Background: an optimization exercise with open tools, aiming at small area. Do not read the settings as production practice. Where RTL was checked, it was by simulation tests only, not by an equivalence proof against the original. Not every run is shown, and edits may drop behaviour that the tests do not exercise. The RTL of runs 4 to 13 was laid out without a check of its function.

==> flow/design.v <==
module uart (
    input rst,
    input clk,
    input [1:0] t,
    input st_go,                 
    input [2:0] sel,             
    input [7:0] st_byte,
    input dma_pass,
    input dma_rx,                
    input [7:0] ptr_byte,
    input dma_done,              
    input txcap,                 
    input [7:0] tx_in,
    output [7:0] rd_byte,        
    output [7:0] ptr_tap,        
    output reg [7:0] rx_byte,
    output dma_req,
    output rx_need,
    input rx,
    output tx
);
reg [7:0] u0 [0:3];
reg [7:0] u1 [0:3];
reg [7:0] u2 [0:3];
reg [7:0] u3 [0:3];
reg [7:0] u4 [0:3];
reg [7:0] u5 [0:3];
wire [7:0] tx_start = u0[0];
wire [7:0] tx_end = u1[0];
wire [7:0] rx_start = u2[0];
wire [7:0] rx_end = u3[0];
wire [7:0] tx_ptr = u4[0];
wire [7:0] rx_ptr = u5[0];
reg tx_en, rx_en;
reg [1:0] clr_cnt;
wire clr = rst | (clr_cnt != 0);
reg ptrrst;                      
wire ptrrst_now = (t == 0) ? st_byte[5] : ptrrst;
wire st_cfg = st_go & (sel == 3'd0);
wire w0 = st_go & (sel == 3'd1);
wire w1 = st_go & (sel == 3'd2);
wire w2 = st_go & (sel == 3'd3);
wire w3 = st_go & (sel == 3'd4);
wire w4 = w0 | (dma_pass & ~dma_rx);
wire w5 = w2 | (st_cfg & ptrrst_now) | (dma_pass & dma_rx);
wire [7:0] d4 = dma_pass ? ptr_byte : st_byte;
wire [7:0] d5 = dma_pass ? ptr_byte : (st_cfg ? rx_start : st_byte);
integer k;
always @(posedge clk) begin
    for (k = 0; k < 3; k = k + 1) begin
        u0[k] <= u0[k+1];
        u1[k] <= u1[k+1];
        u2[k] <= u2[k+1];
        u3[k] <= u3[k+1];
        u4[k] <= u4[k+1];
        u5[k] <= u5[k+1];
    end
    u0[3] <= clr ? 8'd0 : w0 ? st_byte : u0[0];
    u1[3] <= clr ? 8'd0 : w1 ? st_byte : u1[0];
    u2[3] <= clr ? 8'd0 : w2 ? st_byte : u2[0];
    u3[3] <= clr ? 8'd0 : w3 ? st_byte : u3[0];
    u4[3] <= clr ? 8'd0 : w4 ? d4 : u4[0];
    u5[3] <= clr ? 8'd0 : w5 ? d5 : u5[0];
end
reg txeq_acc, rxeq_acc, tx_eq, rx_eq;
wire txeq_now = (tx_ptr == tx_end) & ((t == 0) | txeq_acc);
wire rxeq_now = (rx_ptr == rx_end) & ((t == 0) | rxeq_acc);
reg [9:0] txs;
reg [2:0] txc;
wire tx_busy = txs != 0;
wire tx_need = tx_en & ~tx_eq & ~tx_busy & ~txcap;
wire tx_done = tx_en & tx_eq & ~tx_busy & ~txcap;
assign tx = txs[0] | ~tx_busy;
reg rx_prev, rvalid;
reg [9:0] rs;
reg [2:0] rc;
wire rx_idle = rs[0];
wire rx_full = rx_en & rx_eq;
assign rx_need = rvalid;
assign dma_req = rvalid | tx_need;
assign ptr_tap = dma_rx ? rx_ptr : tx_ptr;
always @(*) rx_byte = rs[9:2];
always @(posedge clk) begin
    txeq_acc <= txeq_now;
    rxeq_acc <= rxeq_now;
    if (t == 2'd3) begin
        tx_eq <= txeq_now;
        rx_eq <= rxeq_now;
    end
    if (t == 0)
        ptrrst <= st_byte[5];
    if (rst) begin
        clr_cnt <= 2'd3;
        txs <= 10'd0;
        rx_prev <= 1'b1;
        rs[0] <= 1'b1;
        rvalid <= 0;
        tx_en <= 0;
        rx_en <= 0;
    end else begin
        if (clr_cnt != 0)
            clr_cnt <= clr_cnt - 1'b1;
        if (txcap) begin
            txs <= {1'b1, tx_in, 1'b0};
            txc <= 0;
        end else if (tx_busy && t == 0) begin
            txc <= txc + 1'b1;
            if (txc == 3'd7)
                txs <= {1'b0, txs[9:1]};
        end
        rx_prev <= rx;
        if (rx_idle) begin
            if (rx_prev & ~rx) begin
                rs <= 10'b1000000000;
                rc <= 0;
            end
        end else if (t == 0) begin
            rc <= rc + 1'b1;
            if (rc == 3'd3) begin
                rs <= {rx, rs[9:1]};
                if (rs[1])
                    rvalid <= rx_en & ~rx_eq;
            end
        end
        if (dma_done & dma_rx)
            rvalid <= 0;
        if (st_cfg && t == 0) begin
            tx_en <= st_byte[1];
            rx_en <= st_byte[2];
        end
    end
end
reg [7:0] rdb;
always @(*) begin
    case (sel)
        3'd0: rdb = (t == 0) ? {3'b0, rx_full, tx_done, rx_en, tx_en, 1'b0} : 8'd0;
        3'd1: rdb = tx_start;
        3'd2: rdb = tx_end;
        3'd3: rdb = rx_start;
        3'd4: rdb = rx_end;
        3'd5: rdb = rx_ptr;
        default: rdb = 8'd0;
    endcase
end
assign rd_byte = rdb;
endmodule
module bf8b (
    input rst,
    input clk,
    input rx,
    input [31:0] data_in,
    output [31:0] data_out,
    output [29:0] addr,
    output [3:0] wes,
    output tx
);
localparam P_FETCH = 2'd0;      
localparam P_EX    = 2'd1;      
localparam P_EX2   = 2'd2;      
localparam P_DMA   = 2'd3;      
localparam K_SLT   = 2'd0;
localparam K_SH    = 2'd1;
localparam K_LOAD  = 2'd2;
localparam K_STORE = 2'd3;
reg [1:0] t;
reg [1:0] pass;
reg [1:0] k2;
reg [29:0] pc;
reg [31:0] a;
reg [4:0] rlo;                   
reg [2:0] rf3;                   
reg c;                           
reg cc;                          
reg zacc;                        
reg flag;                        
reg dsel;                        
reg txcap;                       
reg pcinc;                       
reg uflag;                       
wire t0 = t == 2'd0;
wire t1 = t == 2'd1;
wire t3 = t == 2'd3;
wire [31:0] ir = data_in;
wire [4:0] opc = ir[6:2];
wire [2:0] f3 = ir[14:12];
wire [4:0] rd = ir[11:7];
wire [4:0] rs1 = ir[19:15];
wire [4:0] rs2 = ir[24:20];
wire is_load  = opc == 5'b00000;
wire is_opimm = opc == 5'b00100;
wire is_auipc = opc == 5'b00101;
wire is_store = opc == 5'b01000;
wire is_op    = opc == 5'b01100;
wire is_lui   = opc == 5'b01101;
wire is_br    = opc == 5'b11000;
wire is_jalr  = opc == 5'b11001;
wire is_jal   = opc == 5'b11011;
wire is_alu   = is_op | is_opimm;
wire is_slt   = is_alu & (f3[2:1] == 2'b01);
wire is_sh    = is_alu & (f3[1:0] == 2'b01);
reg [31:0] imm;
always @(*) begin
    if (is_store)
        imm = {{20{ir[31]}}, ir[31:25], ir[11:7]};
    else if (is_br)
        imm = {{19{ir[31]}}, ir[31], ir[7], ir[30:25], ir[11:8], 1'b0};
    else if (is_lui | is_auipc)
        imm = {ir[31:12], 12'b0};
    else if (is_jal)
        imm = {{11{ir[31]}}, ir[31], ir[19:12], ir[20], ir[30:21], 1'b0};
    else
        imm = {{20{ir[31]}}, ir[31:20]};
end
wire [7:0] immb = imm[8*t +: 8];
wire [4:0] rs2x = (pass == P_EX) ? rs2 : rlo;
wire [7:0] p1, p2;
reg [7:0] rf [1:31][0:3];
wire [31:1] sel1, sel2;
wire [31*8-1:0] taps;
genvar gr;
generate
    for (gr = 1; gr < 32; gr = gr + 1) begin : TAP
        assign taps[8*(gr-1) +: 8] = rf[gr][0];
    end
endgenerate
onehot5 DEC1 (.x(rs1), .y(sel1));
onehot5 DEC2 (.x(rs2x), .y(sel2));
rdmux RD1 (.sel(sel1), .taps(taps), .q(p1));
rdmux RD2 (.sel(sel2), .taps(taps), .q(p2));
integer r, j;
reg wen;
reg [4:0] wreg;
reg [7:0] wbyte;
always @(posedge clk) begin
    for (r = 1; r < 32; r = r + 1) begin
        for (j = 0; j < 3; j = j + 1)
            rf[r][j] <= rf[r][j+1];
        rf[r][3] <= (wen && wreg == r) ? wbyte : rf[r][0];
    end
end
reg inc_a;                       
wire [29:0] inc = (inc_a ? a[31:2] : pc) + 1'b1;
wire [31:0] pcw = {pc, 2'b00};
wire [31:0] incw = {inc, 2'b00};
wire [7:0] pcb = pcw[8*t +: 8];
wire [7:0] incb = incw[8*t +: 8];
wire [7:0] uart_ptr;
wire in_dma = pass == P_DMA;
wire use_pc = is_auipc | is_jal | is_br;
wire [7:0] ain = in_dma ? uart_ptr : use_pc ? pcb : is_lui ? 8'd0 : p1;
wire [7:0] bin = in_dma ? 8'd0 : is_op ? p2 : immb;
wire sub = ~in_dma & is_op & ir[30] & (f3 == 3'b000);
wire cin = t0 ? (sub | in_dma) : c;
wire [8:0] sum = {1'b0, ain} + {1'b0, bin ^ {8{sub}}} + cin;
wire [7:0] cb = (is_op | is_br) ? p2 : immb;
wire ccin = t0 ? 1'b1 : cc;
wire [8:0] cdiff = {1'b0, p1} + {1'b0, ~cb} + ccin;
wire ltu = ~cdiff[8];
wire lt = ltu ^ p1[7] ^ cb[7];
wire eq = (p1 == cb) & (t0 | zacc);
wire cond = f3[2] ? (f3[1] ? ltu : lt) : eq;
wire taken = cond ^ f3[0];
wire left = ~f3[2];
wire [1:0] q = rlo[4:3];
wire [2:0] rr = rlo[2:0];
wire fill = ir[30] & flag;
wire [1:0] hi_i = left ? -q : q + 2'd1;
wire [1:0] lo_i = left ? ~q : q;
wire [7:0] hi_b = a[8*hi_i +: 8];
wire [7:0] lo_b = a[8*lo_i +: 8];
wire hi_ok = left ? (t >= q) : ({1'b0, t} + q < 3'd3);
wire lo_ok = left ? ({1'b0, t} >= q + 3'd1) : ({1'b0, t} + q < 3'd4);
wire [7:0] hi_v = hi_ok ? hi_b : {8{fill}};
wire [7:0] lo_v = lo_ok ? lo_b : {8{fill}};
wire [15:0] win = left ? {1'b0, hi_v, lo_v[7:1]} : {hi_v, lo_v};
wire [15:0] wsh = win >> (left ? ~rr : rr);
wire [7:0] shout = wsh[7:0];
reg [7:0] alub;
always @(*) begin
    case ({is_alu, f3})
        4'b1100: alub = p1 ^ bin;
        4'b1110: alub = p1 | bin;
        4'b1111: alub = p1 & bin;
        default: alub = sum[7:0];
    endcase
end
wire [1:0] aoff = a[1:0];
wire [1:0] lm = aoff + t;
wire [7:0] lraw = data_in[8*lm +: 8];
wire [1:0] sgn_i = aoff + {1'b0, rf3[0]};
wire lsgn = data_in[8*sgn_i + 7] & ~rf3[2];
wire lext = (rf3[1:0] == 2'b00) ? ~t0 : (rf3[1:0] == 2'b01) ? t[1] : 1'b0;
wire [7:0] ldb = lext ? {8{lsgn}} : lraw;
wire [1:0] lsz = (rf3[1:0] == 2'b00) ? 2'd0 : (rf3[1:0] == 2'b01) ? 2'd1 : 2'd3;
wire [1:0] tn = t + 2'd1;
wire [2:0] lnext = {1'b0, aoff} + {1'b0, (tn < lsz) ? tn : lsz};
wire uart_ea = sum[7:0] == 8'hFF && a[31:24] == 8'hFF && a[23:16] == 8'h00;
wire [2:0] sbyte = {1'b0, aoff} + {1'b0, t};
wire [2:0] ssize = (rf3[1:0] == 2'b00) ? 3'd1 : (rf3[1:0] == 2'b01) ? 3'd2 : 3'd4;
wire b3done = rf3[1:0] == 2'b10 && aoff == 2'd0;
wire st_now = {1'b0, t} < ssize && !(t3 && b3done);
wire [7:0] uart_rd;
wire [7:0] rx_byte;
wire dma_req, rx_need;
wire dma_rx = t0 ? rx_need : dsel;
wire k_uart = pass == P_EX2 && (k2 == K_LOAD || k2 == K_STORE) && uflag;
uart UART (
    .rst(rst),
    .clk(clk),
    .t(t),
    .st_go(k_uart && k2 == K_STORE),
    .sel(a[4:2]),
    .st_byte(p2),
    .dma_pass(in_dma),
    .dma_rx(dma_rx),
    .ptr_byte(sum[7:0]),
    .dma_done(in_dma & t3),
    .txcap(txcap),
    .tx_in(lraw),
    .rd_byte(uart_rd),
    .ptr_tap(uart_ptr),
    .rx_byte(rx_byte),
    .dma_req(dma_req),
    .rx_need(rx_need),
    .rx(rx),
    .tx(tx)
);
reg [1:0] npass;
reg [1:0] nk2;
reg pc_we;                       
reg [31:0] na;
reg [1:0] amux;                  
reg [3:0] wes_r;
reg [7:0] dbyte;
task automatic advance(input jump);
    begin
        pc_we = 1'b1;
        amux = jump ? 2'd3 : 2'd1;
        npass = dma_req ? P_DMA : P_EX;
    end
endtask
always @(*) begin
    npass = pass;
    nk2 = k2;
    pc_we = 1'b0;
    na = a;
    amux = 2'd0;
    inc_a = 1'b0;
    wes_r = 4'b0;
    wen = 1'b0;
    wreg = rd;
    wbyte = alub;
    dbyte = p2;
    case (pass)
        P_FETCH: begin
            if (t0 && pcinc) begin
                amux = 2'd1;
                pc_we = 1'b1;
            end
            if (t3)
                npass = dma_req ? P_DMA : P_EX;
        end
        P_EX: begin
            if (is_alu & (is_slt | is_sh)) begin
                na = {p1, a[31:8]};
                if (t3) begin
                    nk2 = is_slt ? K_SLT : K_SH;
                    npass = P_EX2;
                end
            end else if (is_alu | is_lui | is_auipc) begin
                wen = 1'b1;
                if (t3)
                    advance(1'b0);
            end else if (is_jal | is_jalr | is_br) begin
                na = {sum[7:0], a[31:8]};
                if (!is_br) begin
                    wen = 1'b1;
                    wbyte = incb;
                end
                if (t3)
                    advance(!is_br || taken);
            end else begin
                na = {sum[7:0], a[31:8]};
                if (t3) begin
                    nk2 = is_load ? K_LOAD : K_STORE;
                    npass = P_EX2;
                    if (is_load)
                        amux = 2'd3;
                    else if (f3[1:0] == 2'b10 && a[9:8] == 2'b00 && !uart_ea) begin
                        amux = 2'd3;
                        wes_r = 4'b1000;
                    end
                end
            end
        end
        P_EX2: begin
            case (k2)
                K_SLT: begin
                    wen = 1'b1;
                    wbyte = {7'b0, flag & t0};
                    if (t3)
                        advance(1'b0);
                end
                K_SH: begin
                    wen = 1'b1;
                    wbyte = shout;
                    na = {a[7:0], a[31:8]};
                    if (t3)
                        advance(1'b0);
                end
                K_LOAD: begin
                    wen = 1'b1;
                    wreg = rlo;
                    if (uflag)
                        wbyte = uart_rd;
                    else begin
                        wbyte = ldb;
                        if (!t3) begin
                            inc_a = lnext[2];
                            amux = lnext[2] ? 2'd1 : 2'd2;
                        end
                    end
                    if (t3)
                        advance(1'b0);
                end
                default: begin
                    if (!uflag && st_now) begin
                        inc_a = sbyte[2];
                        amux = sbyte[2] ? 2'd1 : 2'd2;
                        wes_r = 4'b0001 << sbyte[1:0];
                    end
                    if (t3) begin
                        if (!uflag && st_now)
                            npass = P_FETCH;     
                        else
                            advance(1'b0);
                    end
                end
            endcase
        end
        default: begin
            na = {uart_ptr, a[31:8]};
            if (t3) begin
                amux = 2'd3;
                if (dsel) begin
                    wes_r = 4'b0001 << a[9:8];
                    dbyte = rx_byte;
                end
                npass = P_FETCH;
            end
        end
    endcase
end
wire [29:0] ea = {in_dma ? uart_ptr : sum[7:0], a[31:10]};
assign addr = (amux == 2'd0) ? pc : (amux == 2'd1) ? inc : (amux == 2'd2) ? a[31:2] : ea;
assign wes = rst ? 4'b0 : wes_r;
assign data_out = {4{dbyte}};
always @(posedge clk) begin
    if (rst) begin
        t <= 2'd0;
        pass <= P_FETCH;
        pc <= 30'd0;
        txcap <= 1'b0;
        pcinc <= 1'b0;
    end else begin
        t <= t + 1'b1;
        pass <= npass;
        if (pc_we)
            pc <= addr;
        txcap <= in_dma && t3 && !dsel;
        if (pass == P_EX2 && k2 == K_STORE && t3 && !uflag && st_now)
            pcinc <= 1'b1;
        else if (pass == P_FETCH && t0)
            pcinc <= 1'b0;
    end
    k2 <= nk2;
    a <= na;
    c <= sum[8];
    cc <= cdiff[8];
    zacc <= eq;
    if (pass == P_EX && t3) begin
        flag <= is_slt ? (f3[0] ? ltu : lt) : p1[7];
        uflag <= uart_ea;
    end
    if (pass == P_EX) begin
        rf3 <= f3;
        if (is_load)
            rlo <= rd;
        else if (is_op & is_sh)
            rlo <= t0 ? p2[4:0] : rlo;
        else
            rlo <= rs2;
    end
    if (in_dma && t0)
        dsel <= rx_need;
end
endmodule
module onehot5 (
    input [4:0] x,
    output [31:1] y
);
genvar i;
generate
    for (i = 1; i < 32; i = i + 1) begin : D
        assign y[i] = x == i;
    end
endgenerate
endmodule
module rdmux (
    input [31:1] sel,
    input [31*8-1:0] taps,
    output [7:0] q
);
wire [7:0] l0 [0:31];
wire [7:0] l1 [0:15];
wire [7:0] l2 [0:7];
wire [7:0] l3 [0:3];
wire [7:0] l4 [0:1];
genvar i;
generate
    assign l0[0] = 8'd0;
    for (i = 1; i < 32; i = i + 1) begin : L0
        assign l0[i] = {8{sel[i]}} & taps[8*(i-1) +: 8];
    end
    for (i = 0; i < 16; i = i + 1) begin : L1
        assign l1[i] = l0[2*i] | l0[2*i+1];
    end
    for (i = 0; i < 8; i = i + 1) begin : L2
        assign l2[i] = l1[2*i] | l1[2*i+1];
    end
    for (i = 0; i < 4; i = i + 1) begin : L3
        assign l3[i] = l2[2*i] | l2[2*i+1];
    end
    for (i = 0; i < 2; i = i + 1) begin : L4
        assign l4[i] = l3[2*i] | l3[2*i+1];
    end
endgenerate
assign q = l4[0] | l4[1];
endmodule
==> flow/flow/run.sh <==
#!/bin/bash
# The standard layout, with three of its steps tuned for area:
#  - synthesis maps the logic with an area-oriented ABC script (flow/abc_area.script)
#    instead of ORFS's delay-oriented one; everything else in the synthesis is the
#    standard one (synth_recipe.tcl), so the registers are the same;
#  - ports are buffered with buf_2 rather than the resizer's default delay cell;
#  - clock-tree sinks are clustered in larger groups.
set -euo pipefail
here=$(pwd)
{
  echo "proc abc {args} {"
  echo "  set i [lsearch -exact \$args -script]"
  echo "  if {\$i >= 0} { lset args [expr {\$i + 1}] $here/flow/abc_area.script }"
  echo "  yosys abc {*}\$args"
  echo "}"
  cat synth_recipe.tcl
} > area_synth.tcl
sed "s#SYNTH_SCRIPT=[^ ]*#SYNTH_SCRIPT=$here/area_synth.tcl#" standard.sh > area_standard.sh
export BUFFER_PORTS_ARGS="-buffer_cell sky130_fd_sc_hd__buf_2"
export CTS_ARGS="-sink_clustering_enable -repair_clock_nets -sink_clustering_size 24 -sink_clustering_max_diameter 100 -dont_use_dummy_load"
bash area_standard.sh > standard.log 2>&1
==> flow/flow/abc_area.script <==
&get -n
&st
&syn2
&dch
&nf -R 1000
&put
==> flow/standard.sh <==
#!/bin/bash
# synth_recipe.tcl (not shown) runs the flow's synth.tcl, then flattens the netlist and writes it again
# the make line also repeats each setting of config.mk as NAME=value (left out here)
make -C /OpenROAD-flow-scripts/flow DESIGN_CONFIG=/design/flow/config.mk WORK_HOME=/design/flow/orfs CLKGATE_MAP_FILE= SYNTH_SCRIPT=/design/flow/synth_recipe.tcl "${@:-finish}"
==> flow/config.mk <==
export PLATFORM = sky130hd
export DESIGN_NAME = bf8b
export DESIGN_NICKNAME = bf8b
export VERILOG_FILES = /design/flow/design.v
export SDC_FILE = /design/flow/constraint.sdc
export NUM_CORES = 8
export LEC_CHECK = 0
export CAP_MARGIN = 20
export CORE_MARGIN = 2
export CORE_UTILIZATION = 35
export SLEW_MARGIN = 20
==> flow/constraint.sdc <==
create_clock -name core_clock -period 14.0 [get_ports {clk}]
set_input_delay 2.8000 -clock core_clock [delete_from_list [all_inputs] [get_ports {clk}]]
set_output_delay 2.8000 -clock core_clock [all_outputs]
set_load 0.01 [all_outputs]
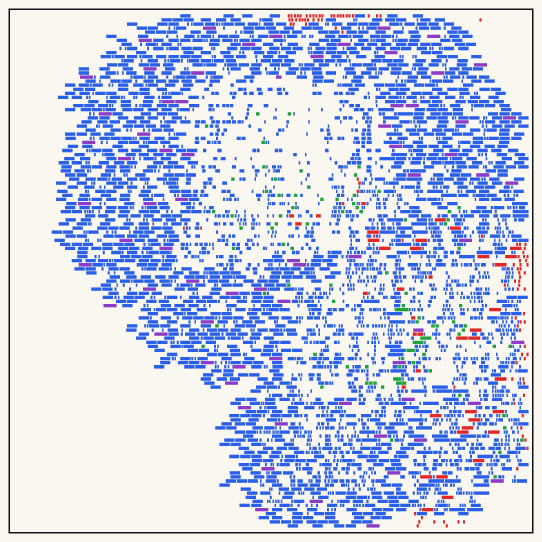
run_1/drive_strength.png
(1.5 px per um)
[red] drive 2 | cells: 143
[green] drive 3 to 4 | cells: 85
[blue] drive 1 or less | cells: 3747
[purple] drive 6 and up | cells: 71
Worst Setup Slack, final: 0.520 ns
area overhead of the layout relative to synthesis: 11.4%
bufs w/o clock: 182
post-route cell area: 0.0462 mm^2

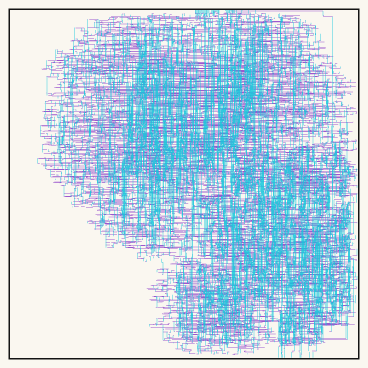
run_1/metal_stack.png
(1 px per um) Only two layers are drawn.
[purple] met1 | wire length: 65.9 mm
[cyan] met2 | wire length: 61.7 mm
total length of routed wires: 146 mm
overall track demand over capacity in global routing: 0.235
average routed wire per standard cell: 26.2 um
detailed-route via count: 30800

==> impl_metrics.xml, run 1 <==
<?xml version="1.0" encoding="UTF-8"?>
<metrics>
  <group name="yosys">
    <metric name="synthDistinctLibCells" unit="">63</metric>
    <metric name="proportion_of_synthesized_chip_area_in_sequential_cells" unit="">0.646</metric>
    <metric name="syn_area" unit="mm^2">0.0414</metric>
    <metric name="syn_nets" unit="">3917</metric>
    <metric name="async_set_or_reset_flop_fraction_in_the_synthesized_netlist" unit="">0</metric>
    <metric name="synth_top_cell_by_area" unit="">sky130_fd_sc_hd__dfxtp_1</metric>
    <metric name="yosys_most_used_dff" unit="">sky130_fd_sc_hd__dfxtp_1</metric>
    <metric name="ys_seq_elements" unit="">1305</metric>
    <metric name="synth-warning-count" unit="">10</metric>
  </group>
  <group name="outcome">
    <metric name="status" unit="">finished clean</metric>
  </group>
  <group name="sta">
    <metric name="timing_worst_slew_pin_value" unit="ns">1.07</metric>
    <metric name="clock.fmax" unit="MHz">74.2</metric>
    <metric name="final.setup.tns" unit="ns">0</metric>
    <metric name="finalHoldViolations" unit="">0</metric>
    <metric name="clock-skew-final" unit="ns">0.0938</metric>
    <metric name="report.final.slew_viol_count" unit="">0</metric>
    <metric name="fin_crit_sh" unit="">0.963</metric>
    <metric name="max_slew_margin" unit="">0.287</metric>
  </group>
  <group name="clock_tree">
    <metric name="cts_inserted_buffers" unit="">69</metric>
    <metric name="cts.path.max_buffers" unit="">3</metric>
    <metric name="cts_max_level" unit="">3</metric>
    <metric name="cts-resized-gates" unit="">0</metric>
    <metric name="cts_num_sinks" unit="">1305</metric>
  </group>
  <group name="placement">
    <metric name="dpl.cell_count" unit="">5513</metric>
    <metric name="buffer_ports.inserted" unit="">101</metric>
    <metric name="preCtsSetupSlack" unit="ns">0.785</metric>
    <metric name="hpwlAfterDp" unit="mm">110</metric>
    <metric name="globalplace.congestion" unit="">1.01</metric>
  </group>
  <group name="route">
    <metric name="antenna_left" unit="">0</metric>
    <metric name="vias_per_cell" unit="">5.52</metric>
    <metric name="drt_pre_antenna_iters" unit="">9</metric>
    <metric name="drtIter0Drc" unit="">4070</metric>
  </group>
  <group name="layout">
    <metric name="area_of_the_multi_input_gates" unit="mm^2">0.0143</metric>
    <metric name="drive_gt1_frac" unit="">0.0739</metric>
    <metric name="design.final.nets" unit="">4145</metric>
    <metric name="filler_cell_count" unit="">11500</metric>
  </group>
  <group name="hold_path">
    <metric name="hold_path.startpoint" unit="">rf[53][4]$_DFF_P_</metric>
    <metric name="min_path_cells" unit="">0</metric>
  </group>
  <group name="setup_path">
    <metric name="critical_path_depth" unit="">33</metric>
    <metric name="critPathTopFamily" unit="">compound AO/OA/AOI/OAI gates</metric>
    <metric name="critPathKind" unit="">in2out</metric>
    <metric name="arrival" unit="ns">10.68</metric>
    <metric name="worstPathMaxFanout" unit="">22</metric>
    <metric name="critical_path.max_stage_delay" unit="ns">0.85</metric>
    <metric name="reg2regPathDepth" unit="">32</metric>
    <metric name="critical_path.startpoint_type" unit="">input pin</metric>
    <metric name="timing.critical_path.required" unit="ns">11.20</metric>
  </group>
  <group name="flow_run">
    <metric name="maxCapViolations" unit="">0</metric>
  </group>
  <group name="global_routing">
    <metric name="grt_most_used_layer" unit="">met2</metric>
    <metric name="first_global_vias" unit="">28100</metric>
    <metric name="grt_start_max_net_pins" unit="">68</metric>
    <metric name="number_of_antenna_violations_at_the_first_check_in_global_routing" unit="">12</metric>
  </group>
  <group name="floorplanning">
    <metric name="fp.coreArea" unit="mm^2">0.118</metric>
  </group>
</metrics>
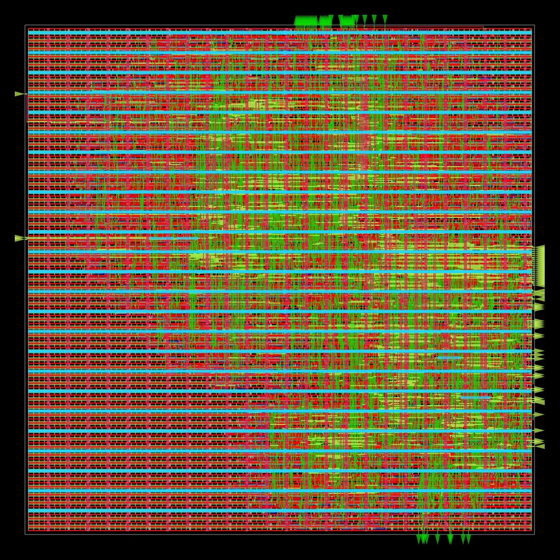
run_1/layout.png
placement row count: 126
area enclosed by the die boundary: 0.121 mm^2
Die Width: 348 um
I/O pin total: 102

[run 1: flip-flops by register name, summed over array words and instances (netlist names), 2 cells and up]
| name | cells |
|---|---|
| rf | 992 |
| UART.u0 | 32 |
| UART.u1 | 32 |
| UART.u2 | 32 |
| UART.u3 | 32 |
| UART.u4 | 32 |
| UART.u5 | 32 |
| a | 32 |
| pc | 30 |
| UART.rs | 10 |
| UART.txs | 10 |
| rlo | 5 |
| UART.rc | 3 |
| UART.txc | 3 |
| rf3 | 3 |
| UART.clr_cnt | 2 |
| k2 | 2 |
| pass | 2 |
| t | 2 |
[run 1: per-layer routing]
| layer | part of all wire | wire [um] |
|---|---|---|
| met5 | 0.00040 | 59 |
| met4 | 0.045 | 6630 |
| met3 | 0.083 | 12100 |
| met2 | 0.42 | 61700 |
| met1 | 0.45 | 65800 |
[run 1: worst reg2reg max path: cells and delay by family, from the launching register on]
family	cells	cell delay, ns
adder cells (fa/ha/maj)	1	0.32
buffers and inverters	4	1.44
flip-flops	1	0.97
AND/OR/NAND/NOR	15	2.70
AO/OA/AOI/OAI	10	3.47
XOR/XNOR	2	0.39
[run 1: per-stage QoR]
stage / cell area, um^2 / hold WS (ns)
after floorplan: 41400 / 0.310
after global placement: 44400 / 0.310
after detailed placement: 44400 / 0.312
after CTS: 46100 / 0.250
after global routing: 46100 / 0.262
final: 46200 / 0.246
[run 1: layout make-up]
| cell class | count | area share |
|---|---|---|
| inverter | 71 | 0.00577 |
| sequential | 1305 | 0.580 |
| clock buffer | 69 | 0.0374 |
| tap | 1536 | 0.0416 |
| timing repair buffer | 182 | 0.0245 |
| multi-input combinational | 2419 | 0.311 |
| antenna | 6 | 0.000325 |
[run 1: cell families (layout without fill, tap and decap cells)]
group | count (synthesis) | in the layout | share of synthesized area
AOI/OAI and AO/OA | 1041 | 1041 | 0.155
xor gates and xnor gates | 66 | 66 | 0.0140
adders and majority gates | 62 | 62 | 0.0195
buffers and inverters | 96 | 322 | 0.0109
DFF | 1305 | 1305 | 0.646
muxes | 117 | 117 | 0.0367
other | 0 | 6 | 0
and+or+nand+nor | 1133 | 1133 | 0.118
[run 1: final timing paths]
path	end	slack, ns
hold reg to reg	rf[52][4]$_DFF_P_	0.25
setup reg to reg	pc[23]$_SDFFE_PP0P_	4.56
setup / recovery	addr[0]	0.52
hold / removal	rf[52][4]$_DFF_P_	0.25
[run 1: cells in the final DEF (no fill, tap or decap), drive strengths merged, types with 33 or more instances in the layout]
cell type and n:
dfxtp 1243, nor2 445, nand2 374, o21ai 350
a21oi 301, buf 182, a22oi 117, nor3 74
mux2i 73, clkinv 71, clkbuf 69, nand3 63
edfxtp 62, a222oi 58, ha 58, o22ai 40
xor2 34, nand4 33, a221oi 33
==> inputs of run 2 (changes only) <==
==> flow/flow/abc_area.script (replaced) <==
&get -n
&st
&dch
&nf -R 1000
&put
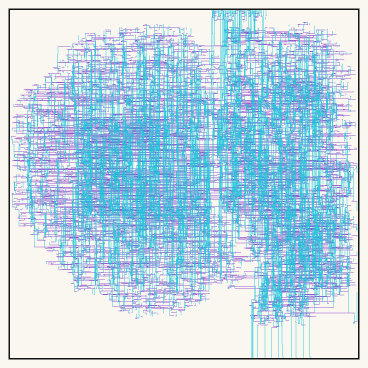
run_2/metal_stack.png
(1 px per um) Only two layers are drawn.
[cyan] met2 | wire length: 69.2 mm
[purple] met1 | wire length: 62.3 mm
detailed-route via count: 30500
total length of routed wires: 149 mm
overall track demand over capacity in global routing: 0.238
average routed wire per standard cell: 26.6 um

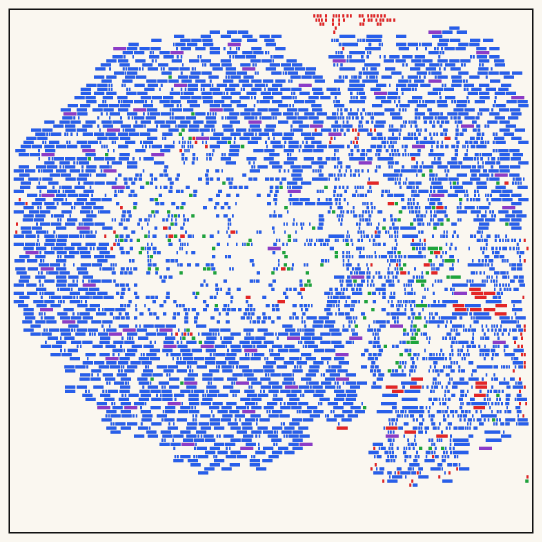
run_2/drive_strength.png
(1.5 px per um)
[green] drive 3 to 4 | cells: 125
[purple] drive 6 and up | cells: 67
[blue] drive 1 or less | cells: 3704
[red] drive 2 | cells: 152
bufs w/o clock: 218
Worst Setup Slack, final: 0.389 ns
post-route cell area: 0.0464 mm^2

==> impl_metrics.xml, run 2 <==
<?xml version="1.0" encoding="UTF-8"?>
<metrics>
  <group name="outcome">
    <metric name="status" unit="">finished clean</metric>
  </group>
  <group name="flow_run">
    <metric name="maxCapViolations" unit="">0</metric>
  </group>
  <group name="yosys">
    <metric name="proportion_of_synthesized_chip_area_in_sequential_cells" unit="">0.646</metric>
    <metric name="yosys_most_used_dff" unit="">sky130_fd_sc_hd__dfxtp_1</metric>
    <metric name="synth_top_cell_by_area" unit="">sky130_fd_sc_hd__dfxtp_1</metric>
    <metric name="synthDistinctLibCells" unit="">55</metric>
    <metric name="synth-warning-count" unit="">10</metric>
  </group>
  <group name="layout">
    <metric name="design.final.nets" unit="">4147</metric>
    <metric name="layout-area-overhead-vs-synth" unit="%">12.1</metric>
    <metric name="layout.cells.most_common" unit="">sky130_fd_sc_hd__dfxtp_1</metric>
    <metric name="largest_register" unit="">rf</metric>
    <metric name="final_cell_mix" unit="">1242 x sky130_fd_sc_hd__dfxtp_1, 490 x sky130_fd_sc_hd__nor2_1, 463 x sky130_fd_sc_hd__a21oi_1</metric>
  </group>
  <group name="sta">
    <metric name="clock-skew-final" unit="ns">0.0788</metric>
    <metric name="timing_worst_slew_pin_value" unit="ns">1.15</metric>
    <metric name="clock.fmax" unit="MHz">73.5</metric>
    <metric name="fin_crit_sh" unit="">0.972</metric>
    <metric name="finalHoldViolations" unit="">0</metric>
  </group>
  <group name="route">
    <metric name="vias_per_cell" unit="">5.46</metric>
    <metric name="met1Wirelength" unit="mm">62.3</metric>
    <metric name="drtIter0Drc" unit="">3536</metric>
    <metric name="top_layer" unit="">met5</metric>
    <metric name="met2RoutedLength" unit="mm">69.2</metric>
    <metric name="antenna_left" unit="">0</metric>
  </group>
  <group name="setup_path">
    <metric name="critPathKind" unit="">in2out</metric>
    <metric name="critPathTopFamily" unit="">simple AND/OR/NAND/NOR gates</metric>
    <metric name="worstPathMaxFanout" unit="">54</metric>
    <metric name="critical_path.startpoint_type" unit="">input pin</metric>
    <metric name="regToRegSetupSlack" unit="ns">4.33</metric>
  </group>
  <group name="placement">
    <metric name="buffer_ports.inserted" unit="">101</metric>
  </group>
  <group name="hold_path">
    <metric name="min_path_cells" unit="">0</metric>
  </group>
  <group name="clock_tree">
    <metric name="cts.path.max_buffers" unit="">3</metric>
    <metric name="cts_inserted_buffers" unit="">67</metric>
  </group>
  <group name="floorplanning">
    <metric name="die_area" unit="mm^2">0.121</metric>
    <metric name="ios" unit="">102</metric>
  </group>
</metrics>
[run 2: changes by cell type in the layout (fill, tap and decap cells not counted), sizes merged, moves of 14 or more]
cell	change
nor3	-17
a22oi	+15
nor2	+57
a22o	+58
o21ai	-119
buf	+36
nand2b	-14
nor4	-14
a222oi	-44
nand4	+18
a221oi	+33
nand2	-144
a21oi	+163
[run 2: routing by layer]
metal | up-vias | track usage
met5 | - | 0
met2 | 1347 | 0.392
met1 | 14700 | 0.309
met4 | 12 | 0.107
li1 | 14100 | -
met3 | 379 | 0.0355
[run 2: per-stage QoR]
| stage | TNS, ns | setup WS [ns] | cells | area, um^2 |
|---|---|---|---|---|
| 2_1_floorplan | 0 | 0.819 | 3788 | 41400 |
| 3_3_place_gp | -0.0218 | -0.0218 | 5515 | 44700 |
| 3_5_place_dp | 0 | 0.398 | 5516 | 44700 |
| 4_1_cts | 0 | 0.386 | 5583 | 46400 |
| 5_1_grt | 0 | 0.0322 | 5586 | 46400 |
| 6_report | 0 | 0.389 | 5589 | 46400 |
[run 2: worst max path at each step]
stage / slack, ns / startpoint / cells after the start / to
floorplan: 0.82 / data_in[6] / 26 / addr[1]
global placement: -0.02 / data_in[22] / 34 / addr[24]
detailed placement: 0.40 / data_in[24] / 30 / addr[24]
CTS: 0.39 / data_in[24] / 34 / addr[24]
global route: 0.03 / data_in[5] / 33 / addr[22]
finish: 0.39 / data_in[24] / 31 / addr[24]
[run 2: kinds of logic (layout without fill, tap and decap cells)]
group,after synthesis,after routing,share of synthesized area
flip-flops,1305,1305,0.646
AO/OA/AOI/OAI,1110,1110,0.164
AND/OR/NAND/NOR,1022,1022,0.108
multiplexers,130,130,0.0389
buffers and inverters,95,355,0.0108
XOR/XNOR,64,64,0.0135
adder cells (fa/ha/maj),62,62,0.0195
other,0,5,0
[run 2: cell type report]
type | instances | area (um^2) | area share
antenna | 5 | 12.5 | 0.000269
clock buffer | 67 | 1680 | 0.0361
inverter | 70 | 263 | 0.00566
multi-input combinational | 2388 | 14400 | 0.311
sequential | 1305 | 26700 | 0.576
tap | 1536 | 1920 | 0.0414
timing repair buffer | 218 | 1380 | 0.0298
[run 2: timing repair]
action,4_1_cts,5_1_grt
endpoints found under the hold margin,0,0
endpoints found under the setup margin,0,29
resized for setup,0,1
[run 2: worst register-to-register path, delay by kind of cell, from the launching register on]
| family | cells | cell delay (ns) |
|---|---|---|
| simple gates | 17 | 3.82 |
| buf+inv | 3 | 1.83 |
| fa+ha+maj | 4 | 1.31 |
| compound gates | 6 | 0.84 |
| flops | 1 | 0.81 |
| mux | 2 | 0.59 |
| xor+xnor | 1 | 0.28 |
==> inputs of run 3 (changes only) <==
--- a/flow/flow/run.sh
+++ b/flow/flow/run.sh
@@ -4,5 +4,5 @@
 #    instead of ORFS's delay-oriented one; everything else in the synthesis is the
 #    standard one (synth_recipe.tcl), so the registers are the same;
-#  - ports are buffered with buf_2 rather than the resizer's default delay cell;
+#  - ports are buffered with buf_1 rather than the resizer's default delay cell;
 #  - clock-tree sinks are clustered in larger groups.
 set -euo pipefail
@@ -17,5 +17,5 @@
 } > area_synth.tcl
 sed "s#SYNTH_SCRIPT=[^ ]*#SYNTH_SCRIPT=$here/area_synth.tcl#" standard.sh > area_standard.sh
-export BUFFER_PORTS_ARGS="-buffer_cell sky130_fd_sc_hd__buf_2"
+export BUFFER_PORTS_ARGS="-buffer_cell sky130_fd_sc_hd__buf_1"
 export CTS_ARGS="-sink_clustering_enable -repair_clock_nets -sink_clustering_size 24 -sink_clustering_max_diameter 100 -dont_use_dummy_load"
 bash area_standard.sh > standard.log 2>&1
==> flow/flow/abc_area.script (replaced) <==
&get -n
&st
&syn2
&dch
&nf -R 1000
&put
--- a/flow/config.mk
+++ b/flow/config.mk
@@ -8,4 +8,4 @@
 export CAP_MARGIN = 20
 export CORE_MARGIN = 2
-export CORE_UTILIZATION = 35
+export CORE_UTILIZATION = 55
 export SLEW_MARGIN = 20
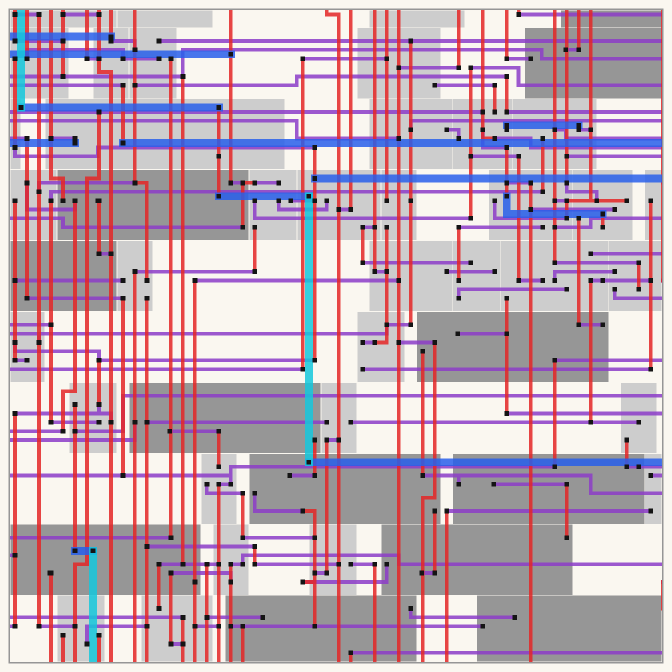
run_3/zoom.png
Region (196, 196) to (221, 221) um. Cells in gray, sequential cells in the stronger gray; small squares are vias.
[purple] met1
[red] met2
[cyan] met4
[blue] met3
most frequent: dfxtp_1 (11)
cells with their middle in the window: 40
sequential cells in the window: 11
netlist names of flops here include: UART.u4 (5), UART.u5 (4)

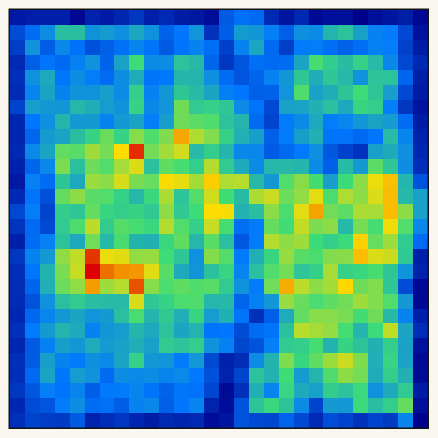
run_3/wire_density.png
(1.5 px per um) The die is cut into 28 by 28 equal tiles; dark blue is low, red is high, scaled to the fullest tile. Values are wire area over tile area, all layers added.
mean over tiles: 0.31
fullest tile: 0.86
tiles over half the peak: 25%
overall track demand over capacity in global routing: 0.363
total length of routed wires: 143 mm
average routed wire per standard cell: 28.5 um

==> impl_metrics.xml, run 3 <==
<?xml version="1.0" encoding="UTF-8"?>
<metrics>
  <group name="outcome">
    <metric name="status" unit="">finished clean</metric>
  </group>
  <group name="layout">
    <metric name="layout.cells.non_filler" unit="">5019</metric>
    <metric name="fin_util" unit="">0.608</metric>
    <metric name="layout.cells.most_common" unit="">sky130_fd_sc_hd__dfxtp_1</metric>
    <metric name="layout-area-overhead-vs-synth" unit="%">9.36</metric>
    <metric name="final_cell_mix" unit="">1241 x sky130_fd_sc_hd__dfxtp_1, 441 x sky130_fd_sc_hd__nor2_1, 374 x sky130_fd_sc_hd__nand2_1</metric>
    <metric name="design.final.nets" unit="">4148</metric>
    <metric name="area_of_the_multi_input_gates" unit="mm^2">0.0144</metric>
    <metric name="sequential_cell_area" unit="mm^2">0.0267</metric>
    <metric name="largest_reg_flops" unit="">992</metric>
    <metric name="finish.instance_area" unit="mm^2">0.0453</metric>
    <metric name="largest_register" unit="">rf</metric>
  </group>
  <group name="setup_path">
    <metric name="crit_buf_inv" unit="">4</metric>
    <metric name="critPathTopFamily" unit="">compound AO/OA/AOI/OAI gates</metric>
    <metric name="critical_path_depth" unit="">28</metric>
    <metric name="worstPathMaxFanout" unit="">28</metric>
    <metric name="critical_path.startpoint_type" unit="">input pin</metric>
    <metric name="critPathKind" unit="">in2out</metric>
  </group>
  <group name="sta">
    <metric name="clock.fmax" unit="MHz">73.9</metric>
    <metric name="max_slew_margin" unit="">0.193</metric>
    <metric name="fin_crit_sh" unit="">0.966</metric>
    <metric name="timing_worst_slew_pin_value" unit="ns">1.18</metric>
    <metric name="final.setup.tns" unit="ns">0</metric>
    <metric name="clock-skew-final" unit="ns">0.0875</metric>
    <metric name="finalHoldViolations" unit="">0</metric>
  </group>
  <group name="flow_run">
    <metric name="maxCapViolations" unit="">0</metric>
  </group>
  <group name="placement">
    <metric name="buffer_ports.inserted" unit="">101</metric>
    <metric name="globalplace.congestion" unit="">1.05</metric>
    <metric name="place_area" unit="mm^2">0.0436</metric>
    <metric name="dpl.cell_count" unit="">4951</metric>
  </group>
  <group name="clock_tree">
    <metric name="cts.path.max_buffers" unit="">3</metric>
    <metric name="cts_post_setup_buffers_inserted" unit="">0</metric>
    <metric name="cts-resized-gates" unit="">0</metric>
    <metric name="clk_transition_reported_paths" unit="ns">0.09</metric>
    <metric name="cts_inserted_buffers" unit="">66</metric>
  </group>
  <group name="floorplanning">
    <metric name="die_area" unit="mm^2">0.0775</metric>
    <metric name="fp.coreArea" unit="mm^2">0.0744</metric>
    <metric name="start_util" unit="">0.556</metric>
    <metric name="die_width" unit="um">278</metric>
    <metric name="ios" unit="">102</metric>
  </group>
  <group name="yosys">
    <metric name="synthDistinctLibCells" unit="">63</metric>
    <metric name="synth_top_area_share" unit="">0.601</metric>
    <metric name="synth-warning-count" unit="">10</metric>
    <metric name="proportion_of_synthesized_chip_area_in_sequential_cells" unit="">0.646</metric>
    <metric name="synth_top_cell_by_area" unit="">sky130_fd_sc_hd__dfxtp_1</metric>
    <metric name="yosys_most_used_dff" unit="">sky130_fd_sc_hd__dfxtp_1</metric>
    <metric name="synth_enable_flop_cells" unit="">62</metric>
  </group>
  <group name="global_routing">
    <metric name="grt_first_pass_wirelength" unit="mm">207</metric>
    <metric name="first_global_vias" unit="">30300</metric>
  </group>
  <group name="route">
    <metric name="antenna_left" unit="">0</metric>
    <metric name="drtIter0Drc" unit="">4279</metric>
    <metric name="vias_per_cell" unit="">6.29</metric>
    <metric name="detailroute.via_count" unit="">31600</metric>
    <metric name="route.detailed.drc" unit="">0</metric>
  </group>
  <group name="hold_path">
    <metric name="min_path_cells" unit="">0</metric>
  </group>
</metrics>
==> run 3: cell types whose count changed in the layout (fill, tap and decap cells not counted), moves of 18 or more <==
cell | before | now
sky130_fd_sc_hd__nor2_1 | 490 | 441
sky130_fd_sc_hd__buf_1 | 0 | 99
sky130_fd_sc_hd__nor3_1 | 50 | 74
sky130_fd_sc_hd__a221oi_1 | 66 | 32
sky130_fd_sc_hd__buf_2 | 101 | 1
sky130_fd_sc_hd__nand4_1 | 51 | 33
sky130_fd_sc_hd__a22o_1 | 83 | 25
sky130_fd_sc_hd__nand2_1 | 230 | 374
sky130_fd_sc_hd__o21ai_0 | 230 | 348
sky130_fd_sc_hd__buf_4 | 117 | 85
sky130_fd_sc_hd__a222oi_1 | 14 | 58
sky130_fd_sc_hd__a21oi_1 | 463 | 300
==> run 3: worst register-to-register path: cells and delay by family, from the launching register on <==
family	cells	cell delay [ns]
xor+xnor	2	0.53
flops	1	0.49
buf+inv	3	1.22
simple gates	14	2.52
compound gates	8	2.95
fa+ha+maj	3	1.79
==> run 3: metrics by stage <==
| stage | hold slack (ns) | worst slack [ns] |
|---|---|---|
| 3_3_place_gp | 0.310 | 0.881 |
| 2_1_floorplan | 0.310 | 1.81 |
| 6_report | 0.302 | 0.472 |
| 4_1_cts | 0.283 | 0.746 |
| 5_1_grt | 0.291 | 0.0835 |
| 3_5_place_dp | 0.312 | 0.780 |
==> run 3: final timing paths <==
| path | start | to | slack, ns |
|---|---|---|---|
| max | data_in[23] | addr[16] | 0.47 |
| min | rf[53][3]$_DFF_P_ | rf[52][3]$_DFF_P_ | 0.30 |
| max reg2reg | pass[0]$_SDFFE_PP0P_ | pc[6]$_SDFFE_PP0P_ | 4.43 |
| min reg2reg | rf[53][3]$_DFF_P_ | rf[52][3]$_DFF_P_ | 0.30 |
==> run 3: cells by family (layout without fill, tap and decap cells) <==
kind of cell,Yosys count,in the layout,synth area share
flip-flops,1305,1305,0.646
multiplexers,117,117,0.0367
adder cells (fa/ha/maj),62,62,0.0195
buffers and inverters,96,325,0.0109
other,0,1,0
XOR/XNOR,66,66,0.0140
AO/OA/AOI/OAI,1041,1041,0.155
AND/OR/NAND/NOR,1133,1133,0.118
==> run 3: layout make-up <==
cell class              count  share of cell area
diodes                      1           0.0000553
clock buffers              66              0.0365
inverters                  71             0.00588
multi-input cells        2419               0.317
flip-flops and latches   1305               0.591
well taps                 969              0.0268
repair buffers            188              0.0231
==> run 3: metal layers <==
metal	GRT usage	wire, um	vias to the layer above
li1	-	-	14100
met5	0	0	-
met1	0.460	55900	15300
met2	0.588	65800	1765
met4	0.212	9760	0
met3	0.0619	11700	428
==> inputs of run 4 (changes only) <==
--- a/flow/design.v
+++ b/flow/design.v
@@ -510,30 +510,11 @@
     input [31:1] sel,
     input [31*8-1:0] taps,
-    output [7:0] q
+    output reg [7:0] q
 );
-wire [7:0] l0 [0:31];
-wire [7:0] l1 [0:15];
-wire [7:0] l2 [0:7];
-wire [7:0] l3 [0:3];
-wire [7:0] l4 [0:1];
-genvar i;
-generate
-    assign l0[0] = 8'd0;
-    for (i = 1; i < 32; i = i + 1) begin : L0
-        assign l0[i] = {8{sel[i]}} & taps[8*(i-1) +: 8];
-    end
-    for (i = 0; i < 16; i = i + 1) begin : L1
-        assign l1[i] = l0[2*i] | l0[2*i+1];
-    end
-    for (i = 0; i < 8; i = i + 1) begin : L2
-        assign l2[i] = l1[2*i] | l1[2*i+1];
-    end
-    for (i = 0; i < 4; i = i + 1) begin : L3
-        assign l3[i] = l2[2*i] | l2[2*i+1];
-    end
-    for (i = 0; i < 2; i = i + 1) begin : L4
-        assign l4[i] = l3[2*i] | l3[2*i+1];
-    end
-endgenerate
-assign q = l4[0] | l4[1];
+integer i;
+always @(*) begin
+    q = 8'd0;
+    for (i = 1; i < 32; i = i + 1)
+        q = q | ({8{sel[i]}} & taps[8*(i-1) +: 8]);
+end
 endmodule
--- a/flow/flow/run.sh
+++ b/flow/flow/run.sh
@@ -4,5 +4,5 @@
 #    instead of ORFS's delay-oriented one; everything else in the synthesis is the
 #    standard one (synth_recipe.tcl), so the registers are the same;
-#  - ports are buffered with buf_1 rather than the resizer's default delay cell;
+#  - ports are buffered with buf_2 rather than the resizer's default delay cell;
 #  - clock-tree sinks are clustered in larger groups.
 set -euo pipefail
@@ -17,5 +17,5 @@
 } > area_synth.tcl
 sed "s#SYNTH_SCRIPT=[^ ]*#SYNTH_SCRIPT=$here/area_synth.tcl#" standard.sh > area_standard.sh
-export BUFFER_PORTS_ARGS="-buffer_cell sky130_fd_sc_hd__buf_1"
-export CTS_ARGS="-sink_clustering_enable -repair_clock_nets -sink_clustering_size 24 -sink_clustering_max_diameter 100 -dont_use_dummy_load"
+export BUFFER_PORTS_ARGS="-buffer_cell sky130_fd_sc_hd__buf_2"
+export CTS_ARGS="-sink_clustering_enable -repair_clock_nets -sink_clustering_size 28 -sink_clustering_max_diameter 120"
 bash area_standard.sh > standard.log 2>&1
==> flow/flow/abc_area.script (replaced) <==
&get -n
&st
&dch
&nf -R 1000
&put
--- a/flow/config.mk
+++ b/flow/config.mk
@@ -8,4 +8,4 @@
 export CAP_MARGIN = 20
 export CORE_MARGIN = 2
-export CORE_UTILIZATION = 55
+export CORE_UTILIZATION = 35
 export SLEW_MARGIN = 20
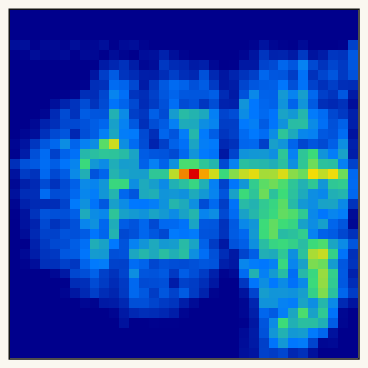
run_4/wire_density.png
(1 px per um) The die is cut into 35 by 35 equal tiles; dark blue is low, red is high, scaled to the fullest tile. Values are wire area over tile area, all layers added.
emptiest ninth of the die: north-west
fullest tile: 1.0
densest ninth of the die: east
nearly empty tiles: 30%
tiles over half the peak: 3.4%
total length of routed wires: 126 mm
average routed wire per standard cell: 22.2 um
detailed-route via count: 30400

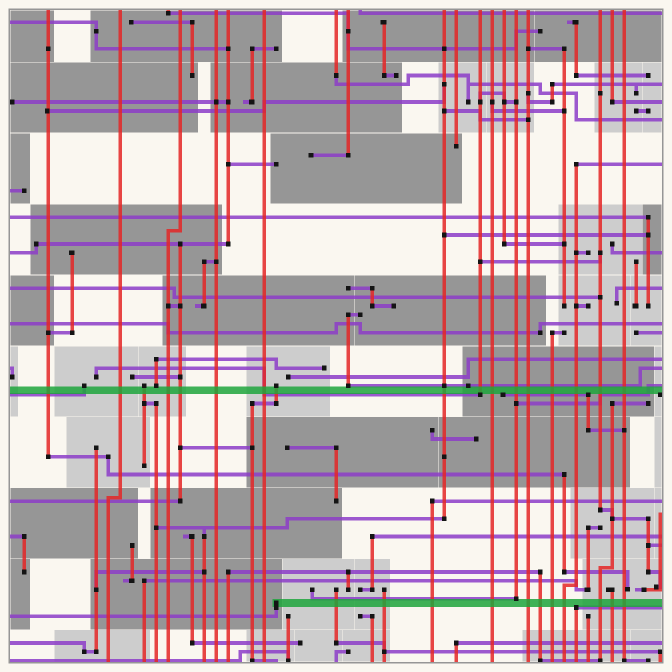
run_4/zoom.png
Region (249, 249) to (274, 274) um. Cells in gray, sequential cells in the stronger gray; small squares are vias.
[green] met3
[red] met2
[purple] met1
most frequent: dfxtp_1 (15), xor2_1 (3), o21ai_0 (2)
netlist names of flops here include: UART.u5 (5), UART.u0 (4), UART.u4 (4)
cells with their middle in the window: 28
sequential cells in the window: 15

==> impl_metrics.xml, run 4 <==
<?xml version="1.0" encoding="UTF-8"?>
<metrics>
  <group name="sta">
    <metric name="setup-violations-final" unit="">23</metric>
    <metric name="clock.fmax" unit="MHz">70.8</metric>
    <metric name="post_route_hold_slack" unit="ns">0.288</metric>
    <metric name="clock-skew-final" unit="ns">0.0518</metric>
    <metric name="worst_setup_slack_final" unit="ns">-0.123</metric>
  </group>
  <group name="yosys">
    <metric name="synth_top_area_share" unit="">0.600</metric>
    <metric name="synth-warning-count" unit="">10</metric>
    <metric name="yosys_most_used_dff" unit="">sky130_fd_sc_hd__dfxtp_1</metric>
    <metric name="synth_top_cell_by_area" unit="">sky130_fd_sc_hd__dfxtp_1</metric>
    <metric name="synth_enable_flop_cells" unit="">62</metric>
    <metric name="proportion_of_synthesized_chip_area_in_sequential_cells" unit="">0.645</metric>
  </group>
  <group name="route">
    <metric name="antenna_left" unit="">0</metric>
    <metric name="vias_per_cell" unit="">5.36</metric>
    <metric name="route.detailed.drc" unit="">0</metric>
    <metric name="drtIter0Drc" unit="">3174</metric>
  </group>
  <group name="setup_path">
    <metric name="critical_path.startpoint_type" unit="">input pin</metric>
    <metric name="crit_path_to" unit="">addr[8]</metric>
    <metric name="critPathKind" unit="">in2out</metric>
    <metric name="critPathLaunch" unit="">data_in[24]</metric>
    <metric name="regToRegSetupSlack" unit="ns">3.82</metric>
    <metric name="regToRegEndpoint" unit="">pc[23]$_SDFFE_PP0P_</metric>
  </group>
  <group name="placement">
    <metric name="globalplace.congestion" unit="">0.977</metric>
    <metric name="place_area" unit="mm^2">0.0456</metric>
    <metric name="dpl.cell_count" unit="">5572</metric>
  </group>
  <group name="clock_tree">
    <metric name="clk_transition_reported_paths" unit="ns">0.11</metric>
  </group>
  <group name="floorplanning">
    <metric name="start_util" unit="">0.352</metric>
    <metric name="die_width" unit="um">348</metric>
    <metric name="die_area" unit="mm^2">0.121</metric>
  </group>
  <group name="outcome">
    <metric name="so.violations" unit="">negative setup slack</metric>
    <metric name="status" unit="">finished with violations</metric>
  </group>
  <group name="layout">
    <metric name="final_cell_mix" unit="">1242 x sky130_fd_sc_hd__dfxtp_1, 500 x sky130_fd_sc_hd__nor2_1, 434 x sky130_fd_sc_hd__a21oi_1</metric>
    <metric name="n_antenna_cell" unit="">0</metric>
    <metric name="layout-area-overhead-vs-synth" unit="%">15.3</metric>
    <metric name="largest_reg_flops" unit="">992</metric>
    <metric name="largest_register" unit="">rf</metric>
    <metric name="layout.cells.most_common" unit="">sky130_fd_sc_hd__dfxtp_1</metric>
  </group>
  <group name="hold_path">
    <metric name="hold_path.startpoint" unit="">rf[29][0]$_DFF_P_</metric>
  </group>
  <group name="global_routing">
    <metric name="grt_util_all_layers" unit="">0.200</metric>
    <metric name="grt_first_pass_wirelength" unit="mm">185</metric>
  </group>
</metrics>
## run 4: cell count changes in the layout (fill, tap and decap cells not counted), sizes merged, moves of 20 or more
cell,change
mux2i,+28
a21oi,+159
clkinv,-21
o21ai,-138
nand2,-141
a22oi,-67
buf,+154
a221o,+88
and3,+24
nor2,+63
o211ai,+20
nand3,-23
## run 4: routing by layer
| layer | share of wire | global-route usage | up-vias | wire length (um) |
|---|---|---|---|---|
| met2 | 0.45 | 0.317 | 1218 | 56200 |
| li1 | - | - | 14300 | - |
| met4 | 0.039 | 0.0762 | 6 | 4940 |
| met1 | 0.44 | 0.273 | 14700 | 56100 |
| met3 | 0.069 | 0.0331 | 238 | 8730 |
| met5 | 0.0015 | 0.00960 | - | 189 |
## run 4: worst max-delay path: cells and delay by family
family	cells	cell delay, ns
AOI/OAI and AO/OA	27	5.82
buffers and inverters	9	1.42
and+or+nand+nor	6	0.67
xor gates and xnor gates	2	0.36
adders and majority gates	1	0.24
## run 4: layout make-up
class	instances	area [um^2]	share of cell area
Sequential cell	1305	26700	0.559
Multi-Input combinational cell	2379	15000	0.314
Timing Repair Buffer	342	2480	0.0519
Tap cell	1536	1920	0.0402
Clock buffer	59	1370	0.0286
Inverter	51	191	0.00400
Clock inverter	6	81.3	0.00170
## run 4: how the worst min path moves through the flow
stage,endpoint,slack (ns),depth (start not counted)
3_3_place_gp,UART.u1[1][5]$_DFF_P_,0.31,0
4_1_cts,rf[24][0]$_DFF_P_,0.32,0
2_1_floorplan,UART.u0[0][0]$_DFF_P_,0.31,0
5_1_grt,rf[24][0]$_DFF_P_,0.32,0
3_5_place_dp,UART.u1[0][6]$_DFF_P_,0.31,0
6_report,rf[28][0]$_DFF_P_,0.29,0
## run 4: stage by stage
| stage | util | setup WS, ns |
|---|---|---|
| after floorplan | - | -0.00119 |
| after global placement | 0.387 | -0.361 |
| after detailed placement | 0.387 | -0.360 |
| after CTS | 0.403 | 0.00105 |
| after global routing | 0.406 | -0.430 |
| final | 0.406 | -0.123 |
## run 4: kinds of logic after synthesis
kind of cell    after synthesis  synth area share
flops                      1305             0.645
compound gates             1064             0.162
simple gates               1049             0.111
mux                         138            0.0401
buf+inv                      76           0.00905
xor+xnor                     66            0.0139
fa+ha+maj                    62            0.0192
## run 4: what timing repair did
| action | CTS | global route |
|---|---|---|
| cloned | 2 | 2 |
| endpoints found under the setup margin | 30 | 31 |
| pin swaps | 25 | 49 |
| buffers inserted | 22 | 19 |
| gates resized for setup | 42 | 79 |
| endpoints found under the hold margin | 0 | 0 |
==> inputs of run 5 (changes only) <==
==> flow/flow/abc_area.script (replaced) <==
&get -n
&st
&dch
&nf -R 1000
&st
&syn2
&if -g -K 6
&synch2
&nf -R 1000
&st
&syn2
&if -g -K 6
&synch2
&nf -R 1000
&st
&syn2
&if -g -K 6
&synch2
&nf -R 1000
&st
&syn2
&if -g -K 6
&synch2
&nf -R 1000
&st
&syn2
&if -g -K 6
&synch2
&nf -R 1000
&put
buffer -c
topo
stime -c
upsize -c
dnsize -c
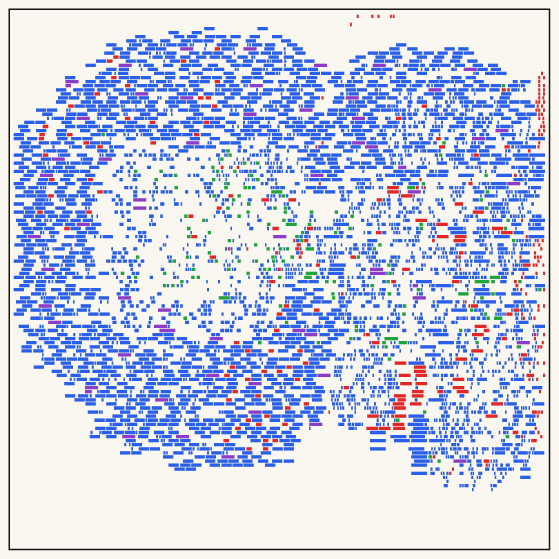
run_5/drive_strength.png
(1.5 px per um)
[purple] drive 6 and up | cells: 62
[red] drive 2 | cells: 271
[blue] drive 1 or less | cells: 3736
[green] drive 3 to 4 | cells: 146
area overhead of the layout relative to synthesis: 9.25%
post-route cell area: 0.0482 mm^2
Worst Setup Slack, final: 0.905 ns
bufs w/o clock: 233

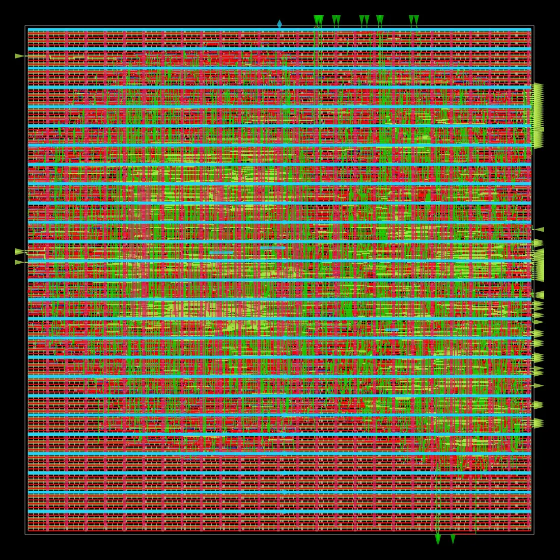
run_5/layout.png
total length of routed wires: 165 mm
final core utilization: 0.385
area enclosed by the die boundary: 0.129 mm^2
Die H: 359 um

==> impl_metrics.xml, run 5 <==
<?xml version="1.0" encoding="UTF-8"?>
<metrics>
  <group name="outcome">
    <metric name="status" unit="">finished clean</metric>
  </group>
  <group name="yosys">
    <metric name="synth_top_cell_by_area" unit="">sky130_fd_sc_hd__dfxtp_1</metric>
    <metric name="synth-warning-count" unit="">10</metric>
    <metric name="proportion_of_synthesized_chip_area_in_sequential_cells" unit="">0.606</metric>
    <metric name="synth_enable_flop_cells" unit="">62</metric>
    <metric name="yosys_most_used_dff" unit="">sky130_fd_sc_hd__dfxtp_1</metric>
    <metric name="synth_top_area_share" unit="">0.564</metric>
  </group>
  <group name="global_routing">
    <metric name="grt_util_all_layers" unit="">0.248</metric>
    <metric name="grt_first_pass_wirelength" unit="mm">233</metric>
  </group>
  <group name="sta">
    <metric name="clock-skew-final" unit="ns">0.0554</metric>
    <metric name="post_route_hold_slack" unit="ns">0.315</metric>
    <metric name="clock.fmax" unit="MHz">76.4</metric>
  </group>
  <group name="clock_tree">
    <metric name="clk_transition_reported_paths" unit="ns">0.10</metric>
    <metric name="cts_post_setup_buffers_inserted" unit="">0</metric>
    <metric name="cts_max_level" unit="">2</metric>
  </group>
  <group name="route">
    <metric name="detailroute.via_count" unit="">32600</metric>
    <metric name="route.detailed.drc" unit="">0</metric>
    <metric name="antenna_left" unit="">0</metric>
    <metric name="drtIter0Drc" unit="">4068</metric>
    <metric name="routed_wire_length_per_instance" unit="um">28.2</metric>
  </group>
  <group name="placement">
    <metric name="preCtsSetupSlack" unit="ns">1.08</metric>
    <metric name="globalplace.congestion" unit="">1.05</metric>
    <metric name="dpl.cell_count" unit="">5796</metric>
    <metric name="place_area" unit="mm^2">0.0467</metric>
  </group>
  <group name="setup_path">
    <metric name="critPathLaunch" unit="">data_in[23]</metric>
    <metric name="regToRegEndpoint" unit="">pc[13]$_SDFFE_PP0P_</metric>
    <metric name="critPathKind" unit="">in2out</metric>
    <metric name="regToRegSetupSlack" unit="ns">5.55</metric>
    <metric name="crit_path_to" unit="">addr[12]</metric>
    <metric name="critical_path.startpoint_type" unit="">input pin</metric>
  </group>
  <group name="layout">
    <metric name="largest_register" unit="">rf</metric>
    <metric name="final_cell_mix" unit="">1241 x sky130_fd_sc_hd__dfxtp_1, 445 x sky130_fd_sc_hd__nor2_1, 376 x sky130_fd_sc_hd__nand2_1</metric>
    <metric name="largest_reg_flops" unit="">992</metric>
  </group>
  <group name="hold_path">
    <metric name="min_path_cells" unit="">0</metric>
  </group>
  <group name="floorplanning">
    <metric name="start_util" unit="">0.352</metric>
  </group>
</metrics>
## run 5: changes by cell type in the layout (fill, tap and decap cells not counted), sizes merged, moves of 59 or more
| cell | before | now |
|---|---|---|
| a21oi | 460 | 260 |
| a221o | 94 | 4 |
| nand3 | 40 | 108 |
| buf | 340 | 233 |
| nor2 | 508 | 449 |
| nand2 | 233 | 377 |
## run 5: layout make-up
cell class                      count  area, um^2  share of cell area
Multi-Input combinational cell   2544       16100               0.334
Clock buffer                       63        1440              0.0298
Sequential cell                  1305       26700               0.554
Clock inverter                      6         108             0.00223
Inverter                           64         240             0.00498
Antenna cell                        4        10.0            0.000208
Timing Repair Buffer              233        1500              0.0310
Tap cell                         1650        2060              0.0428
## run 5: worst min path at each step
| stage | start | end | slack (ns) |
|---|---|---|---|
| floorplan | UART.u0[1][0]$_DFF_P_ | UART.u0[0][0]$_DFF_P_ | 0.31 |
| global placement | rf[75][4]$_DFF_P_ | rf[74][4]$_DFF_P_ | 0.31 |
| detailed placement | rf[101][3]$_DFF_P_ | rf[100][3]$_DFF_P_ | 0.31 |
| CTS | rf[30][3]$_DFF_P_ | rf[29][3]$_DFF_P_ | 0.31 |
| global route | rf[57][6]$_DFF_P_ | rf[56][6]$_DFF_P_ | 0.32 |
| finish | UART.u5[3][0]$_SDFF_PP0_ | UART.u5[2][0]$_DFF_P_ | 0.31 |
## run 5: critical path: cells and delay by family
kind | cells | cell delay [ns]
fa+ha+maj | 1 | 0.38
compound gates | 13 | 3.13
buf+inv | 5 | 1.25
xor+xnor | 1 | 0.17
simple gates | 11 | 2.55
## run 5: cell families after synthesis
kind of cell,Yosys count,share of synthesized area
and+or+nand+nor,1213,0.122
buffers and inverters,330,0.0326
DFF,1305,0.606
muxes,191,0.0562
AOI/OAI and AO/OA,984,0.146
adders and majority gates,62,0.0181
xor gates and xnor gates,94,0.0188
## run 5: per-layer routing
layer | vias up | global-route usage | part of all wire
li1 | 14700 | - | -
met1 | 15800 | 0.330 | 0.43
met2 | 1636 | 0.376 | 0.43
met3 | 462 | 0.0478 | 0.078
met4 | 6 | 0.139 | 0.066
met5 | - | 0 | 0.00022
## run 5: metrics by stage
step                       util
after floorplan               -
after global placement    0.372
after detailed placement  0.372
after CTS                 0.385
after global routing      0.385
final                     0.385
==> inputs of run 6 (changes only) <==
==> flow/flow/run.sh (replaced) <==
#!/bin/bash
# The standard layout, with two of its steps tuned for area:
#  - ports are buffered with buf_2 rather than the resizer's default delay cell;
#  - clock-tree sinks are clustered in larger groups.
set -euo pipefail
export BUFFER_PORTS_ARGS="-buffer_cell sky130_fd_sc_hd__buf_2"
export CTS_ARGS="-sink_clustering_enable -repair_clock_nets -sink_clustering_size 28 -sink_clustering_max_diameter 120"
bash standard.sh > standard.log 2>&1
removed: flow/flow/abc_area.script
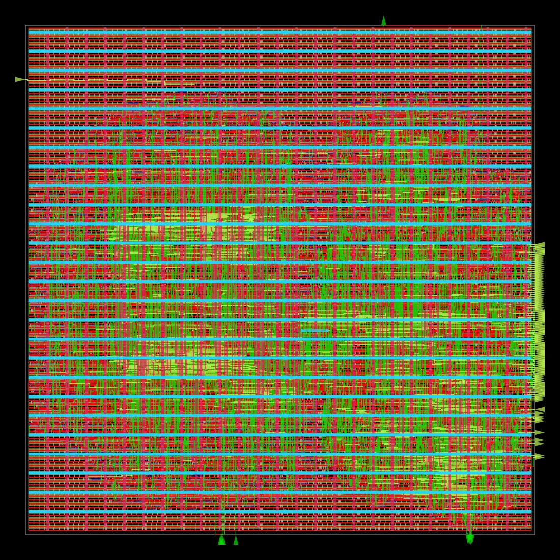
run_6/layout.png
area enclosed by the die boundary: 0.130 mm^2
final core utilization: 0.385
Die H: 361 um

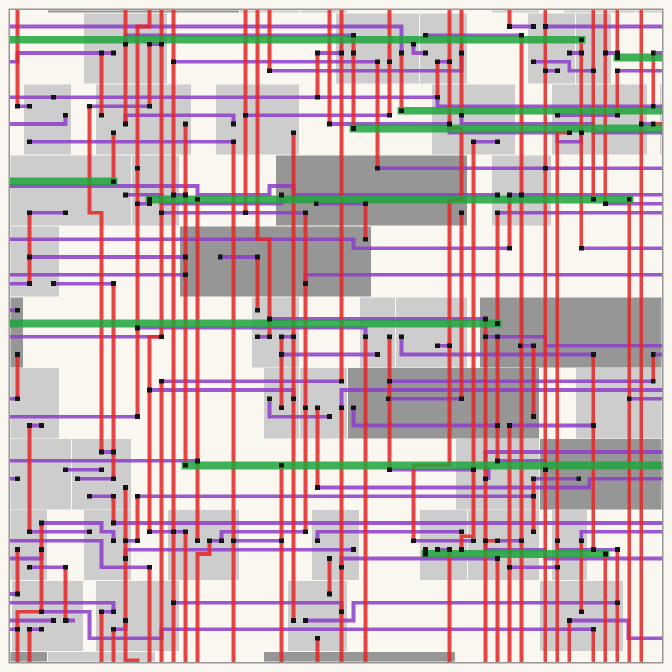
run_6/zoom.png
Region (258, 258) to (283, 283) um. Cells in gray, sequential cells in the stronger gray; small squares are vias.
[purple] met1
[red] met2
[green] met3
most frequent: xnor2_1 (6), dfxtp_1 (5), a21oi_1 (5)
cells with their middle in the window: 40
netlist names of flops here include: UART.u4 (4), UART.u1 (1)
sequential cells in the window: 5

==> impl_metrics.xml, run 6 <==
<?xml version="1.0" encoding="UTF-8"?>
<metrics>
  <group name="outcome">
    <metric name="status" unit="">finished clean</metric>
  </group>
  <group name="clock_tree">
    <metric name="clk_root_buffer_cell" unit="">sky130_fd_sc_hd__clkbuf_16</metric>
    <metric name="clk_transition_reported_paths" unit="ns">0.10</metric>
    <metric name="tritoncts" unit="">yes</metric>
    <metric name="cts_post_setup_buffers_inserted" unit="">0</metric>
    <metric name="cts.path.max_buffers" unit="">3</metric>
    <metric name="cts_max_level" unit="">2</metric>
  </group>
  <group name="layout">
    <metric name="largest_register" unit="">rf</metric>
    <metric name="finish.instance_area" unit="mm^2">0.0489</metric>
    <metric name="layout-area-overhead-vs-synth" unit="%">9.52</metric>
  </group>
  <group name="global_routing">
    <metric name="use_met3" unit="">0.0511</metric>
    <metric name="grt_util_all_layers" unit="">0.253</metric>
    <metric name="grt_first_pass_wirelength" unit="mm">238</metric>
    <metric name="met1_global_route_usage" unit="">0.336</metric>
    <metric name="gr-usage-met2" unit="">0.393</metric>
    <metric name="grt_most_used_layer" unit="">met2</metric>
  </group>
  <group name="setup_path">
    <metric name="critical_path.startpoint_type" unit="">input pin</metric>
    <metric name="critPathKind" unit="">in2out</metric>
  </group>
  <group name="route">
    <metric name="route.detailed.drc" unit="">0</metric>
    <metric name="finalWirelength" unit="mm">170</metric>
    <metric name="drtIter0Drc" unit="">3952</metric>
    <metric name="antenna_left" unit="">0</metric>
    <metric name="routed_wire_length_per_instance" unit="um">29.0</metric>
  </group>
  <group name="floorplanning">
    <metric name="start_util" unit="">0.351</metric>
  </group>
  <group name="yosys">
    <metric name="synth_enable_flop_cells" unit="">62</metric>
    <metric name="async_set_or_reset_flop_fraction_in_the_synthesized_netlist" unit="">0</metric>
    <metric name="syn_nets" unit="">4258</metric>
    <metric name="synth_top_cell_by_area" unit="">sky130_fd_sc_hd__dfxtp_1</metric>
    <metric name="proportion_of_synthesized_chip_area_in_sequential_cells" unit="">0.599</metric>
    <metric name="yosys_most_used_dff" unit="">sky130_fd_sc_hd__dfxtp_1</metric>
    <metric name="synth-warning-count" unit="">10</metric>
  </group>
  <group name="sta">
    <metric name="max_slew_margin" unit="">0.117</metric>
    <metric name="clock.fmax" unit="MHz">75.0</metric>
    <metric name="clock-skew-final" unit="ns">0.0420</metric>
    <metric name="post_route_hold_slack" unit="ns">0.311</metric>
  </group>
  <group name="placement">
    <metric name="place_area" unit="mm^2">0.0472</metric>
  </group>
</metrics>
==> run 6: cell types whose count changed in the layout (fill, tap and decap cells not counted), moves of 13 or more <==
cell | previous run | this run
sky130_fd_sc_hd__nand2_1 | 376 | 322
sky130_fd_sc_hd__a211oi_1 | 59 | 84
sky130_fd_sc_hd__o21ai_1 | 32 | 10
sky130_fd_sc_hd__and2_1 | 14 | 28
sky130_fd_sc_hd__a22o_1 | 42 | 29
sky130_fd_sc_hd__o22ai_1 | 27 | 50
sky130_fd_sc_hd__o21ai_0 | 211 | 169
sky130_fd_sc_hd__mux2_2 | 73 | 130
sky130_fd_sc_hd__nor2_1 | 445 | 409
sky130_fd_sc_hd__a22oi_1 | 92 | 106
sky130_fd_sc_hd__a21oi_1 | 259 | 234
==> run 6: cell families (layout without fill, tap and decap cells) <==
family / count (synthesis) / after routing / synth area share
AND/OR/NAND/NOR: 1174 / 1174 / 0.122
buffers and inverters: 330 / 374 / 0.0311
other: 0 / 3 / 0
flip-flops: 1305 / 1305 / 0.599
adder cells (fa/ha/maj): 62 / 62 / 0.0179
multiplexers: 242 / 242 / 0.0685
XOR/XNOR: 87 / 87 / 0.0172
AO/OA/AOI/OAI: 961 / 961 / 0.144
==> run 6: routing by layer <==
metal | up-vias | part of all wire
met2 | 1729 | 0.43
met1 | 16000 | 0.42
met4 | 2 | 0.060
met3 | 427 | 0.083
li1 | 14800 | -
met5 | - | 0.00010
==> run 6: cell type report <==
| class | count | area, um^2 |
|---|---|---|
| clock inverter | 12 | 199 |
| tap | 1662 | 2080 |
| antenna | 3 | 7.51 |
| sequential | 1305 | 26700 |
| timing repair buffer | 234 | 1520 |
| multi-input combinational | 2526 | 16700 |
| clock buffer | 59 | 1390 |
| inverter | 69 | 259 |
| fill | 12500 | 78200 |
==> run 6: final timing paths <==
kind	from	to	slack [ns]	cells after the start
max	data_in[23]	addr[0]	0.67	25
max reg2reg	pass[0]$_SDFFE_PP0P_	pc[6]$_SDFFE_PP0P_	5.55	26
min	rf[6][0]$_DFF_P_	rf[5][0]$_DFF_P_	0.31	0
min reg2reg	rf[6][0]$_DFF_P_	rf[5][0]$_DFF_P_	0.31	0
==> run 6: through the flow <==
| stage | worst slack, ns | cells |
|---|---|---|
| floorplan | 2.42 | 4161 |
| finish | 0.669 | 5870 |
| detailed placement | 0.889 | 5794 |
| CTS | 0.858 | 5865 |
| global placement | 0.941 | 5792 |
| global route | 0.359 | 5867 |
==> run 6: worst max-delay path, delay by kind of cell <==
| kind | cells | cell delay [ns] |
|---|---|---|
| AOI/OAI and AO/OA | 8 | 2.41 |
| xor gates and xnor gates | 1 | 0.13 |
| and+or+nand+nor | 10 | 3.38 |
| muxes | 1 | 0.48 |
| buffers and inverters | 4 | 0.90 |
| adders and majority gates | 1 | 0.39 |
==> inputs of run 7 (changes only) <==
--- a/flow/flow/run.sh
+++ b/flow/flow/run.sh
@@ -5,4 +5,4 @@
 set -euo pipefail
 export BUFFER_PORTS_ARGS="-buffer_cell sky130_fd_sc_hd__buf_2"
-export CTS_ARGS="-sink_clustering_enable -repair_clock_nets -sink_clustering_size 28 -sink_clustering_max_diameter 120"
+export CTS_ARGS="-sink_clustering_enable -repair_clock_nets -sink_clustering_size 28 -sink_clustering_max_diameter 120 -dont_use_dummy_load"
 bash standard.sh > standard.log 2>&1
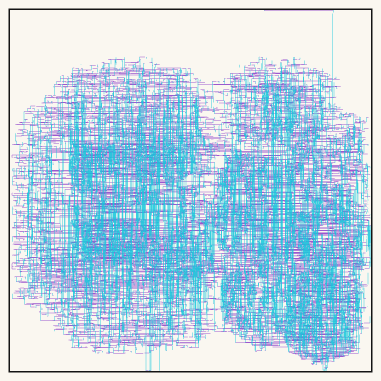
run_7/metal_stack.png
(1 px per um) Only two layers are drawn.
[purple] met1 | wire length: 72.2 mm
[cyan] met2 | wire length: 73.5 mm
overall track demand over capacity in global routing: 0.253
total length of routed wires: 170 mm
detailed-route via count: 32900
average routed wire per standard cell: 29.1 um

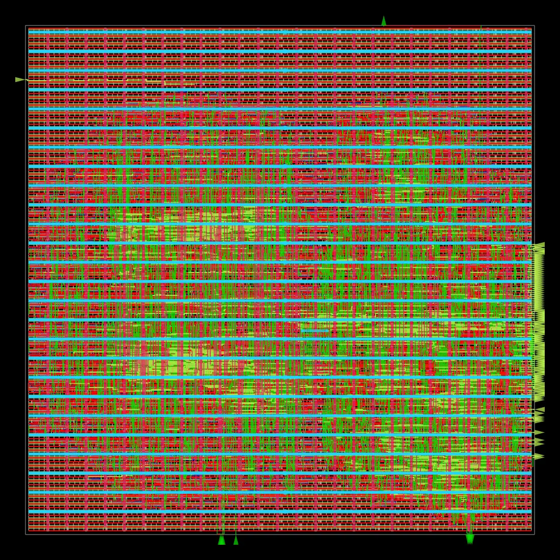
run_7/layout.png
post-route insts no fill: 5852
placement row count: 131
post-route cell area: 0.0487 mm^2
Die Width: 361 um

==> impl_metrics.xml, run 7 <==
<?xml version="1.0" encoding="UTF-8"?>
<metrics>
  <group name="outcome">
    <metric name="status" unit="">finished clean</metric>
  </group>
  <group name="route">
    <metric name="route.detailed.drc" unit="">0</metric>
    <metric name="antenna_left" unit="">0</metric>
    <metric name="drtIter0Drc" unit="">4023</metric>
  </group>
  <group name="sta">
    <metric name="clock-skew-final" unit="ns">0.0888</metric>
    <metric name="max_slew_margin" unit="">0.178</metric>
    <metric name="clock.fmax" unit="MHz">75.5</metric>
  </group>
  <group name="yosys">
    <metric name="xor_xnor_share_of_the_synthesized_area" unit="">0.0172</metric>
    <metric name="synth_simple_gate_area_share" unit="">0.122</metric>
    <metric name="share_of_the_synthesized_area_in_compound_gates_ao_oa_aoi_oai" unit="">0.144</metric>
    <metric name="synthAdderAreaFrac" unit="">0.0179</metric>
    <metric name="synth-warning-count" unit="">10</metric>
    <metric name="async_set_or_reset_flop_fraction_in_the_synthesized_netlist" unit="">0</metric>
    <metric name="syn_nets" unit="">4258</metric>
    <metric name="synth_enable_flop_cells" unit="">62</metric>
    <metric name="proportion_of_synthesized_chip_area_in_sequential_cells" unit="">0.599</metric>
  </group>
  <group name="clock_tree">
    <metric name="clk_transition_reported_paths" unit="ns">0.10</metric>
    <metric name="cts_max_level" unit="">2</metric>
    <metric name="clk_root_buffer_cell" unit="">sky130_fd_sc_hd__clkbuf_16</metric>
  </group>
  <group name="setup_path">
    <metric name="critical_path.startpoint_type" unit="">input pin</metric>
  </group>
  <group name="global_routing">
    <metric name="grt_first_pass_wirelength" unit="mm">238</metric>
  </group>
  <group name="layout">
    <metric name="area_of_the_multi_input_gates" unit="mm^2">0.0167</metric>
    <metric name="sequential_cell_area" unit="mm^2">0.0267</metric>
    <metric name="layout-area-overhead-vs-synth" unit="%">9.04</metric>
    <metric name="largest_register" unit="">rf</metric>
    <metric name="fin_util" unit="">0.383</metric>
  </group>
  <group name="floorplanning">
    <metric name="die_area" unit="mm^2">0.130</metric>
  </group>
</metrics>
run 7: cells by family after synthesis:
group,Yosys count
AOI/OAI and AO/OA,961
DFF,1305
xor gates and xnor gates,87
muxes,242
adders and majority gates,62
buffers and inverters,330
and+or+nand+nor,1174
run 7: final cells by class:
class,instances,share of cell area
Timing Repair Buffer,234,0.0313
Inverter,69,0.00532
Clock buffer,55,0.0283
Multi-Input combinational cell,2526,0.343
Sequential cell,1305,0.550
Tap cell,1662,0.0427
Antenna cell,1,0.0000514
run 7: layer usage:
metal	vias up	share of wire	track usage
met2	1706	0.43	0.391
met1	16000	0.42	0.336
li1	14800	-	-
met5	-	0.00010	0
met4	2	0.060	0.128
met3	403	0.083	0.0501
run 7: final timing paths:
| kind | start | to | slack [ns] | cells after the start |
|---|---|---|---|---|
| worst max-delay path | data_in[23] | addr[0] | 0.75 | 22 |
| worst min-delay path | rf[77][2]$_DFF_P_ | rf[76][2]$_DFF_P_ | 0.27 | 0 |
| worst max register to register | pass[0]$_SDFFE_PP0P_ | pc[6]$_SDFFE_PP0P_ | 5.63 | 23 |
| worst min register to register | rf[77][2]$_DFF_P_ | rf[76][2]$_DFF_P_ | 0.27 | 0 |
run 7: metrics by stage:
| step | hold slack [ns] | cell area (um^2) | instances | setup WS (ns) |
|---|---|---|---|---|
| 2_1_floorplan | 0.310 | 44600 | 4161 | 2.42 |
| 3_3_place_gp | 0.310 | 47200 | 5792 | 0.941 |
| 3_5_place_dp | 0.312 | 47200 | 5794 | 0.889 |
| 4_1_cts | 0.277 | 48600 | 5849 | 0.858 |
| 5_1_grt | 0.280 | 48700 | 5851 | 0.357 |
| 6_report | 0.272 | 48700 | 5852 | 0.753 |
run 7: critical path: stages:
cell and delay [ns]:
sky130_fd_sc_hd__buf_2 0.25, sky130_fd_sc_hd__mux2_2 0.53, sky130_fd_sc_hd__nand2_1 0.35, sky130_fd_sc_hd__nor3_1 0.89, sky130_fd_sc_hd__buf_4 0.27, sky130_fd_sc_hd__a22oi_1 0.09
sky130_fd_sc_hd__nand4_1 0.16, sky130_fd_sc_hd__nor3_2 0.11, sky130_fd_sc_hd__a211oi_1 0.45, sky130_fd_sc_hd__xor2_1 0.17, sky130_fd_sc_hd__fa_1 0.51, sky130_fd_sc_hd__nand2b_1 0.24
sky130_fd_sc_hd__a21oi_1 0.31, sky130_fd_sc_hd__o2111ai_1 0.37, sky130_fd_sc_hd__nor4b_2 0.33, sky130_fd_sc_hd__nand4_1 0.37, sky130_fd_sc_hd__a31o_2 0.51, sky130_fd_sc_hd__or3_1 0.82
sky130_fd_sc_hd__inv_2 0.27, sky130_fd_sc_hd__o31ai_1 0.12, sky130_fd_sc_hd__o31ai_1 0.29, sky130_fd_sc_hd__buf_2 0.19
==> inputs of run 8 (changes only) <==
==> flow/run.sh (new file) <==
#!/bin/bash
# synth_recipe.tcl (not shown) runs the flow's synth.tcl, then flattens the netlist and writes it again
# the make line also repeats each setting of config.mk as NAME=value (left out here)
make -C /OpenROAD-flow-scripts/flow DESIGN_CONFIG=/design/flow/config.mk WORK_HOME=/design/flow/orfs CLKGATE_MAP_FILE= SYNTH_SCRIPT=/design/flow/synth_recipe.tcl finish
--- a/flow/config.mk
+++ b/flow/config.mk
@@ -9,3 +9,5 @@
 export CORE_MARGIN = 2
 export CORE_UTILIZATION = 35
+export CTS_CLUSTER_DIAMETER = 120
+export CTS_CLUSTER_SIZE = 28
 export SLEW_MARGIN = 20
removed: flow/flow/run.sh
removed: flow/standard.sh
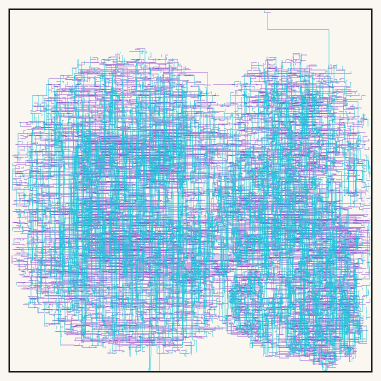
run_8/metal_stack.png
(1 px per um) Only two layers are drawn.
[cyan] met2 | wire length: 74.7 mm
[purple] met1 | wire length: 73.8 mm
detailed-route via count: 33000
total length of routed wires: 173 mm

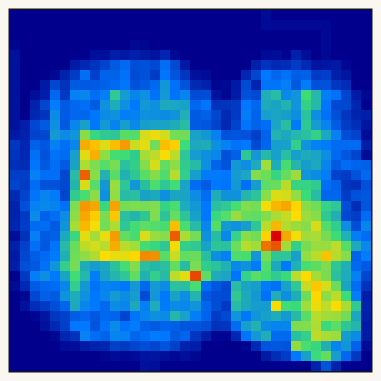
run_8/wire_density.png
(1 px per um) The die is cut into 36 by 36 equal tiles; dark blue is low, red is high, scaled to the fullest tile. Values are wire area over tile area, all layers added.
fullest tile: 0.84
mean over tiles: 0.22
emptiest ninth of the die: north-west
nearly empty tiles: 22%
tiles over half the peak: 18%
average routed wire per standard cell: 29.3 um
overall track demand over capacity in global routing: 0.257

==> impl_metrics.xml, run 8 <==
<?xml version="1.0" encoding="UTF-8"?>
<metrics>
  <group name="yosys">
    <metric name="xor_xnor_share_of_the_synthesized_area" unit="">0.0172</metric>
    <metric name="syn_nets" unit="">4258</metric>
    <metric name="synth-warning-count" unit="">10</metric>
    <metric name="synth_simple_gate_area_share" unit="">0.122</metric>
    <metric name="share_of_the_synthesized_area_in_compound_gates_ao_oa_aoi_oai" unit="">0.144</metric>
  </group>
  <group name="setup_path">
    <metric name="critical_path.startpoint_type" unit="">input pin</metric>
    <metric name="critPathLaunch" unit="">data_in[17]</metric>
    <metric name="critical_path.reg2reg.startpoint" unit="">pass[0]$_SDFFE_PP0P_</metric>
    <metric name="regToRegEndpoint" unit="">pc[6]$_SDFFE_PP0P_</metric>
    <metric name="reg2regPathDepth" unit="">23</metric>
  </group>
  <group name="route">
    <metric name="route.detailed.drc" unit="">0</metric>
    <metric name="antenna_left" unit="">0</metric>
    <metric name="drtIter0Drc" unit="">4070</metric>
  </group>
  <group name="layout">
    <metric name="largest_register" unit="">rf</metric>
    <metric name="fin_util" unit="">0.391</metric>
    <metric name="n_antenna_cell" unit="">0</metric>
  </group>
  <group name="sta">
    <metric name="post_route_hold_slack" unit="ns">0.285</metric>
    <metric name="max_slew_margin" unit="">0.181</metric>
  </group>
  <group name="clock_tree">
    <metric name="clk_root_buffer_cell" unit="">sky130_fd_sc_hd__clkbuf_16</metric>
    <metric name="cts_max_level" unit="">2</metric>
    <metric name="clk_transition_reported_paths" unit="ns">0.10</metric>
  </group>
  <group name="floorplanning">
    <metric name="die_area" unit="mm^2">0.130</metric>
    <metric name="die_width" unit="um">361</metric>
  </group>
  <group name="outcome">
    <metric name="status" unit="">finished clean</metric>
  </group>
  <group name="global_routing">
    <metric name="grt_first_pass_wirelength" unit="mm">241</metric>
  </group>
</metrics>
-- run 8: worst min-delay path by stage --
stage,from,endpoint,slack [ns],cells past startpoint
after floorplan,UART.u0[1][0]$_DFF_P_,UART.u0[0][0]$_DFF_P_,0.31,0
after global placement,rf[118][6]$_DFF_P_,rf[117][6]$_DFF_P_,0.31,0
after detailed placement,UART.u3[1][5]$_DFF_P_,UART.u3[0][5]$_DFF_P_,0.31,0
after CTS,rf[75][0]$_DFF_P_,rf[74][0]$_DFF_P_,0.29,0
after global routing,rf[75][0]$_DFF_P_,rf[74][0]$_DFF_P_,0.29,0
final,rf[75][0]$_DFF_P_,rf[74][0]$_DFF_P_,0.29,0
-- run 8: timing repair --
item / CTS / global route
resized for setup: 0 / 2
endpoints found under the setup margin: 0 / 20
hold buffers: 0 / 0
-- run 8: cells by family after synthesis --
logic type / count (synthesis)
muxes: 242
adders and majority gates: 62
AOI/OAI and AO/OA: 961
buffers and inverters: 330
and+or+nand+nor: 1174
DFF: 1305
xor gates and xnor gates: 87
-- run 8: critical path, stage by stage --
cell                              delay, ns
sky130_fd_sc_hd__clkdlybuf4s50_1       0.85
sky130_fd_sc_hd__or3b_2                0.72
sky130_fd_sc_hd__nor2_1                0.66
sky130_fd_sc_hd__buf_4                 0.34
sky130_fd_sc_hd__a22oi_1               0.12
sky130_fd_sc_hd__nand4_1               0.17
sky130_fd_sc_hd__nor2_1                0.08
sky130_fd_sc_hd__nand4_1               0.37
sky130_fd_sc_hd__a221oi_1              0.18
sky130_fd_sc_hd__a21o_1                0.22
sky130_fd_sc_hd__fa_1                  0.44
sky130_fd_sc_hd__xor2_1                0.19
sky130_fd_sc_hd__or4_1                 0.43
sky130_fd_sc_hd__a2111oi_2             0.29
sky130_fd_sc_hd__nor4b_2               0.23
sky130_fd_sc_hd__nand4_1               0.35
sky130_fd_sc_hd__a31o_2                0.49
sky130_fd_sc_hd__or3_1                 0.65
sky130_fd_sc_hd__inv_2                 0.22
sky130_fd_sc_hd__a221oi_2              0.09
sky130_fd_sc_hd__o21ai_0               0.32
sky130_fd_sc_hd__clkdlybuf4s50_1       0.61
-- run 8: area by class of cell --
cell class,instances,area [um^2]
Fill cell,12300,77400
Sequential cell,1305,26700
Multi-Input combinational cell,2526,16700
Timing Repair Buffer,252,2160
Tap cell,1662,2080
Clock buffer,61,1470
Inverter,69,259
Clock inverter,15,236
-- run 8: per-layer routing --
layer | track usage | wire length (um) | part of all wire | vias to the layer above
met3 | 0.0427 | 13200 | 0.077 | 435
met1 | 0.345 | 73800 | 0.43 | 16100
met4 | 0.139 | 11000 | 0.064 | 4
li1 | - | - | - | 14800
met2 | 0.395 | 74700 | 0.43 | 1703
met5 | 0 | 28 | 0.00016 | -
-- run 8: metrics by stage --
step,cell area [um^2],setup WS [ns],cells
6_report,49600,0.351,5890
5_1_grt,49600,0.0657,5890
4_1_cts,49600,0.431,5889
3_5_place_dp,47900,0.438,5813
3_3_place_gp,47900,0.292,5811
2_1_floorplan,44600,2.42,4161
==> inputs of run 9 (changes only) <==
--- a/flow/design.v
+++ b/flow/design.v
@@ -214,19 +214,15 @@
 wire [7:0] immb = imm[8*t +: 8];
 wire [4:0] rs2x = (pass == P_EX) ? rs2 : rlo;
-wire [7:0] p1, p2;
 reg [7:0] rf [1:31][0:3];
-wire [31:1] sel1, sel2;
-wire [31*8-1:0] taps;
-genvar gr;
-generate
-    for (gr = 1; gr < 32; gr = gr + 1) begin : TAP
-        assign taps[8*(gr-1) +: 8] = rf[gr][0];
-    end
-endgenerate
-onehot5 DEC1 (.x(rs1), .y(sel1));
-onehot5 DEC2 (.x(rs2x), .y(sel2));
-rdmux RD1 (.sel(sel1), .taps(taps), .q(p1));
-rdmux RD2 (.sel(sel2), .taps(taps), .q(p2));
+reg [7:0] p1, p2;
 integer r, j;
+always @(*) begin
+    p1 = 8'd0;
+    p2 = 8'd0;
+    for (r = 1; r < 32; r = r + 1) begin
+        p1 = p1 | ({8{rs1 == r}} & rf[r][0]);
+        p2 = p2 | ({8{rs2x == r}} & rf[r][0]);
+    end
+end
 reg wen;
 reg [4:0] wreg;
@@ -496,25 +492,2 @@
 end
 endmodule
-module onehot5 (
-    input [4:0] x,
-    output [31:1] y
-);
-genvar i;
-generate
-    for (i = 1; i < 32; i = i + 1) begin : D
-        assign y[i] = x == i;
-    end
-endgenerate
-endmodule
-module rdmux (
-    input [31:1] sel,
-    input [31*8-1:0] taps,
-    output reg [7:0] q
-);
-integer i;
-always @(*) begin
-    q = 8'd0;
-    for (i = 1; i < 32; i = i + 1)
-        q = q | ({8{sel[i]}} & taps[8*(i-1) +: 8]);
-end
-endmodule
--- a/flow/config.mk
+++ b/flow/config.mk
@@ -9,5 +9,5 @@
 export CORE_MARGIN = 2
 export CORE_UTILIZATION = 35
-export CTS_CLUSTER_DIAMETER = 120
-export CTS_CLUSTER_SIZE = 28
+export CTS_CLUSTER_DIAMETER = 60
+export CTS_CLUSTER_SIZE = 25
 export SLEW_MARGIN = 20
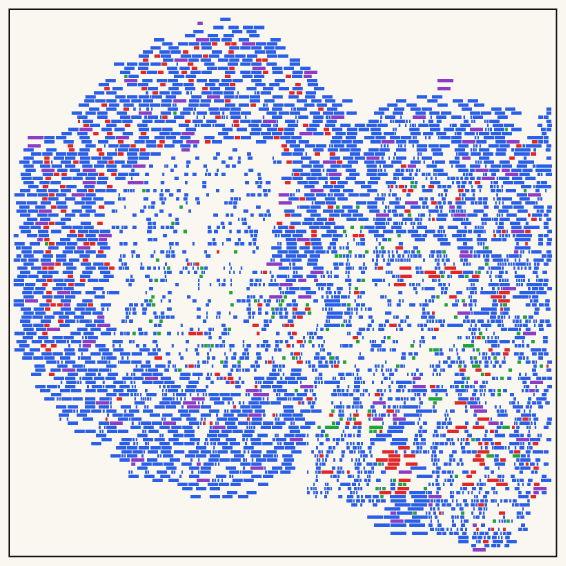
run_9/drive_strength.png
(1.5 px per um)
post-route cell area: 0.0513 mm^2
area overhead of the layout relative to synthesis: 13.1%

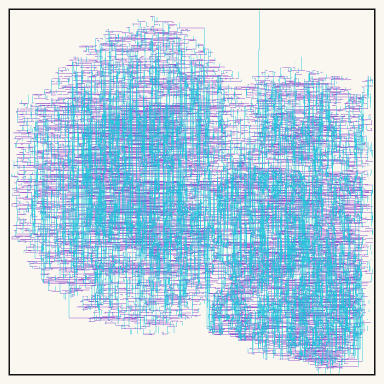
run_9/metal_stack.png
(1 px per um) Only two layers are drawn.
[purple] met1 | wire length: 74.5 mm
[cyan] met2 | wire length: 73.6 mm
total length of routed wires: 169 mm
overall track demand over capacity in global routing: 0.250
average routed wire per standard cell: 28.4 um
detailed-route via count: 33600

==> impl_metrics.xml, run 9 <==
<?xml version="1.0" encoding="UTF-8"?>
<metrics>
  <group name="floorplanning">
    <metric name="ios" unit="">102</metric>
    <metric name="die_width" unit="um">364</metric>
    <metric name="die_area" unit="mm^2">0.132</metric>
  </group>
  <group name="outcome">
    <metric name="status" unit="">finished clean</metric>
  </group>
  <group name="yosys">
    <metric name="synth-warning-count" unit="">9</metric>
    <metric name="synth_top_cell_by_area" unit="">sky130_fd_sc_hd__dfxtp_1</metric>
    <metric name="syn_nets" unit="">4208</metric>
  </group>
  <group name="sta">
    <metric name="max_slew_margin" unit="">0.172</metric>
  </group>
  <group name="setup_path">
    <metric name="crit_buf_inv" unit="">4</metric>
    <metric name="regToRegEndpoint" unit="">pc[7]$_SDFFE_PP0P_</metric>
    <metric name="library_cell_contributing_the_largest_single_delay_on_the_critical_path" unit="">sky130_fd_sc_hd__clkdlybuf4s50_1</metric>
    <metric name="critical_path_depth" unit="">22</metric>
    <metric name="reg2regPathDepth" unit="">22</metric>
    <metric name="worstSetupEndpointType" unit="">primary output</metric>
    <metric name="critical_path.startpoint_type" unit="">input pin</metric>
    <metric name="critical_path.max_stage_delay" unit="ns">0.90</metric>
    <metric name="critPathTopFamily" unit="">simple AND/OR/NAND/NOR gates</metric>
    <metric name="critical_path.reg2reg.startpoint" unit="">pass[0]$_SDFFE_PP0P_</metric>
    <metric name="critPathLaunch" unit="">data_in[24]</metric>
  </group>
  <group name="clock_tree">
    <metric name="cts_max_level" unit="">3</metric>
    <metric name="clk_transition_reported_paths" unit="ns">0.09</metric>
    <metric name="clk_root_buffer_cell" unit="">sky130_fd_sc_hd__clkbuf_16</metric>
  </group>
  <group name="route">
    <metric name="drtIter0Drc" unit="">4114</metric>
    <metric name="antenna_left" unit="">0</metric>
    <metric name="route.detailed.drc" unit="">0</metric>
  </group>
  <group name="layout">
    <metric name="largest_register" unit="">rf</metric>
    <metric name="filler_cell_count" unit="">12400</metric>
    <metric name="fin_util" unit="">0.398</metric>
  </group>
  <group name="global_routing">
    <metric name="grt_first_pass_wirelength" unit="mm">238</metric>
  </group>
  <group name="hold_path">
    <metric name="min_path_cells" unit="">0</metric>
  </group>
</metrics>
[run 9: cell types whose count changed after synthesis, moves of 20 or more]
| cell | before | now |
|---|---|---|
| sky130_fd_sc_hd__nor2_1 | 412 | 318 |
| sky130_fd_sc_hd__a21oi_1 | 235 | 153 |
| sky130_fd_sc_hd__a211oi_1 | 85 | 25 |
| sky130_fd_sc_hd__nand3_1 | 115 | 71 |
| sky130_fd_sc_hd__mux2_2 | 130 | 167 |
| sky130_fd_sc_hd__o22ai_1 | 50 | 19 |
| sky130_fd_sc_hd__clkbuf_1 | 187 | 160 |
| sky130_fd_sc_hd__mux2i_1 | 73 | 97 |
| sky130_fd_sc_hd__a32o_1 | 5 | 27 |
| sky130_fd_sc_hd__a31oi_1 | 29 | 49 |
[run 9: what timing repair did]
item	CTS	global route
setup endpoints to repair	0	19
hold buffers	0	0
gates resized for setup	0	2
[run 9: layout make-up]
type                       instances  area [um^2]  area share
sequential                      1305        26700       0.522
clock buffer                     100         2270      0.0442
antenna                            1         2.50   0.0000488
timing repair buffer             218         1900      0.0371
multi-input combinational       2493        17400       0.339
clock inverter                    42          572      0.0112
inverter                          65          244     0.00476
tap                             1742         2180      0.0425
[run 9: logic make-up (layout without fill, tap and decap cells)]
family | after synthesis | count (layout) | synth area share
buffers and inverters | 314 | 425 | 0.0300
adder cells (fa/ha/maj) | 61 | 61 | 0.0175
XOR/XNOR | 89 | 89 | 0.0172
AND/OR/NAND/NOR | 1113 | 1113 | 0.120
AO/OA/AOI/OAI | 930 | 930 | 0.145
multiplexers | 300 | 300 | 0.0803
flip-flops | 1305 | 1305 | 0.590
other | 0 | 1 | 0
[run 9: worst min path at each step]
stage	start	endpoint	slack (ns)
CTS	rf[73][6]$_DFF_P_	rf[72][6]$_DFF_P_	0.31
floorplan	UART.u0[1][0]$_DFF_P_	UART.u0[0][0]$_DFF_P_	0.31
global placement	rf[26][0]$_DFF_P_	rf[25][0]$_DFF_P_	0.31
global route	rf[2][2]$_DFF_P_	rf[1][2]$_DFF_P_	0.31
finish	rf[22][5]$_DFF_P_	rf[21][5]$_DFF_P_	0.30
detailed placement	rf[17][1]$_DFF_P_	rf[16][1]$_DFF_P_	0.31
[run 9: routing by layer]
| layer | vias to the layer above | part of all wire | global-route usage | wire length (um) |
|---|---|---|---|---|
| met1 | 16600 | 0.44 | 0.345 | 74500 |
| met4 | 0 | 0.049 | 0.111 | 8380 |
| met3 | 387 | 0.076 | 0.0421 | 12900 |
| met5 | - | 0 | 0 | 0 |
| li1 | 15000 | - | - | - |
| met2 | 1663 | 0.43 | 0.385 | 73600 |
[run 9: stage by stage]
| step | hold slack, ns | area, um^2 | setup slack, ns | instances |
|---|---|---|---|---|
| after global routing | 0.309 | 51300 | 0.0372 | 5965 |
| final | 0.305 | 51300 | 0.258 | 5966 |
| after CTS | 0.308 | 51300 | 0.345 | 5965 |
| after floorplan | 0.310 | 45300 | 2.53 | 4112 |
| after detailed placement | 0.312 | 48400 | 0.364 | 5823 |
| after global placement | 0.310 | 48400 | 0.325 | 5823 |
==> inputs of run 10 (changes only) <==
--- a/flow/config.mk
+++ b/flow/config.mk
@@ -9,5 +9,5 @@
 export CORE_MARGIN = 2
 export CORE_UTILIZATION = 35
-export CTS_CLUSTER_DIAMETER = 60
-export CTS_CLUSTER_SIZE = 25
+export CTS_CLUSTER_DIAMETER = 40
+export CTS_CLUSTER_SIZE = 30
 export SLEW_MARGIN = 20
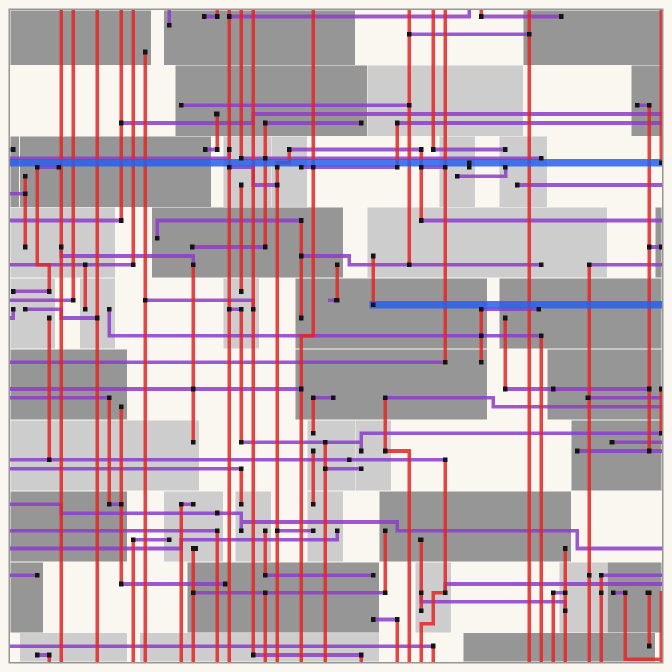
run_10/zoom.png
Region (260, 260) to (285, 285) um. Cells in gray, sequential cells in the stronger gray; small squares are vias.

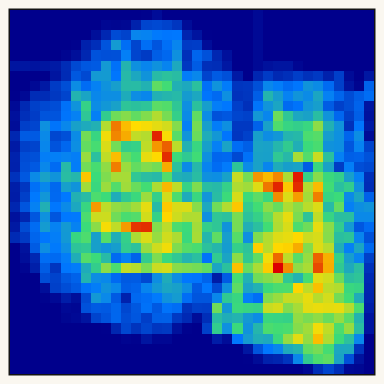
run_10/wire_density.png
(1 px per um) The die is cut into 36 by 36 equal tiles; dark blue is low, red is high, scaled to the fullest tile. Values are wire area over tile area, all layers added.
detailed-route via count: 34200
total length of routed wires: 171 mm

==> impl_metrics.xml, run 10 <==
<?xml version="1.0" encoding="UTF-8"?>
<metrics>
  <group name="outcome">
    <metric name="status" unit="">finished clean</metric>
  </group>
  <group name="yosys">
    <metric name="syn_nets" unit="">4208</metric>
    <metric name="synth_top_family_by_area" unit="">compound AO/OA/AOI/OAI gates</metric>
    <metric name="synthAdderAreaFrac" unit="">0.0175</metric>
    <metric name="synth_top_cell_by_area" unit="">sky130_fd_sc_hd__dfxtp_1</metric>
    <metric name="synth-warning-count" unit="">9</metric>
    <metric name="share_of_the_synthesized_area_in_compound_gates_ao_oa_aoi_oai" unit="">0.145</metric>
  </group>
  <group name="route">
    <metric name="antenna_left" unit="">0</metric>
    <metric name="route.detailed.drc" unit="">0</metric>
    <metric name="drtIter0Drc" unit="">4003</metric>
    <metric name="routed_wire_length_per_instance" unit="um">28.2</metric>
  </group>
  <group name="layout">
    <metric name="fin_util" unit="">0.414</metric>
    <metric name="layout-area-overhead-vs-synth" unit="%">17.8</metric>
    <metric name="layout.cells.non_filler" unit="">6076</metric>
    <metric name="largest_register" unit="">rf</metric>
    <metric name="n_antenna_cell" unit="">0</metric>
  </group>
  <group name="clock_tree">
    <metric name="cts_hold_repair.buffers" unit="">0</metric>
    <metric name="cts-resized-gates" unit="">0</metric>
    <metric name="clk_transition_reported_paths" unit="ns">0.07</metric>
    <metric name="clk_root_buffer_cell" unit="">sky130_fd_sc_hd__clkbuf_16</metric>
  </group>
  <group name="sta">
    <metric name="post_route_hold_slack" unit="ns">0.304</metric>
  </group>
  <group name="setup_path">
    <metric name="critPathLaunch" unit="">data_in[24]</metric>
    <metric name="regToRegEndpoint" unit="">pc[7]$_SDFFE_PP0P_</metric>
    <metric name="critical_path.reg2reg.startpoint" unit="">pass[0]$_SDFFE_PP0P_</metric>
    <metric name="critical_path.max_stage_delay" unit="ns">0.91</metric>
    <metric name="critPathTopFamily" unit="">simple AND/OR/NAND/NOR gates</metric>
    <metric name="crit_buf_inv" unit="">5</metric>
    <metric name="worstSetupEndpointType" unit="">primary output</metric>
    <metric name="reg2regPathDepth" unit="">22</metric>
  </group>
  <group name="hold_path">
    <metric name="hold_path.startpoint" unit="">rf[42][7]$_DFF_P_</metric>
    <metric name="sink_of_the_worst_hold_path" unit="">rf[41][7]$_DFF_P_</metric>
    <metric name="min_path_cells" unit="">0</metric>
  </group>
  <group name="global_routing">
    <metric name="grt_first_pass_wirelength" unit="mm">241</metric>
  </group>
  <group name="floorplanning">
    <metric name="die_area" unit="mm^2">0.132</metric>
    <metric name="ios" unit="">102</metric>
  </group>
  <group name="placement">
    <metric name="dpl.cell_count" unit="">5823</metric>
  </group>
</metrics>
[run 10: routing by layer]
metal / up-vias / global-route usage / share of wire / wire [um]
met5: - / 0 / 0 / 0
met4: 0 / 0.122 / 0.052 / 8890
met3: 396 / 0.0485 / 0.081 / 13900
met2: 1856 / 0.386 / 0.43 / 74000
met1: 16700 / 0.344 / 0.43 / 74300
li1: 15200 / - / - / -
[run 10: cells by family (layout without fill, tap and decap cells)]
logic type                 count (synthesis)  in the layout
DFF                                     1305           1305
and+or+nand+nor                         1113           1113
AOI/OAI and AO/OA                        930            930
buffers and inverters                    314            536
muxes                                    300            300
xor gates and xnor gates                  89             89
adders and majority gates                 61             61
[run 10: cell type report]
cell class                 count  area [um^2]
fill                       12200        75600
sequential                  1305        26700
multi-input combinational   2493        17400
clock buffer                 160         3710
tap                         1742         2180
timing repair buffer         218         1900
clock inverter                93         1250
inverter                      65          244
[run 10: how the worst max path moves through the flow]
stage / slack (ns) / endpoint / depth (start not counted)
finish: 0.25 / addr[5] / 23
global route: 0.05 / addr[5] / 25
global placement: 0.33 / addr[5] / 22
floorplan: 2.53 / addr[22] / 25
CTS: 0.34 / addr[7] / 22
detailed placement: 0.36 / addr[7] / 22
[run 10: stage by stage]
stage | setup slack [ns] | area [um^2]
after global routing | 0.0483 | 53400
after floorplan | 2.53 | 45300
final | 0.252 | 53400
after detailed placement | 0.364 | 48400
after CTS | 0.345 | 53400
after global placement | 0.325 | 48400
==> inputs of run 11 (changes only) <==
--- a/flow/config.mk
+++ b/flow/config.mk
@@ -9,5 +9,5 @@
 export CORE_MARGIN = 2
 export CORE_UTILIZATION = 35
-export CTS_CLUSTER_DIAMETER = 40
-export CTS_CLUSTER_SIZE = 30
+export CTS_CLUSTER_DIAMETER = 80
+export CTS_CLUSTER_SIZE = 20
 export SLEW_MARGIN = 20
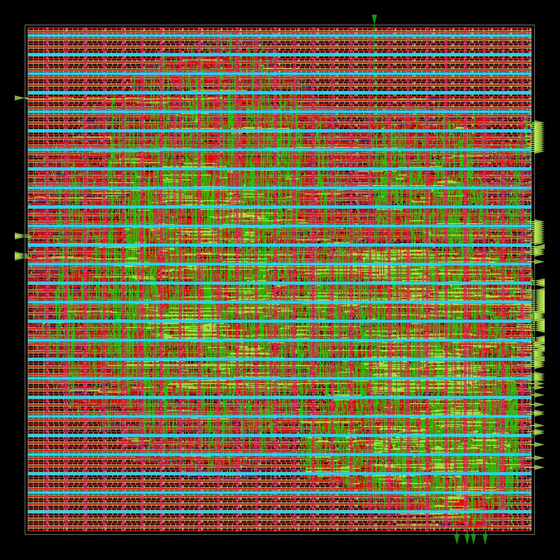
run_11/layout.png
total length of routed wires: 169 mm
area enclosed by the die boundary: 0.132 mm^2
final core utilization: 0.395

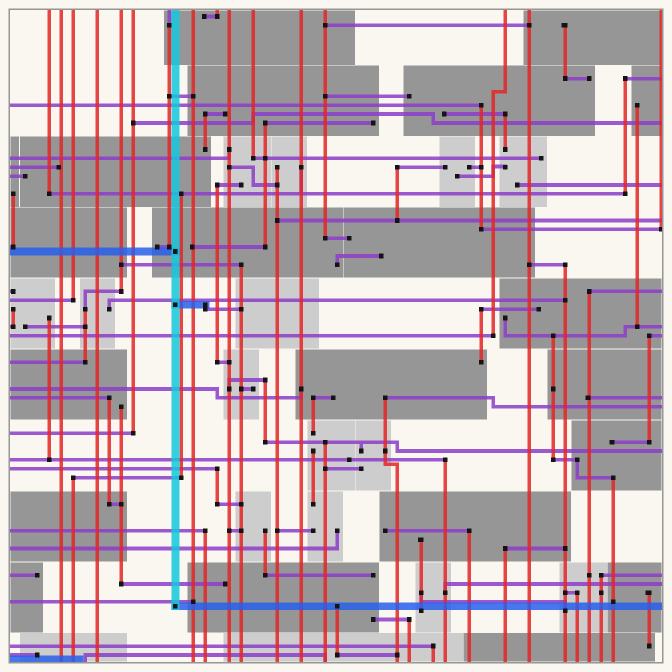
run_11/zoom.png
Region (260, 260) to (285, 285) um. Cells in gray, sequential cells in the stronger gray; small squares are vias.
[blue] met3
[purple] met1
[red] met2
[cyan] met4
most frequent: dfxtp_1 (15), nor2_1 (8), nor3_1 (4)
netlist names of flops here include: UART.u1 (6), UART.u0 (5), UART.u2 (3)
sequential cells in the window: 15
cells with their middle in the window: 29

==> impl_metrics.xml, run 11 <==
<?xml version="1.0" encoding="UTF-8"?>
<metrics>
  <group name="outcome">
    <metric name="status" unit="">finished clean</metric>
  </group>
  <group name="layout">
    <metric name="layout-area-overhead-vs-synth" unit="%">12.3</metric>
    <metric name="filler_cell_count" unit="">12500</metric>
    <metric name="largest_register" unit="">rf</metric>
    <metric name="largest_reg_flops" unit="">992</metric>
    <metric name="finish.instance_area" unit="mm^2">0.0509</metric>
  </group>
  <group name="global_routing">
    <metric name="grt_first_pass_wirelength" unit="mm">238</metric>
  </group>
  <group name="hold_path">
    <metric name="min_path_cells" unit="">0</metric>
    <metric name="sink_of_the_worst_hold_path" unit="">rf[40][3]$_DFF_P_</metric>
    <metric name="hold_path.startpoint" unit="">rf[41][3]$_DFF_P_</metric>
  </group>
  <group name="yosys">
    <metric name="synth_top_cell_by_area" unit="">sky130_fd_sc_hd__dfxtp_1</metric>
    <metric name="synth.avg_cell_area" unit="um^2">11.0</metric>
    <metric name="syn_nets" unit="">4208</metric>
    <metric name="syn_area" unit="mm^2">0.0453</metric>
    <metric name="synthTopCellsByCount" unit="">1243 x sky130_fd_sc_hd__dfxtp_1, 322 x sky130_fd_sc_hd__nand2_1, 318 x sky130_fd_sc_hd__nor2_1</metric>
    <metric name="synth-warning-count" unit="">9</metric>
  </group>
  <group name="setup_path">
    <metric name="crit_buf_inv" unit="">4</metric>
    <metric name="critical_path.startpoint_type" unit="">input pin</metric>
    <metric name="reg2regPathDepth" unit="">22</metric>
    <metric name="critPathTopFamily" unit="">simple AND/OR/NAND/NOR gates</metric>
    <metric name="regToRegSetupSlack" unit="ns">5.89</metric>
    <metric name="critical_path.reg2reg.startpoint" unit="">pass[0]$_SDFFE_PP0P_</metric>
    <metric name="library_cell_contributing_the_largest_single_delay_on_the_critical_path" unit="">sky130_fd_sc_hd__clkdlybuf4s50_1</metric>
    <metric name="critical_path.max_stage_delay" unit="ns">0.89</metric>
    <metric name="worstSetupEndpointType" unit="">primary output</metric>
    <metric name="regToRegEndpoint" unit="">pc[3]$_SDFFE_PP0P_</metric>
  </group>
  <group name="route">
    <metric name="routed_wire_length_per_instance" unit="um">28.5</metric>
    <metric name="drtIter0Drc" unit="">4203</metric>
    <metric name="vias_per_cell" unit="">5.63</metric>
    <metric name="antenna_left" unit="">0</metric>
    <metric name="drt_pre_antenna_iters" unit="">6</metric>
    <metric name="route.detailed.drc" unit="">0</metric>
    <metric name="detailroute.via_count" unit="">33500</metric>
  </group>
  <group name="sta">
    <metric name="post_route_hold_slack" unit="ns">0.310</metric>
    <metric name="final_period_minus_worst_setup_slack" unit="ns">13.75</metric>
    <metric name="clock.fmax" unit="MHz">72.7</metric>
  </group>
  <group name="floorplanning">
    <metric name="ios" unit="">102</metric>
    <metric name="dieHeight" unit="um">364</metric>
  </group>
  <group name="clock_tree">
    <metric name="clk_transition_reported_paths" unit="ns">0.08</metric>
    <metric name="clk_root_buffer_cell" unit="">sky130_fd_sc_hd__clkbuf_16</metric>
    <metric name="cts_hold_repair.buffers" unit="">0</metric>
  </group>
  <group name="placement">
    <metric name="place_area" unit="mm^2">0.0484</metric>
    <metric name="hpwlAfterDp" unit="mm">126</metric>
  </group>
</metrics>
==> run 11: area by class of cell <==
class                           count  area (um^2)  share of cell area
Clock buffer                       89         2120              0.0416
Multi-Input combinational cell   2493        17400               0.341
Sequential cell                  1305        26700               0.526
Timing Repair Buffer              218         1900              0.0374
Clock inverter                     25          335             0.00659
Inverter                           65          244             0.00479
Antenna cell                        2         5.00           0.0000983
Tap cell                         1742         2180              0.0428
==> run 11: worst max path at each step <==
stage                start  endpoint  slack [ns]  cells past startpoint
2_1_floorplan  data_in[21]  addr[22]        2.53                     25
3_3_place_gp   data_in[18]   addr[5]        0.33                     22
3_5_place_dp   data_in[18]   addr[7]        0.36                     22
4_1_cts        data_in[18]   addr[7]        0.34                     22
5_1_grt        data_in[23]   addr[5]        0.05                     25
6_report       data_in[24]  addr[22]        0.25                     22
==> run 11: through the flow <==
stage | cells | setup WS (ns) | util
final | 5939 | 0.246 | 0.395
after global routing | 5937 | 0.0482 | 0.395
after CTS | 5937 | 0.345 | 0.394
after detailed placement | 5823 | 0.364 | 0.375
after global placement | 5823 | 0.325 | 0.375
after floorplan | 4112 | 2.53 | -
==> run 11: timing repair <==
action,CTS,global route
setup buffers,0,0
setup endpoints to repair,0,19
gates resized for setup,0,2
==> run 11: metal layers <==
layer	track usage	share of wire
met1	0.343	0.44
met2	0.385	0.43
met4	0.116	0.050
met3	0.0402	0.078
met5	0	0
==> run 11: kinds of logic (layout without fill, tap and decap cells) <==
| kind of cell | after synthesis | after routing | synth area share |
|---|---|---|---|
| AOI/OAI and AO/OA | 930 | 930 | 0.145 |
| adders and majority gates | 61 | 61 | 0.0175 |
| other | 0 | 2 | 0 |
| buffers and inverters | 314 | 397 | 0.0300 |
| and+or+nand+nor | 1113 | 1113 | 0.120 |
| xor gates and xnor gates | 89 | 89 | 0.0172 |
| muxes | 300 | 300 | 0.0803 |
| DFF | 1305 | 1305 | 0.590 |
==> inputs of run 12 (changes only) <==
--- a/flow/config.mk
+++ b/flow/config.mk
@@ -9,5 +9,5 @@
 export CORE_MARGIN = 2
 export CORE_UTILIZATION = 35
-export CTS_CLUSTER_DIAMETER = 80
-export CTS_CLUSTER_SIZE = 20
+export CTS_CLUSTER_DIAMETER = 90
+export CTS_CLUSTER_SIZE = 35
 export SLEW_MARGIN = 20
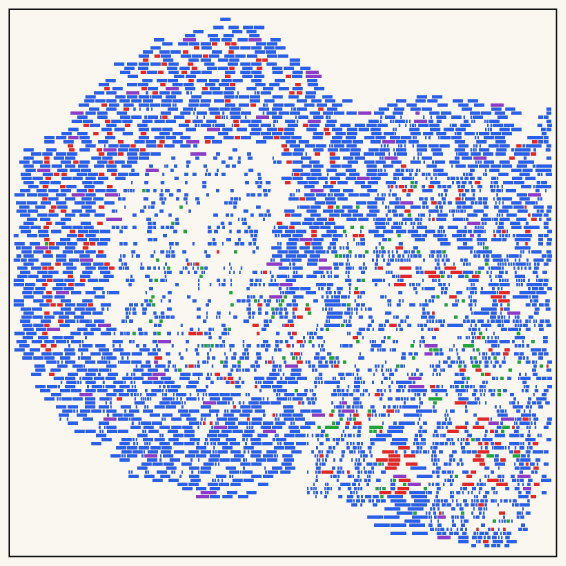
run_12/drive_strength.png
(1.5 px per um)
[green] drive 3 to 4 | cells: 128
[red] drive 2 | cells: 283
[blue] drive 1 or less | cells: 3676
[purple] drive 6 and up | cells: 72
area overhead of the layout relative to synthesis: 10.7%
bufs w/o clock: 218
post-route cell area: 0.0502 mm^2
Worst Setup Slack, final: 0.206 ns

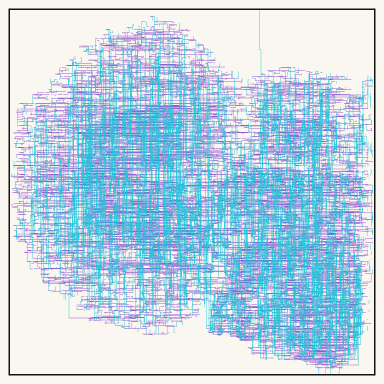
run_12/metal_stack.png
(1 px per um) Only two layers are drawn.
overall track demand over capacity in global routing: 0.248
total length of routed wires: 168 mm

==> impl_metrics.xml, run 12 <==
<?xml version="1.0" encoding="UTF-8"?>
<metrics>
  <group name="outcome">
    <metric name="status" unit="">finished clean</metric>
  </group>
  <group name="layout">
    <metric name="largest_register" unit="">rf</metric>
    <metric name="layout.cells.non_filler" unit="">5902</metric>
    <metric name="fin_util" unit="">0.389</metric>
  </group>
  <group name="route">
    <metric name="route.detailed.drc" unit="">0</metric>
    <metric name="met1Wirelength" unit="mm">73.6</metric>
    <metric name="drtIter0Drc" unit="">4018</metric>
    <metric name="drt_pre_antenna_iters" unit="">10</metric>
    <metric name="met3RoutedLength" unit="mm">13.2</metric>
    <metric name="routed_wire_length_per_instance" unit="um">28.5</metric>
  </group>
  <group name="sta">
    <metric name="post_route_hold_slack" unit="ns">0.295</metric>
    <metric name="final_period_minus_worst_setup_slack" unit="ns">13.79</metric>
  </group>
  <group name="clock_tree">
    <metric name="clk_transition_reported_paths" unit="ns">0.12</metric>
    <metric name="clk_root_buffer_cell" unit="">sky130_fd_sc_hd__clkbuf_16</metric>
  </group>
  <group name="yosys">
    <metric name="synth-warning-count" unit="">9</metric>
    <metric name="syn_nets" unit="">4208</metric>
    <metric name="synthTopCellsByCount" unit="">1243 x sky130_fd_sc_hd__dfxtp_1, 322 x sky130_fd_sc_hd__nand2_1, 318 x sky130_fd_sc_hd__nor2_1</metric>
    <metric name="syn_area" unit="mm^2">0.0453</metric>
    <metric name="synth_top_cell_by_area" unit="">sky130_fd_sc_hd__dfxtp_1</metric>
  </group>
  <group name="placement">
    <metric name="preCtsSetupSlack" unit="ns">0.364</metric>
    <metric name="hpwlAfterDp" unit="mm">126</metric>
    <metric name="place_area" unit="mm^2">0.0484</metric>
  </group>
  <group name="setup_path">
    <metric name="worstSetupEndpointType" unit="">primary output</metric>
    <metric name="critPathTopFamily" unit="">simple AND/OR/NAND/NOR gates</metric>
    <metric name="regToRegSetupSlack" unit="ns">5.80</metric>
    <metric name="critical_path.startpoint_type" unit="">input pin</metric>
  </group>
  <group name="floorplanning">
    <metric name="ios" unit="">102</metric>
  </group>
</metrics>
## run 12: cell counts after synthesis
No cell type changed its count.
## run 12: worst paths after layout
check                                          start                 end  depth (start not counted)
worst min register to register     rf[27][3]$_DFF_P_   rf[26][3]$_DFF_P_                          0
worst min-delay path               rf[27][3]$_DFF_P_   rf[26][3]$_DFF_P_                          0
worst max register to register  pass[0]$_SDFFE_PP0P_  pc[7]$_SDFFE_PP0P_                         22
worst max-delay path                     data_in[23]            addr[22]                         21
## run 12: cell type report
type	instances	area (um^2)
Fill cell	12500	78800
Sequential cell	1305	26700
Multi-Input combinational cell	2493	17400
Tap cell	1742	2180
Timing Repair Buffer	218	1900
Clock buffer	59	1390
Clock inverter	19	342
Inverter	65	244
Antenna cell	1	2.50
## run 12: logic make-up (layout without fill, tap and decap cells)
group                      Yosys count  in the layout  synth area share
DFF                               1305           1305             0.590
xor gates and xnor gates            89             89            0.0172
adders and majority gates           61             61            0.0175
muxes                              300            300            0.0803
other                                0              1                 0
AOI/OAI and AO/OA                  930            930             0.145
buffers and inverters              314            361            0.0300
and+or+nand+nor                   1113           1113             0.120
## run 12: worst register-to-register path, delay by kind of cell, from the launching register on
family,cells,cell delay [ns]
DFF,1,0.48
adders and majority gates,2,1.06
xor gates and xnor gates,1,0.17
and+or+nand+nor,9,2.83
buffers and inverters,2,0.64
muxes,1,0.26
AOI/OAI and AO/OA,7,2.59
## run 12: layer usage
layer,vias up,track usage
met5,-,0
met4,2,0.114
met3,367,0.0379
met2,1694,0.381
met1,16300,0.342
li1,14800,-
## run 12: repair_timing
action	CTS	global route
setup endpoints to repair	0	19
resized for setup	0	2
hold buffers	0	0
==> inputs of run 13 (changes only) <==
--- a/flow/config.mk
+++ b/flow/config.mk
@@ -9,5 +9,5 @@
 export CORE_MARGIN = 2
 export CORE_UTILIZATION = 35
-export CTS_CLUSTER_DIAMETER = 90
-export CTS_CLUSTER_SIZE = 35
+export CTS_CLUSTER_DIAMETER = 120
+export CTS_CLUSTER_SIZE = 28
 export SLEW_MARGIN = 20
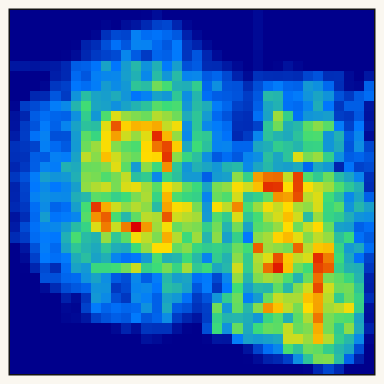
run_13/wire_density.png
(1 px per um) The die is cut into 36 by 36 equal tiles; dark blue is low, red is high, scaled to the fullest tile. Values are wire area over tile area, all layers added.
average routed wire per standard cell: 28.6 um
detailed-route via count: 33200
total length of routed wires: 169 mm

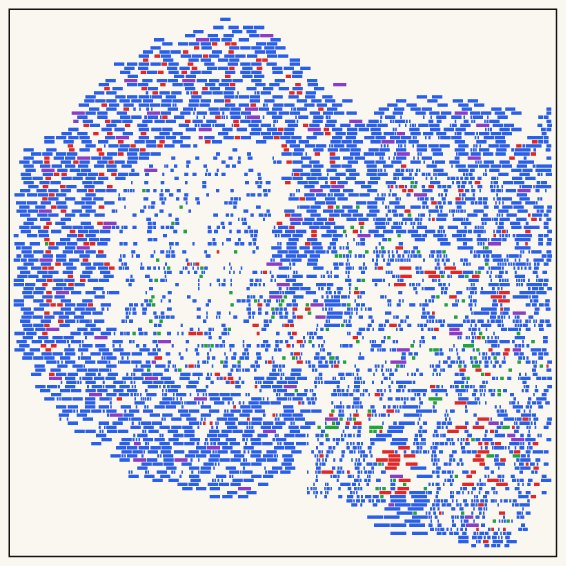
run_13/drive_strength.png
(1.5 px per um)
[purple] drive 6 and up | cells: 72
[blue] drive 1 or less | cells: 3678
[green] drive 3 to 4 | cells: 127
[red] drive 2 | cells: 282
post-route cell area: 0.0501 mm^2
Worst Setup Slack, final: 0.210 ns
area overhead of the layout relative to synthesis: 10.6%

==> impl_metrics.xml, run 13 <==
<?xml version="1.0" encoding="UTF-8"?>
<metrics>
  <group name="clock_tree">
    <metric name="cts_max_level" unit="">2</metric>
    <metric name="clk_root_buffer_cell" unit="">sky130_fd_sc_hd__clkbuf_16</metric>
    <metric name="clock_insertion_delay_worst_skew" unit="ns">0.71</metric>
    <metric name="clk_transition_reported_paths" unit="ns">0.10</metric>
    <metric name="cts_post_setup_buffers_inserted" unit="">0</metric>
  </group>
  <group name="yosys">
    <metric name="synth_top_cell_by_area" unit="">sky130_fd_sc_hd__dfxtp_1</metric>
    <metric name="ys_seq_elements" unit="">1305</metric>
    <metric name="syn_area" unit="mm^2">0.0453</metric>
    <metric name="synth.avg_cell_area" unit="um^2">11.0</metric>
    <metric name="postSynthCellCount" unit="">4112</metric>
    <metric name="synth_enable_flop_cells" unit="">62</metric>
    <metric name="synth_most_common_cell" unit="">sky130_fd_sc_hd__dfxtp_1</metric>
    <metric name="synth_top_area_share" unit="">0.549</metric>
    <metric name="synth-warning-count" unit="">9</metric>
    <metric name="synthTopCellsByCount" unit="">1243 x sky130_fd_sc_hd__dfxtp_1, 322 x sky130_fd_sc_hd__nand2_1, 318 x sky130_fd_sc_hd__nor2_1</metric>
    <metric name="syn_nets" unit="">4208</metric>
  </group>
  <group name="layout">
    <metric name="sequential_cell_area" unit="mm^2">0.0267</metric>
    <metric name="largest_register" unit="">rf</metric>
    <metric name="layout.cells.non_filler" unit="">5903</metric>
    <metric name="area_of_the_multi_input_gates" unit="mm^2">0.0174</metric>
    <metric name="filler_cell_count" unit="">12500</metric>
  </group>
  <group name="sta">
    <metric name="report.final.slew_viol_count" unit="">0</metric>
    <metric name="final_period_minus_worst_setup_slack" unit="ns">13.79</metric>
    <metric name="post_route_hold_slack" unit="ns">0.304</metric>
    <metric name="clock-skew-final" unit="ns">0.0373</metric>
    <metric name="fin_crit_sh" unit="">0.985</metric>
  </group>
  <group name="outcome">
    <metric name="status" unit="">finished clean</metric>
  </group>
  <group name="placement">
    <metric name="hpwlAfterDp" unit="mm">126</metric>
    <metric name="preCtsSetupSlack" unit="ns">0.364</metric>
    <metric name="place_area" unit="mm^2">0.0484</metric>
    <metric name="buffer_ports.inserted" unit="">101</metric>
  </group>
  <group name="global_routing">
    <metric name="use_met3" unit="">0.0395</metric>
    <metric name="grt_util_all_layers" unit="">0.248</metric>
    <metric name="grt_most_used_layer" unit="">met2</metric>
    <metric name="grt_first_pass_wirelength" unit="mm">237</metric>
    <metric name="met1_global_route_usage" unit="">0.342</metric>
    <metric name="number_of_antenna_violations_at_the_first_check_in_global_routing" unit="">6</metric>
    <metric name="gr-usage-met2" unit="">0.383</metric>
  </group>
  <group name="setup_path">
    <metric name="critPathLaunch" unit="">data_in[23]</metric>
    <metric name="worstSetupEndpointType" unit="">primary output</metric>
    <metric name="critical_path.startpoint_type" unit="">input pin</metric>
    <metric name="critical_path.reg2reg.startpoint" unit="">pass[0]$_SDFFE_PP0P_</metric>
  </group>
  <group name="route">
    <metric name="route.detailed.drc" unit="">0</metric>
    <metric name="drt_pre_antenna_iters" unit="">8</metric>
    <metric name="antenna_left" unit="">0</metric>
    <metric name="drtIter0Drc" unit="">3968</metric>
    <metric name="vias_per_cell" unit="">5.62</metric>
  </group>
  <group name="hold_path">
    <metric name="hold_path.startpoint" unit="">rf[25][3]$_DFF_P_</metric>
  </group>
  <group name="floorplanning">
    <metric name="start_util" unit="">0.351</metric>
    <metric name="dieHeight" unit="um">364</metric>
    <metric name="ios" unit="">102</metric>
  </group>
</metrics>
-- run 13: cell counts after synthesis --
No cell type changed its count.
-- run 13: final cells by class --
cell class / instances / area share
Antenna cell: 2 / 0.0000998
Clock inverter: 14 / 0.00457
Timing Repair Buffer: 218 / 0.0379
Inverter: 65 / 0.00487
Multi-Input combinational cell: 2493 / 0.346
Sequential cell: 1305 / 0.534
Tap cell: 1742 / 0.0435
Clock buffer: 64 / 0.0292
-- run 13: worst paths after layout --
| path | to | slack [ns] | cells past startpoint |
|---|---|---|---|
| min reg2reg | rf[24][3]$_DFF_P_ | 0.30 | 0 |
| max | addr[22] | 0.21 | 21 |
| max reg2reg | pc[7]$_SDFFE_PP0P_ | 5.86 | 22 |
| min | rf[24][3]$_DFF_P_ | 0.30 | 0 |
-- run 13: logic make-up after synthesis --
family / Yosys count / synth area share
compound gates: 930 / 0.145
mux: 300 / 0.0803
buf+inv: 314 / 0.0300
fa+ha+maj: 61 / 0.0175
simple gates: 1113 / 0.120
flops: 1305 / 0.590
xor+xnor: 89 / 0.0172
-- run 13: repair_timing --
item                                    4_1_cts  5_1_grt
hold buffers                                  0        0
endpoints found under the setup margin        0       18
gates resized for setup                       0        2
endpoints found under the hold margin         0        0
-- run 13: metrics by stage --
step	util
global route	0.389
detailed placement	0.375
CTS	0.389
floorplan	-
global placement	0.375
finish	0.389
-- run 13: critical path, stage by stage --
cell and delay, ns:
sky130_fd_sc_hd__clkdlybuf4s50_1 0.72, sky130_fd_sc_hd__nand3b_1 0.68, sky130_fd_sc_hd__a22oi_1 0.48, sky130_fd_sc_hd__a32oi_1 0.29, sky130_fd_sc_hd__nand2_1 0.07, sky130_fd_sc_hd__nor4_1 0.41, sky130_fd_sc_hd__buf_4 0.21, sky130_fd_sc_hd__or4b_2 0.67
sky130_fd_sc_hd__o211ai_1 0.35, sky130_fd_sc_hd__xor2_1 0.13, sky130_fd_sc_hd__ha_1 0.47, sky130_fd_sc_hd__a21oi_1 0.16, sky130_fd_sc_hd__xnor2_1 0.81, sky130_fd_sc_hd__and4_1 0.34, sky130_fd_sc_hd__and4_4 0.26, sky130_fd_sc_hd__o211ai_4 0.12
sky130_fd_sc_hd__or3_1 0.36, sky130_fd_sc_hd__a32o_1 0.35, sky130_fd_sc_hd__or2_1 0.28, sky130_fd_sc_hd__a311oi_1 0.40, sky130_fd_sc_hd__clkdlybuf4s50_1 0.61
-- run 13: layer usage --
| layer | share of wire | vias up |
|---|---|---|
| met5 | 0.000089 | - |
| met4 | 0.051 | 2 |
| met3 | 0.079 | 368 |
| met2 | 0.43 | 1676 |
| met1 | 0.44 | 16300 |
| li1 | - | 14900 |

## static timing again, ports no longer ideal
The results above use ideal ports. As a check the final layouts listed here were re-extracted and re-timed, cells and wires unchanged. Step 1: set_driving_cell puts a clkbuf_16 on clk and a buf_2 on each other input, an assumption about the parent block. Step 2 adds t to the input delays and takes it off the output delays; t is the mean of the earliest and latest rising clock arrival at the registers after step 1. Input paths then give back, and output paths get back, about the clock's delay inside the block. Slacks: ideal ports / drivers / drivers and shift; pairs: ideal ports / drivers.
run	shift t [ns]	setup WS [ns]	worst hold slack (ns)	slew at the worst register clock pin (ns)	worst data-port slew with drivers (ns)
run 1	0.699	0.520 / 0.487 / 0.487	0.246 / 0.246 / 0.246	0.10 / 0.10	0.14
run 2	0.688	0.389 / 0.251 / 0.251	0.281 / 0.281 / 0.281	0.10 / 0.10	0.15
run 3	0.688	0.472 / 0.451 / 0.451	0.302 / 0.302 / 0.302	0.09 / 0.09	0.11
run 4	0.741	-0.123 / -0.152 / -0.152	0.288 / 0.288 / 0.288	0.12 / 0.12	0.09
run 5	0.746	0.905 / 0.879 / 0.879	0.315 / 0.315 / 0.315	0.12 / 0.12	0.17
run 6	0.764	0.669 / 0.630 / 0.630	0.311 / 0.311 / 0.311	0.12 / 0.12	0.09
run 7	0.738	0.753 / 0.709 / 0.709	0.272 / 0.272 / 0.272	0.12 / 0.12	0.09
run 8	0.787	0.351 / 0.312 / 0.312	0.285 / 0.285 / 0.285	0.12 / 0.12	0.12
run 9	0.775	0.258 / 0.228 / 0.228	0.305 / 0.305 / 0.305	0.09 / 0.09	0.18
run 10	0.821	0.252 / 0.221 / 0.221	0.304 / 0.304 / 0.304	0.09 / 0.09	0.17
run 11	0.750	0.246 / 0.216 / 0.216	0.310 / 0.310 / 0.310	0.09 / 0.09	0.17
run 12	0.769	0.206 / 0.182 / 0.181	0.295 / 0.295 / 0.295	0.12 / 0.12	0.18
run 13	0.768	0.210 / 0.186 / 0.186	0.304 / 0.304 / 0.304	0.11 / 0.11	0.18
The setup slack of run 2, which loses most, moves by -0.138 ns with the drivers and by -0.138 ns with both steps.
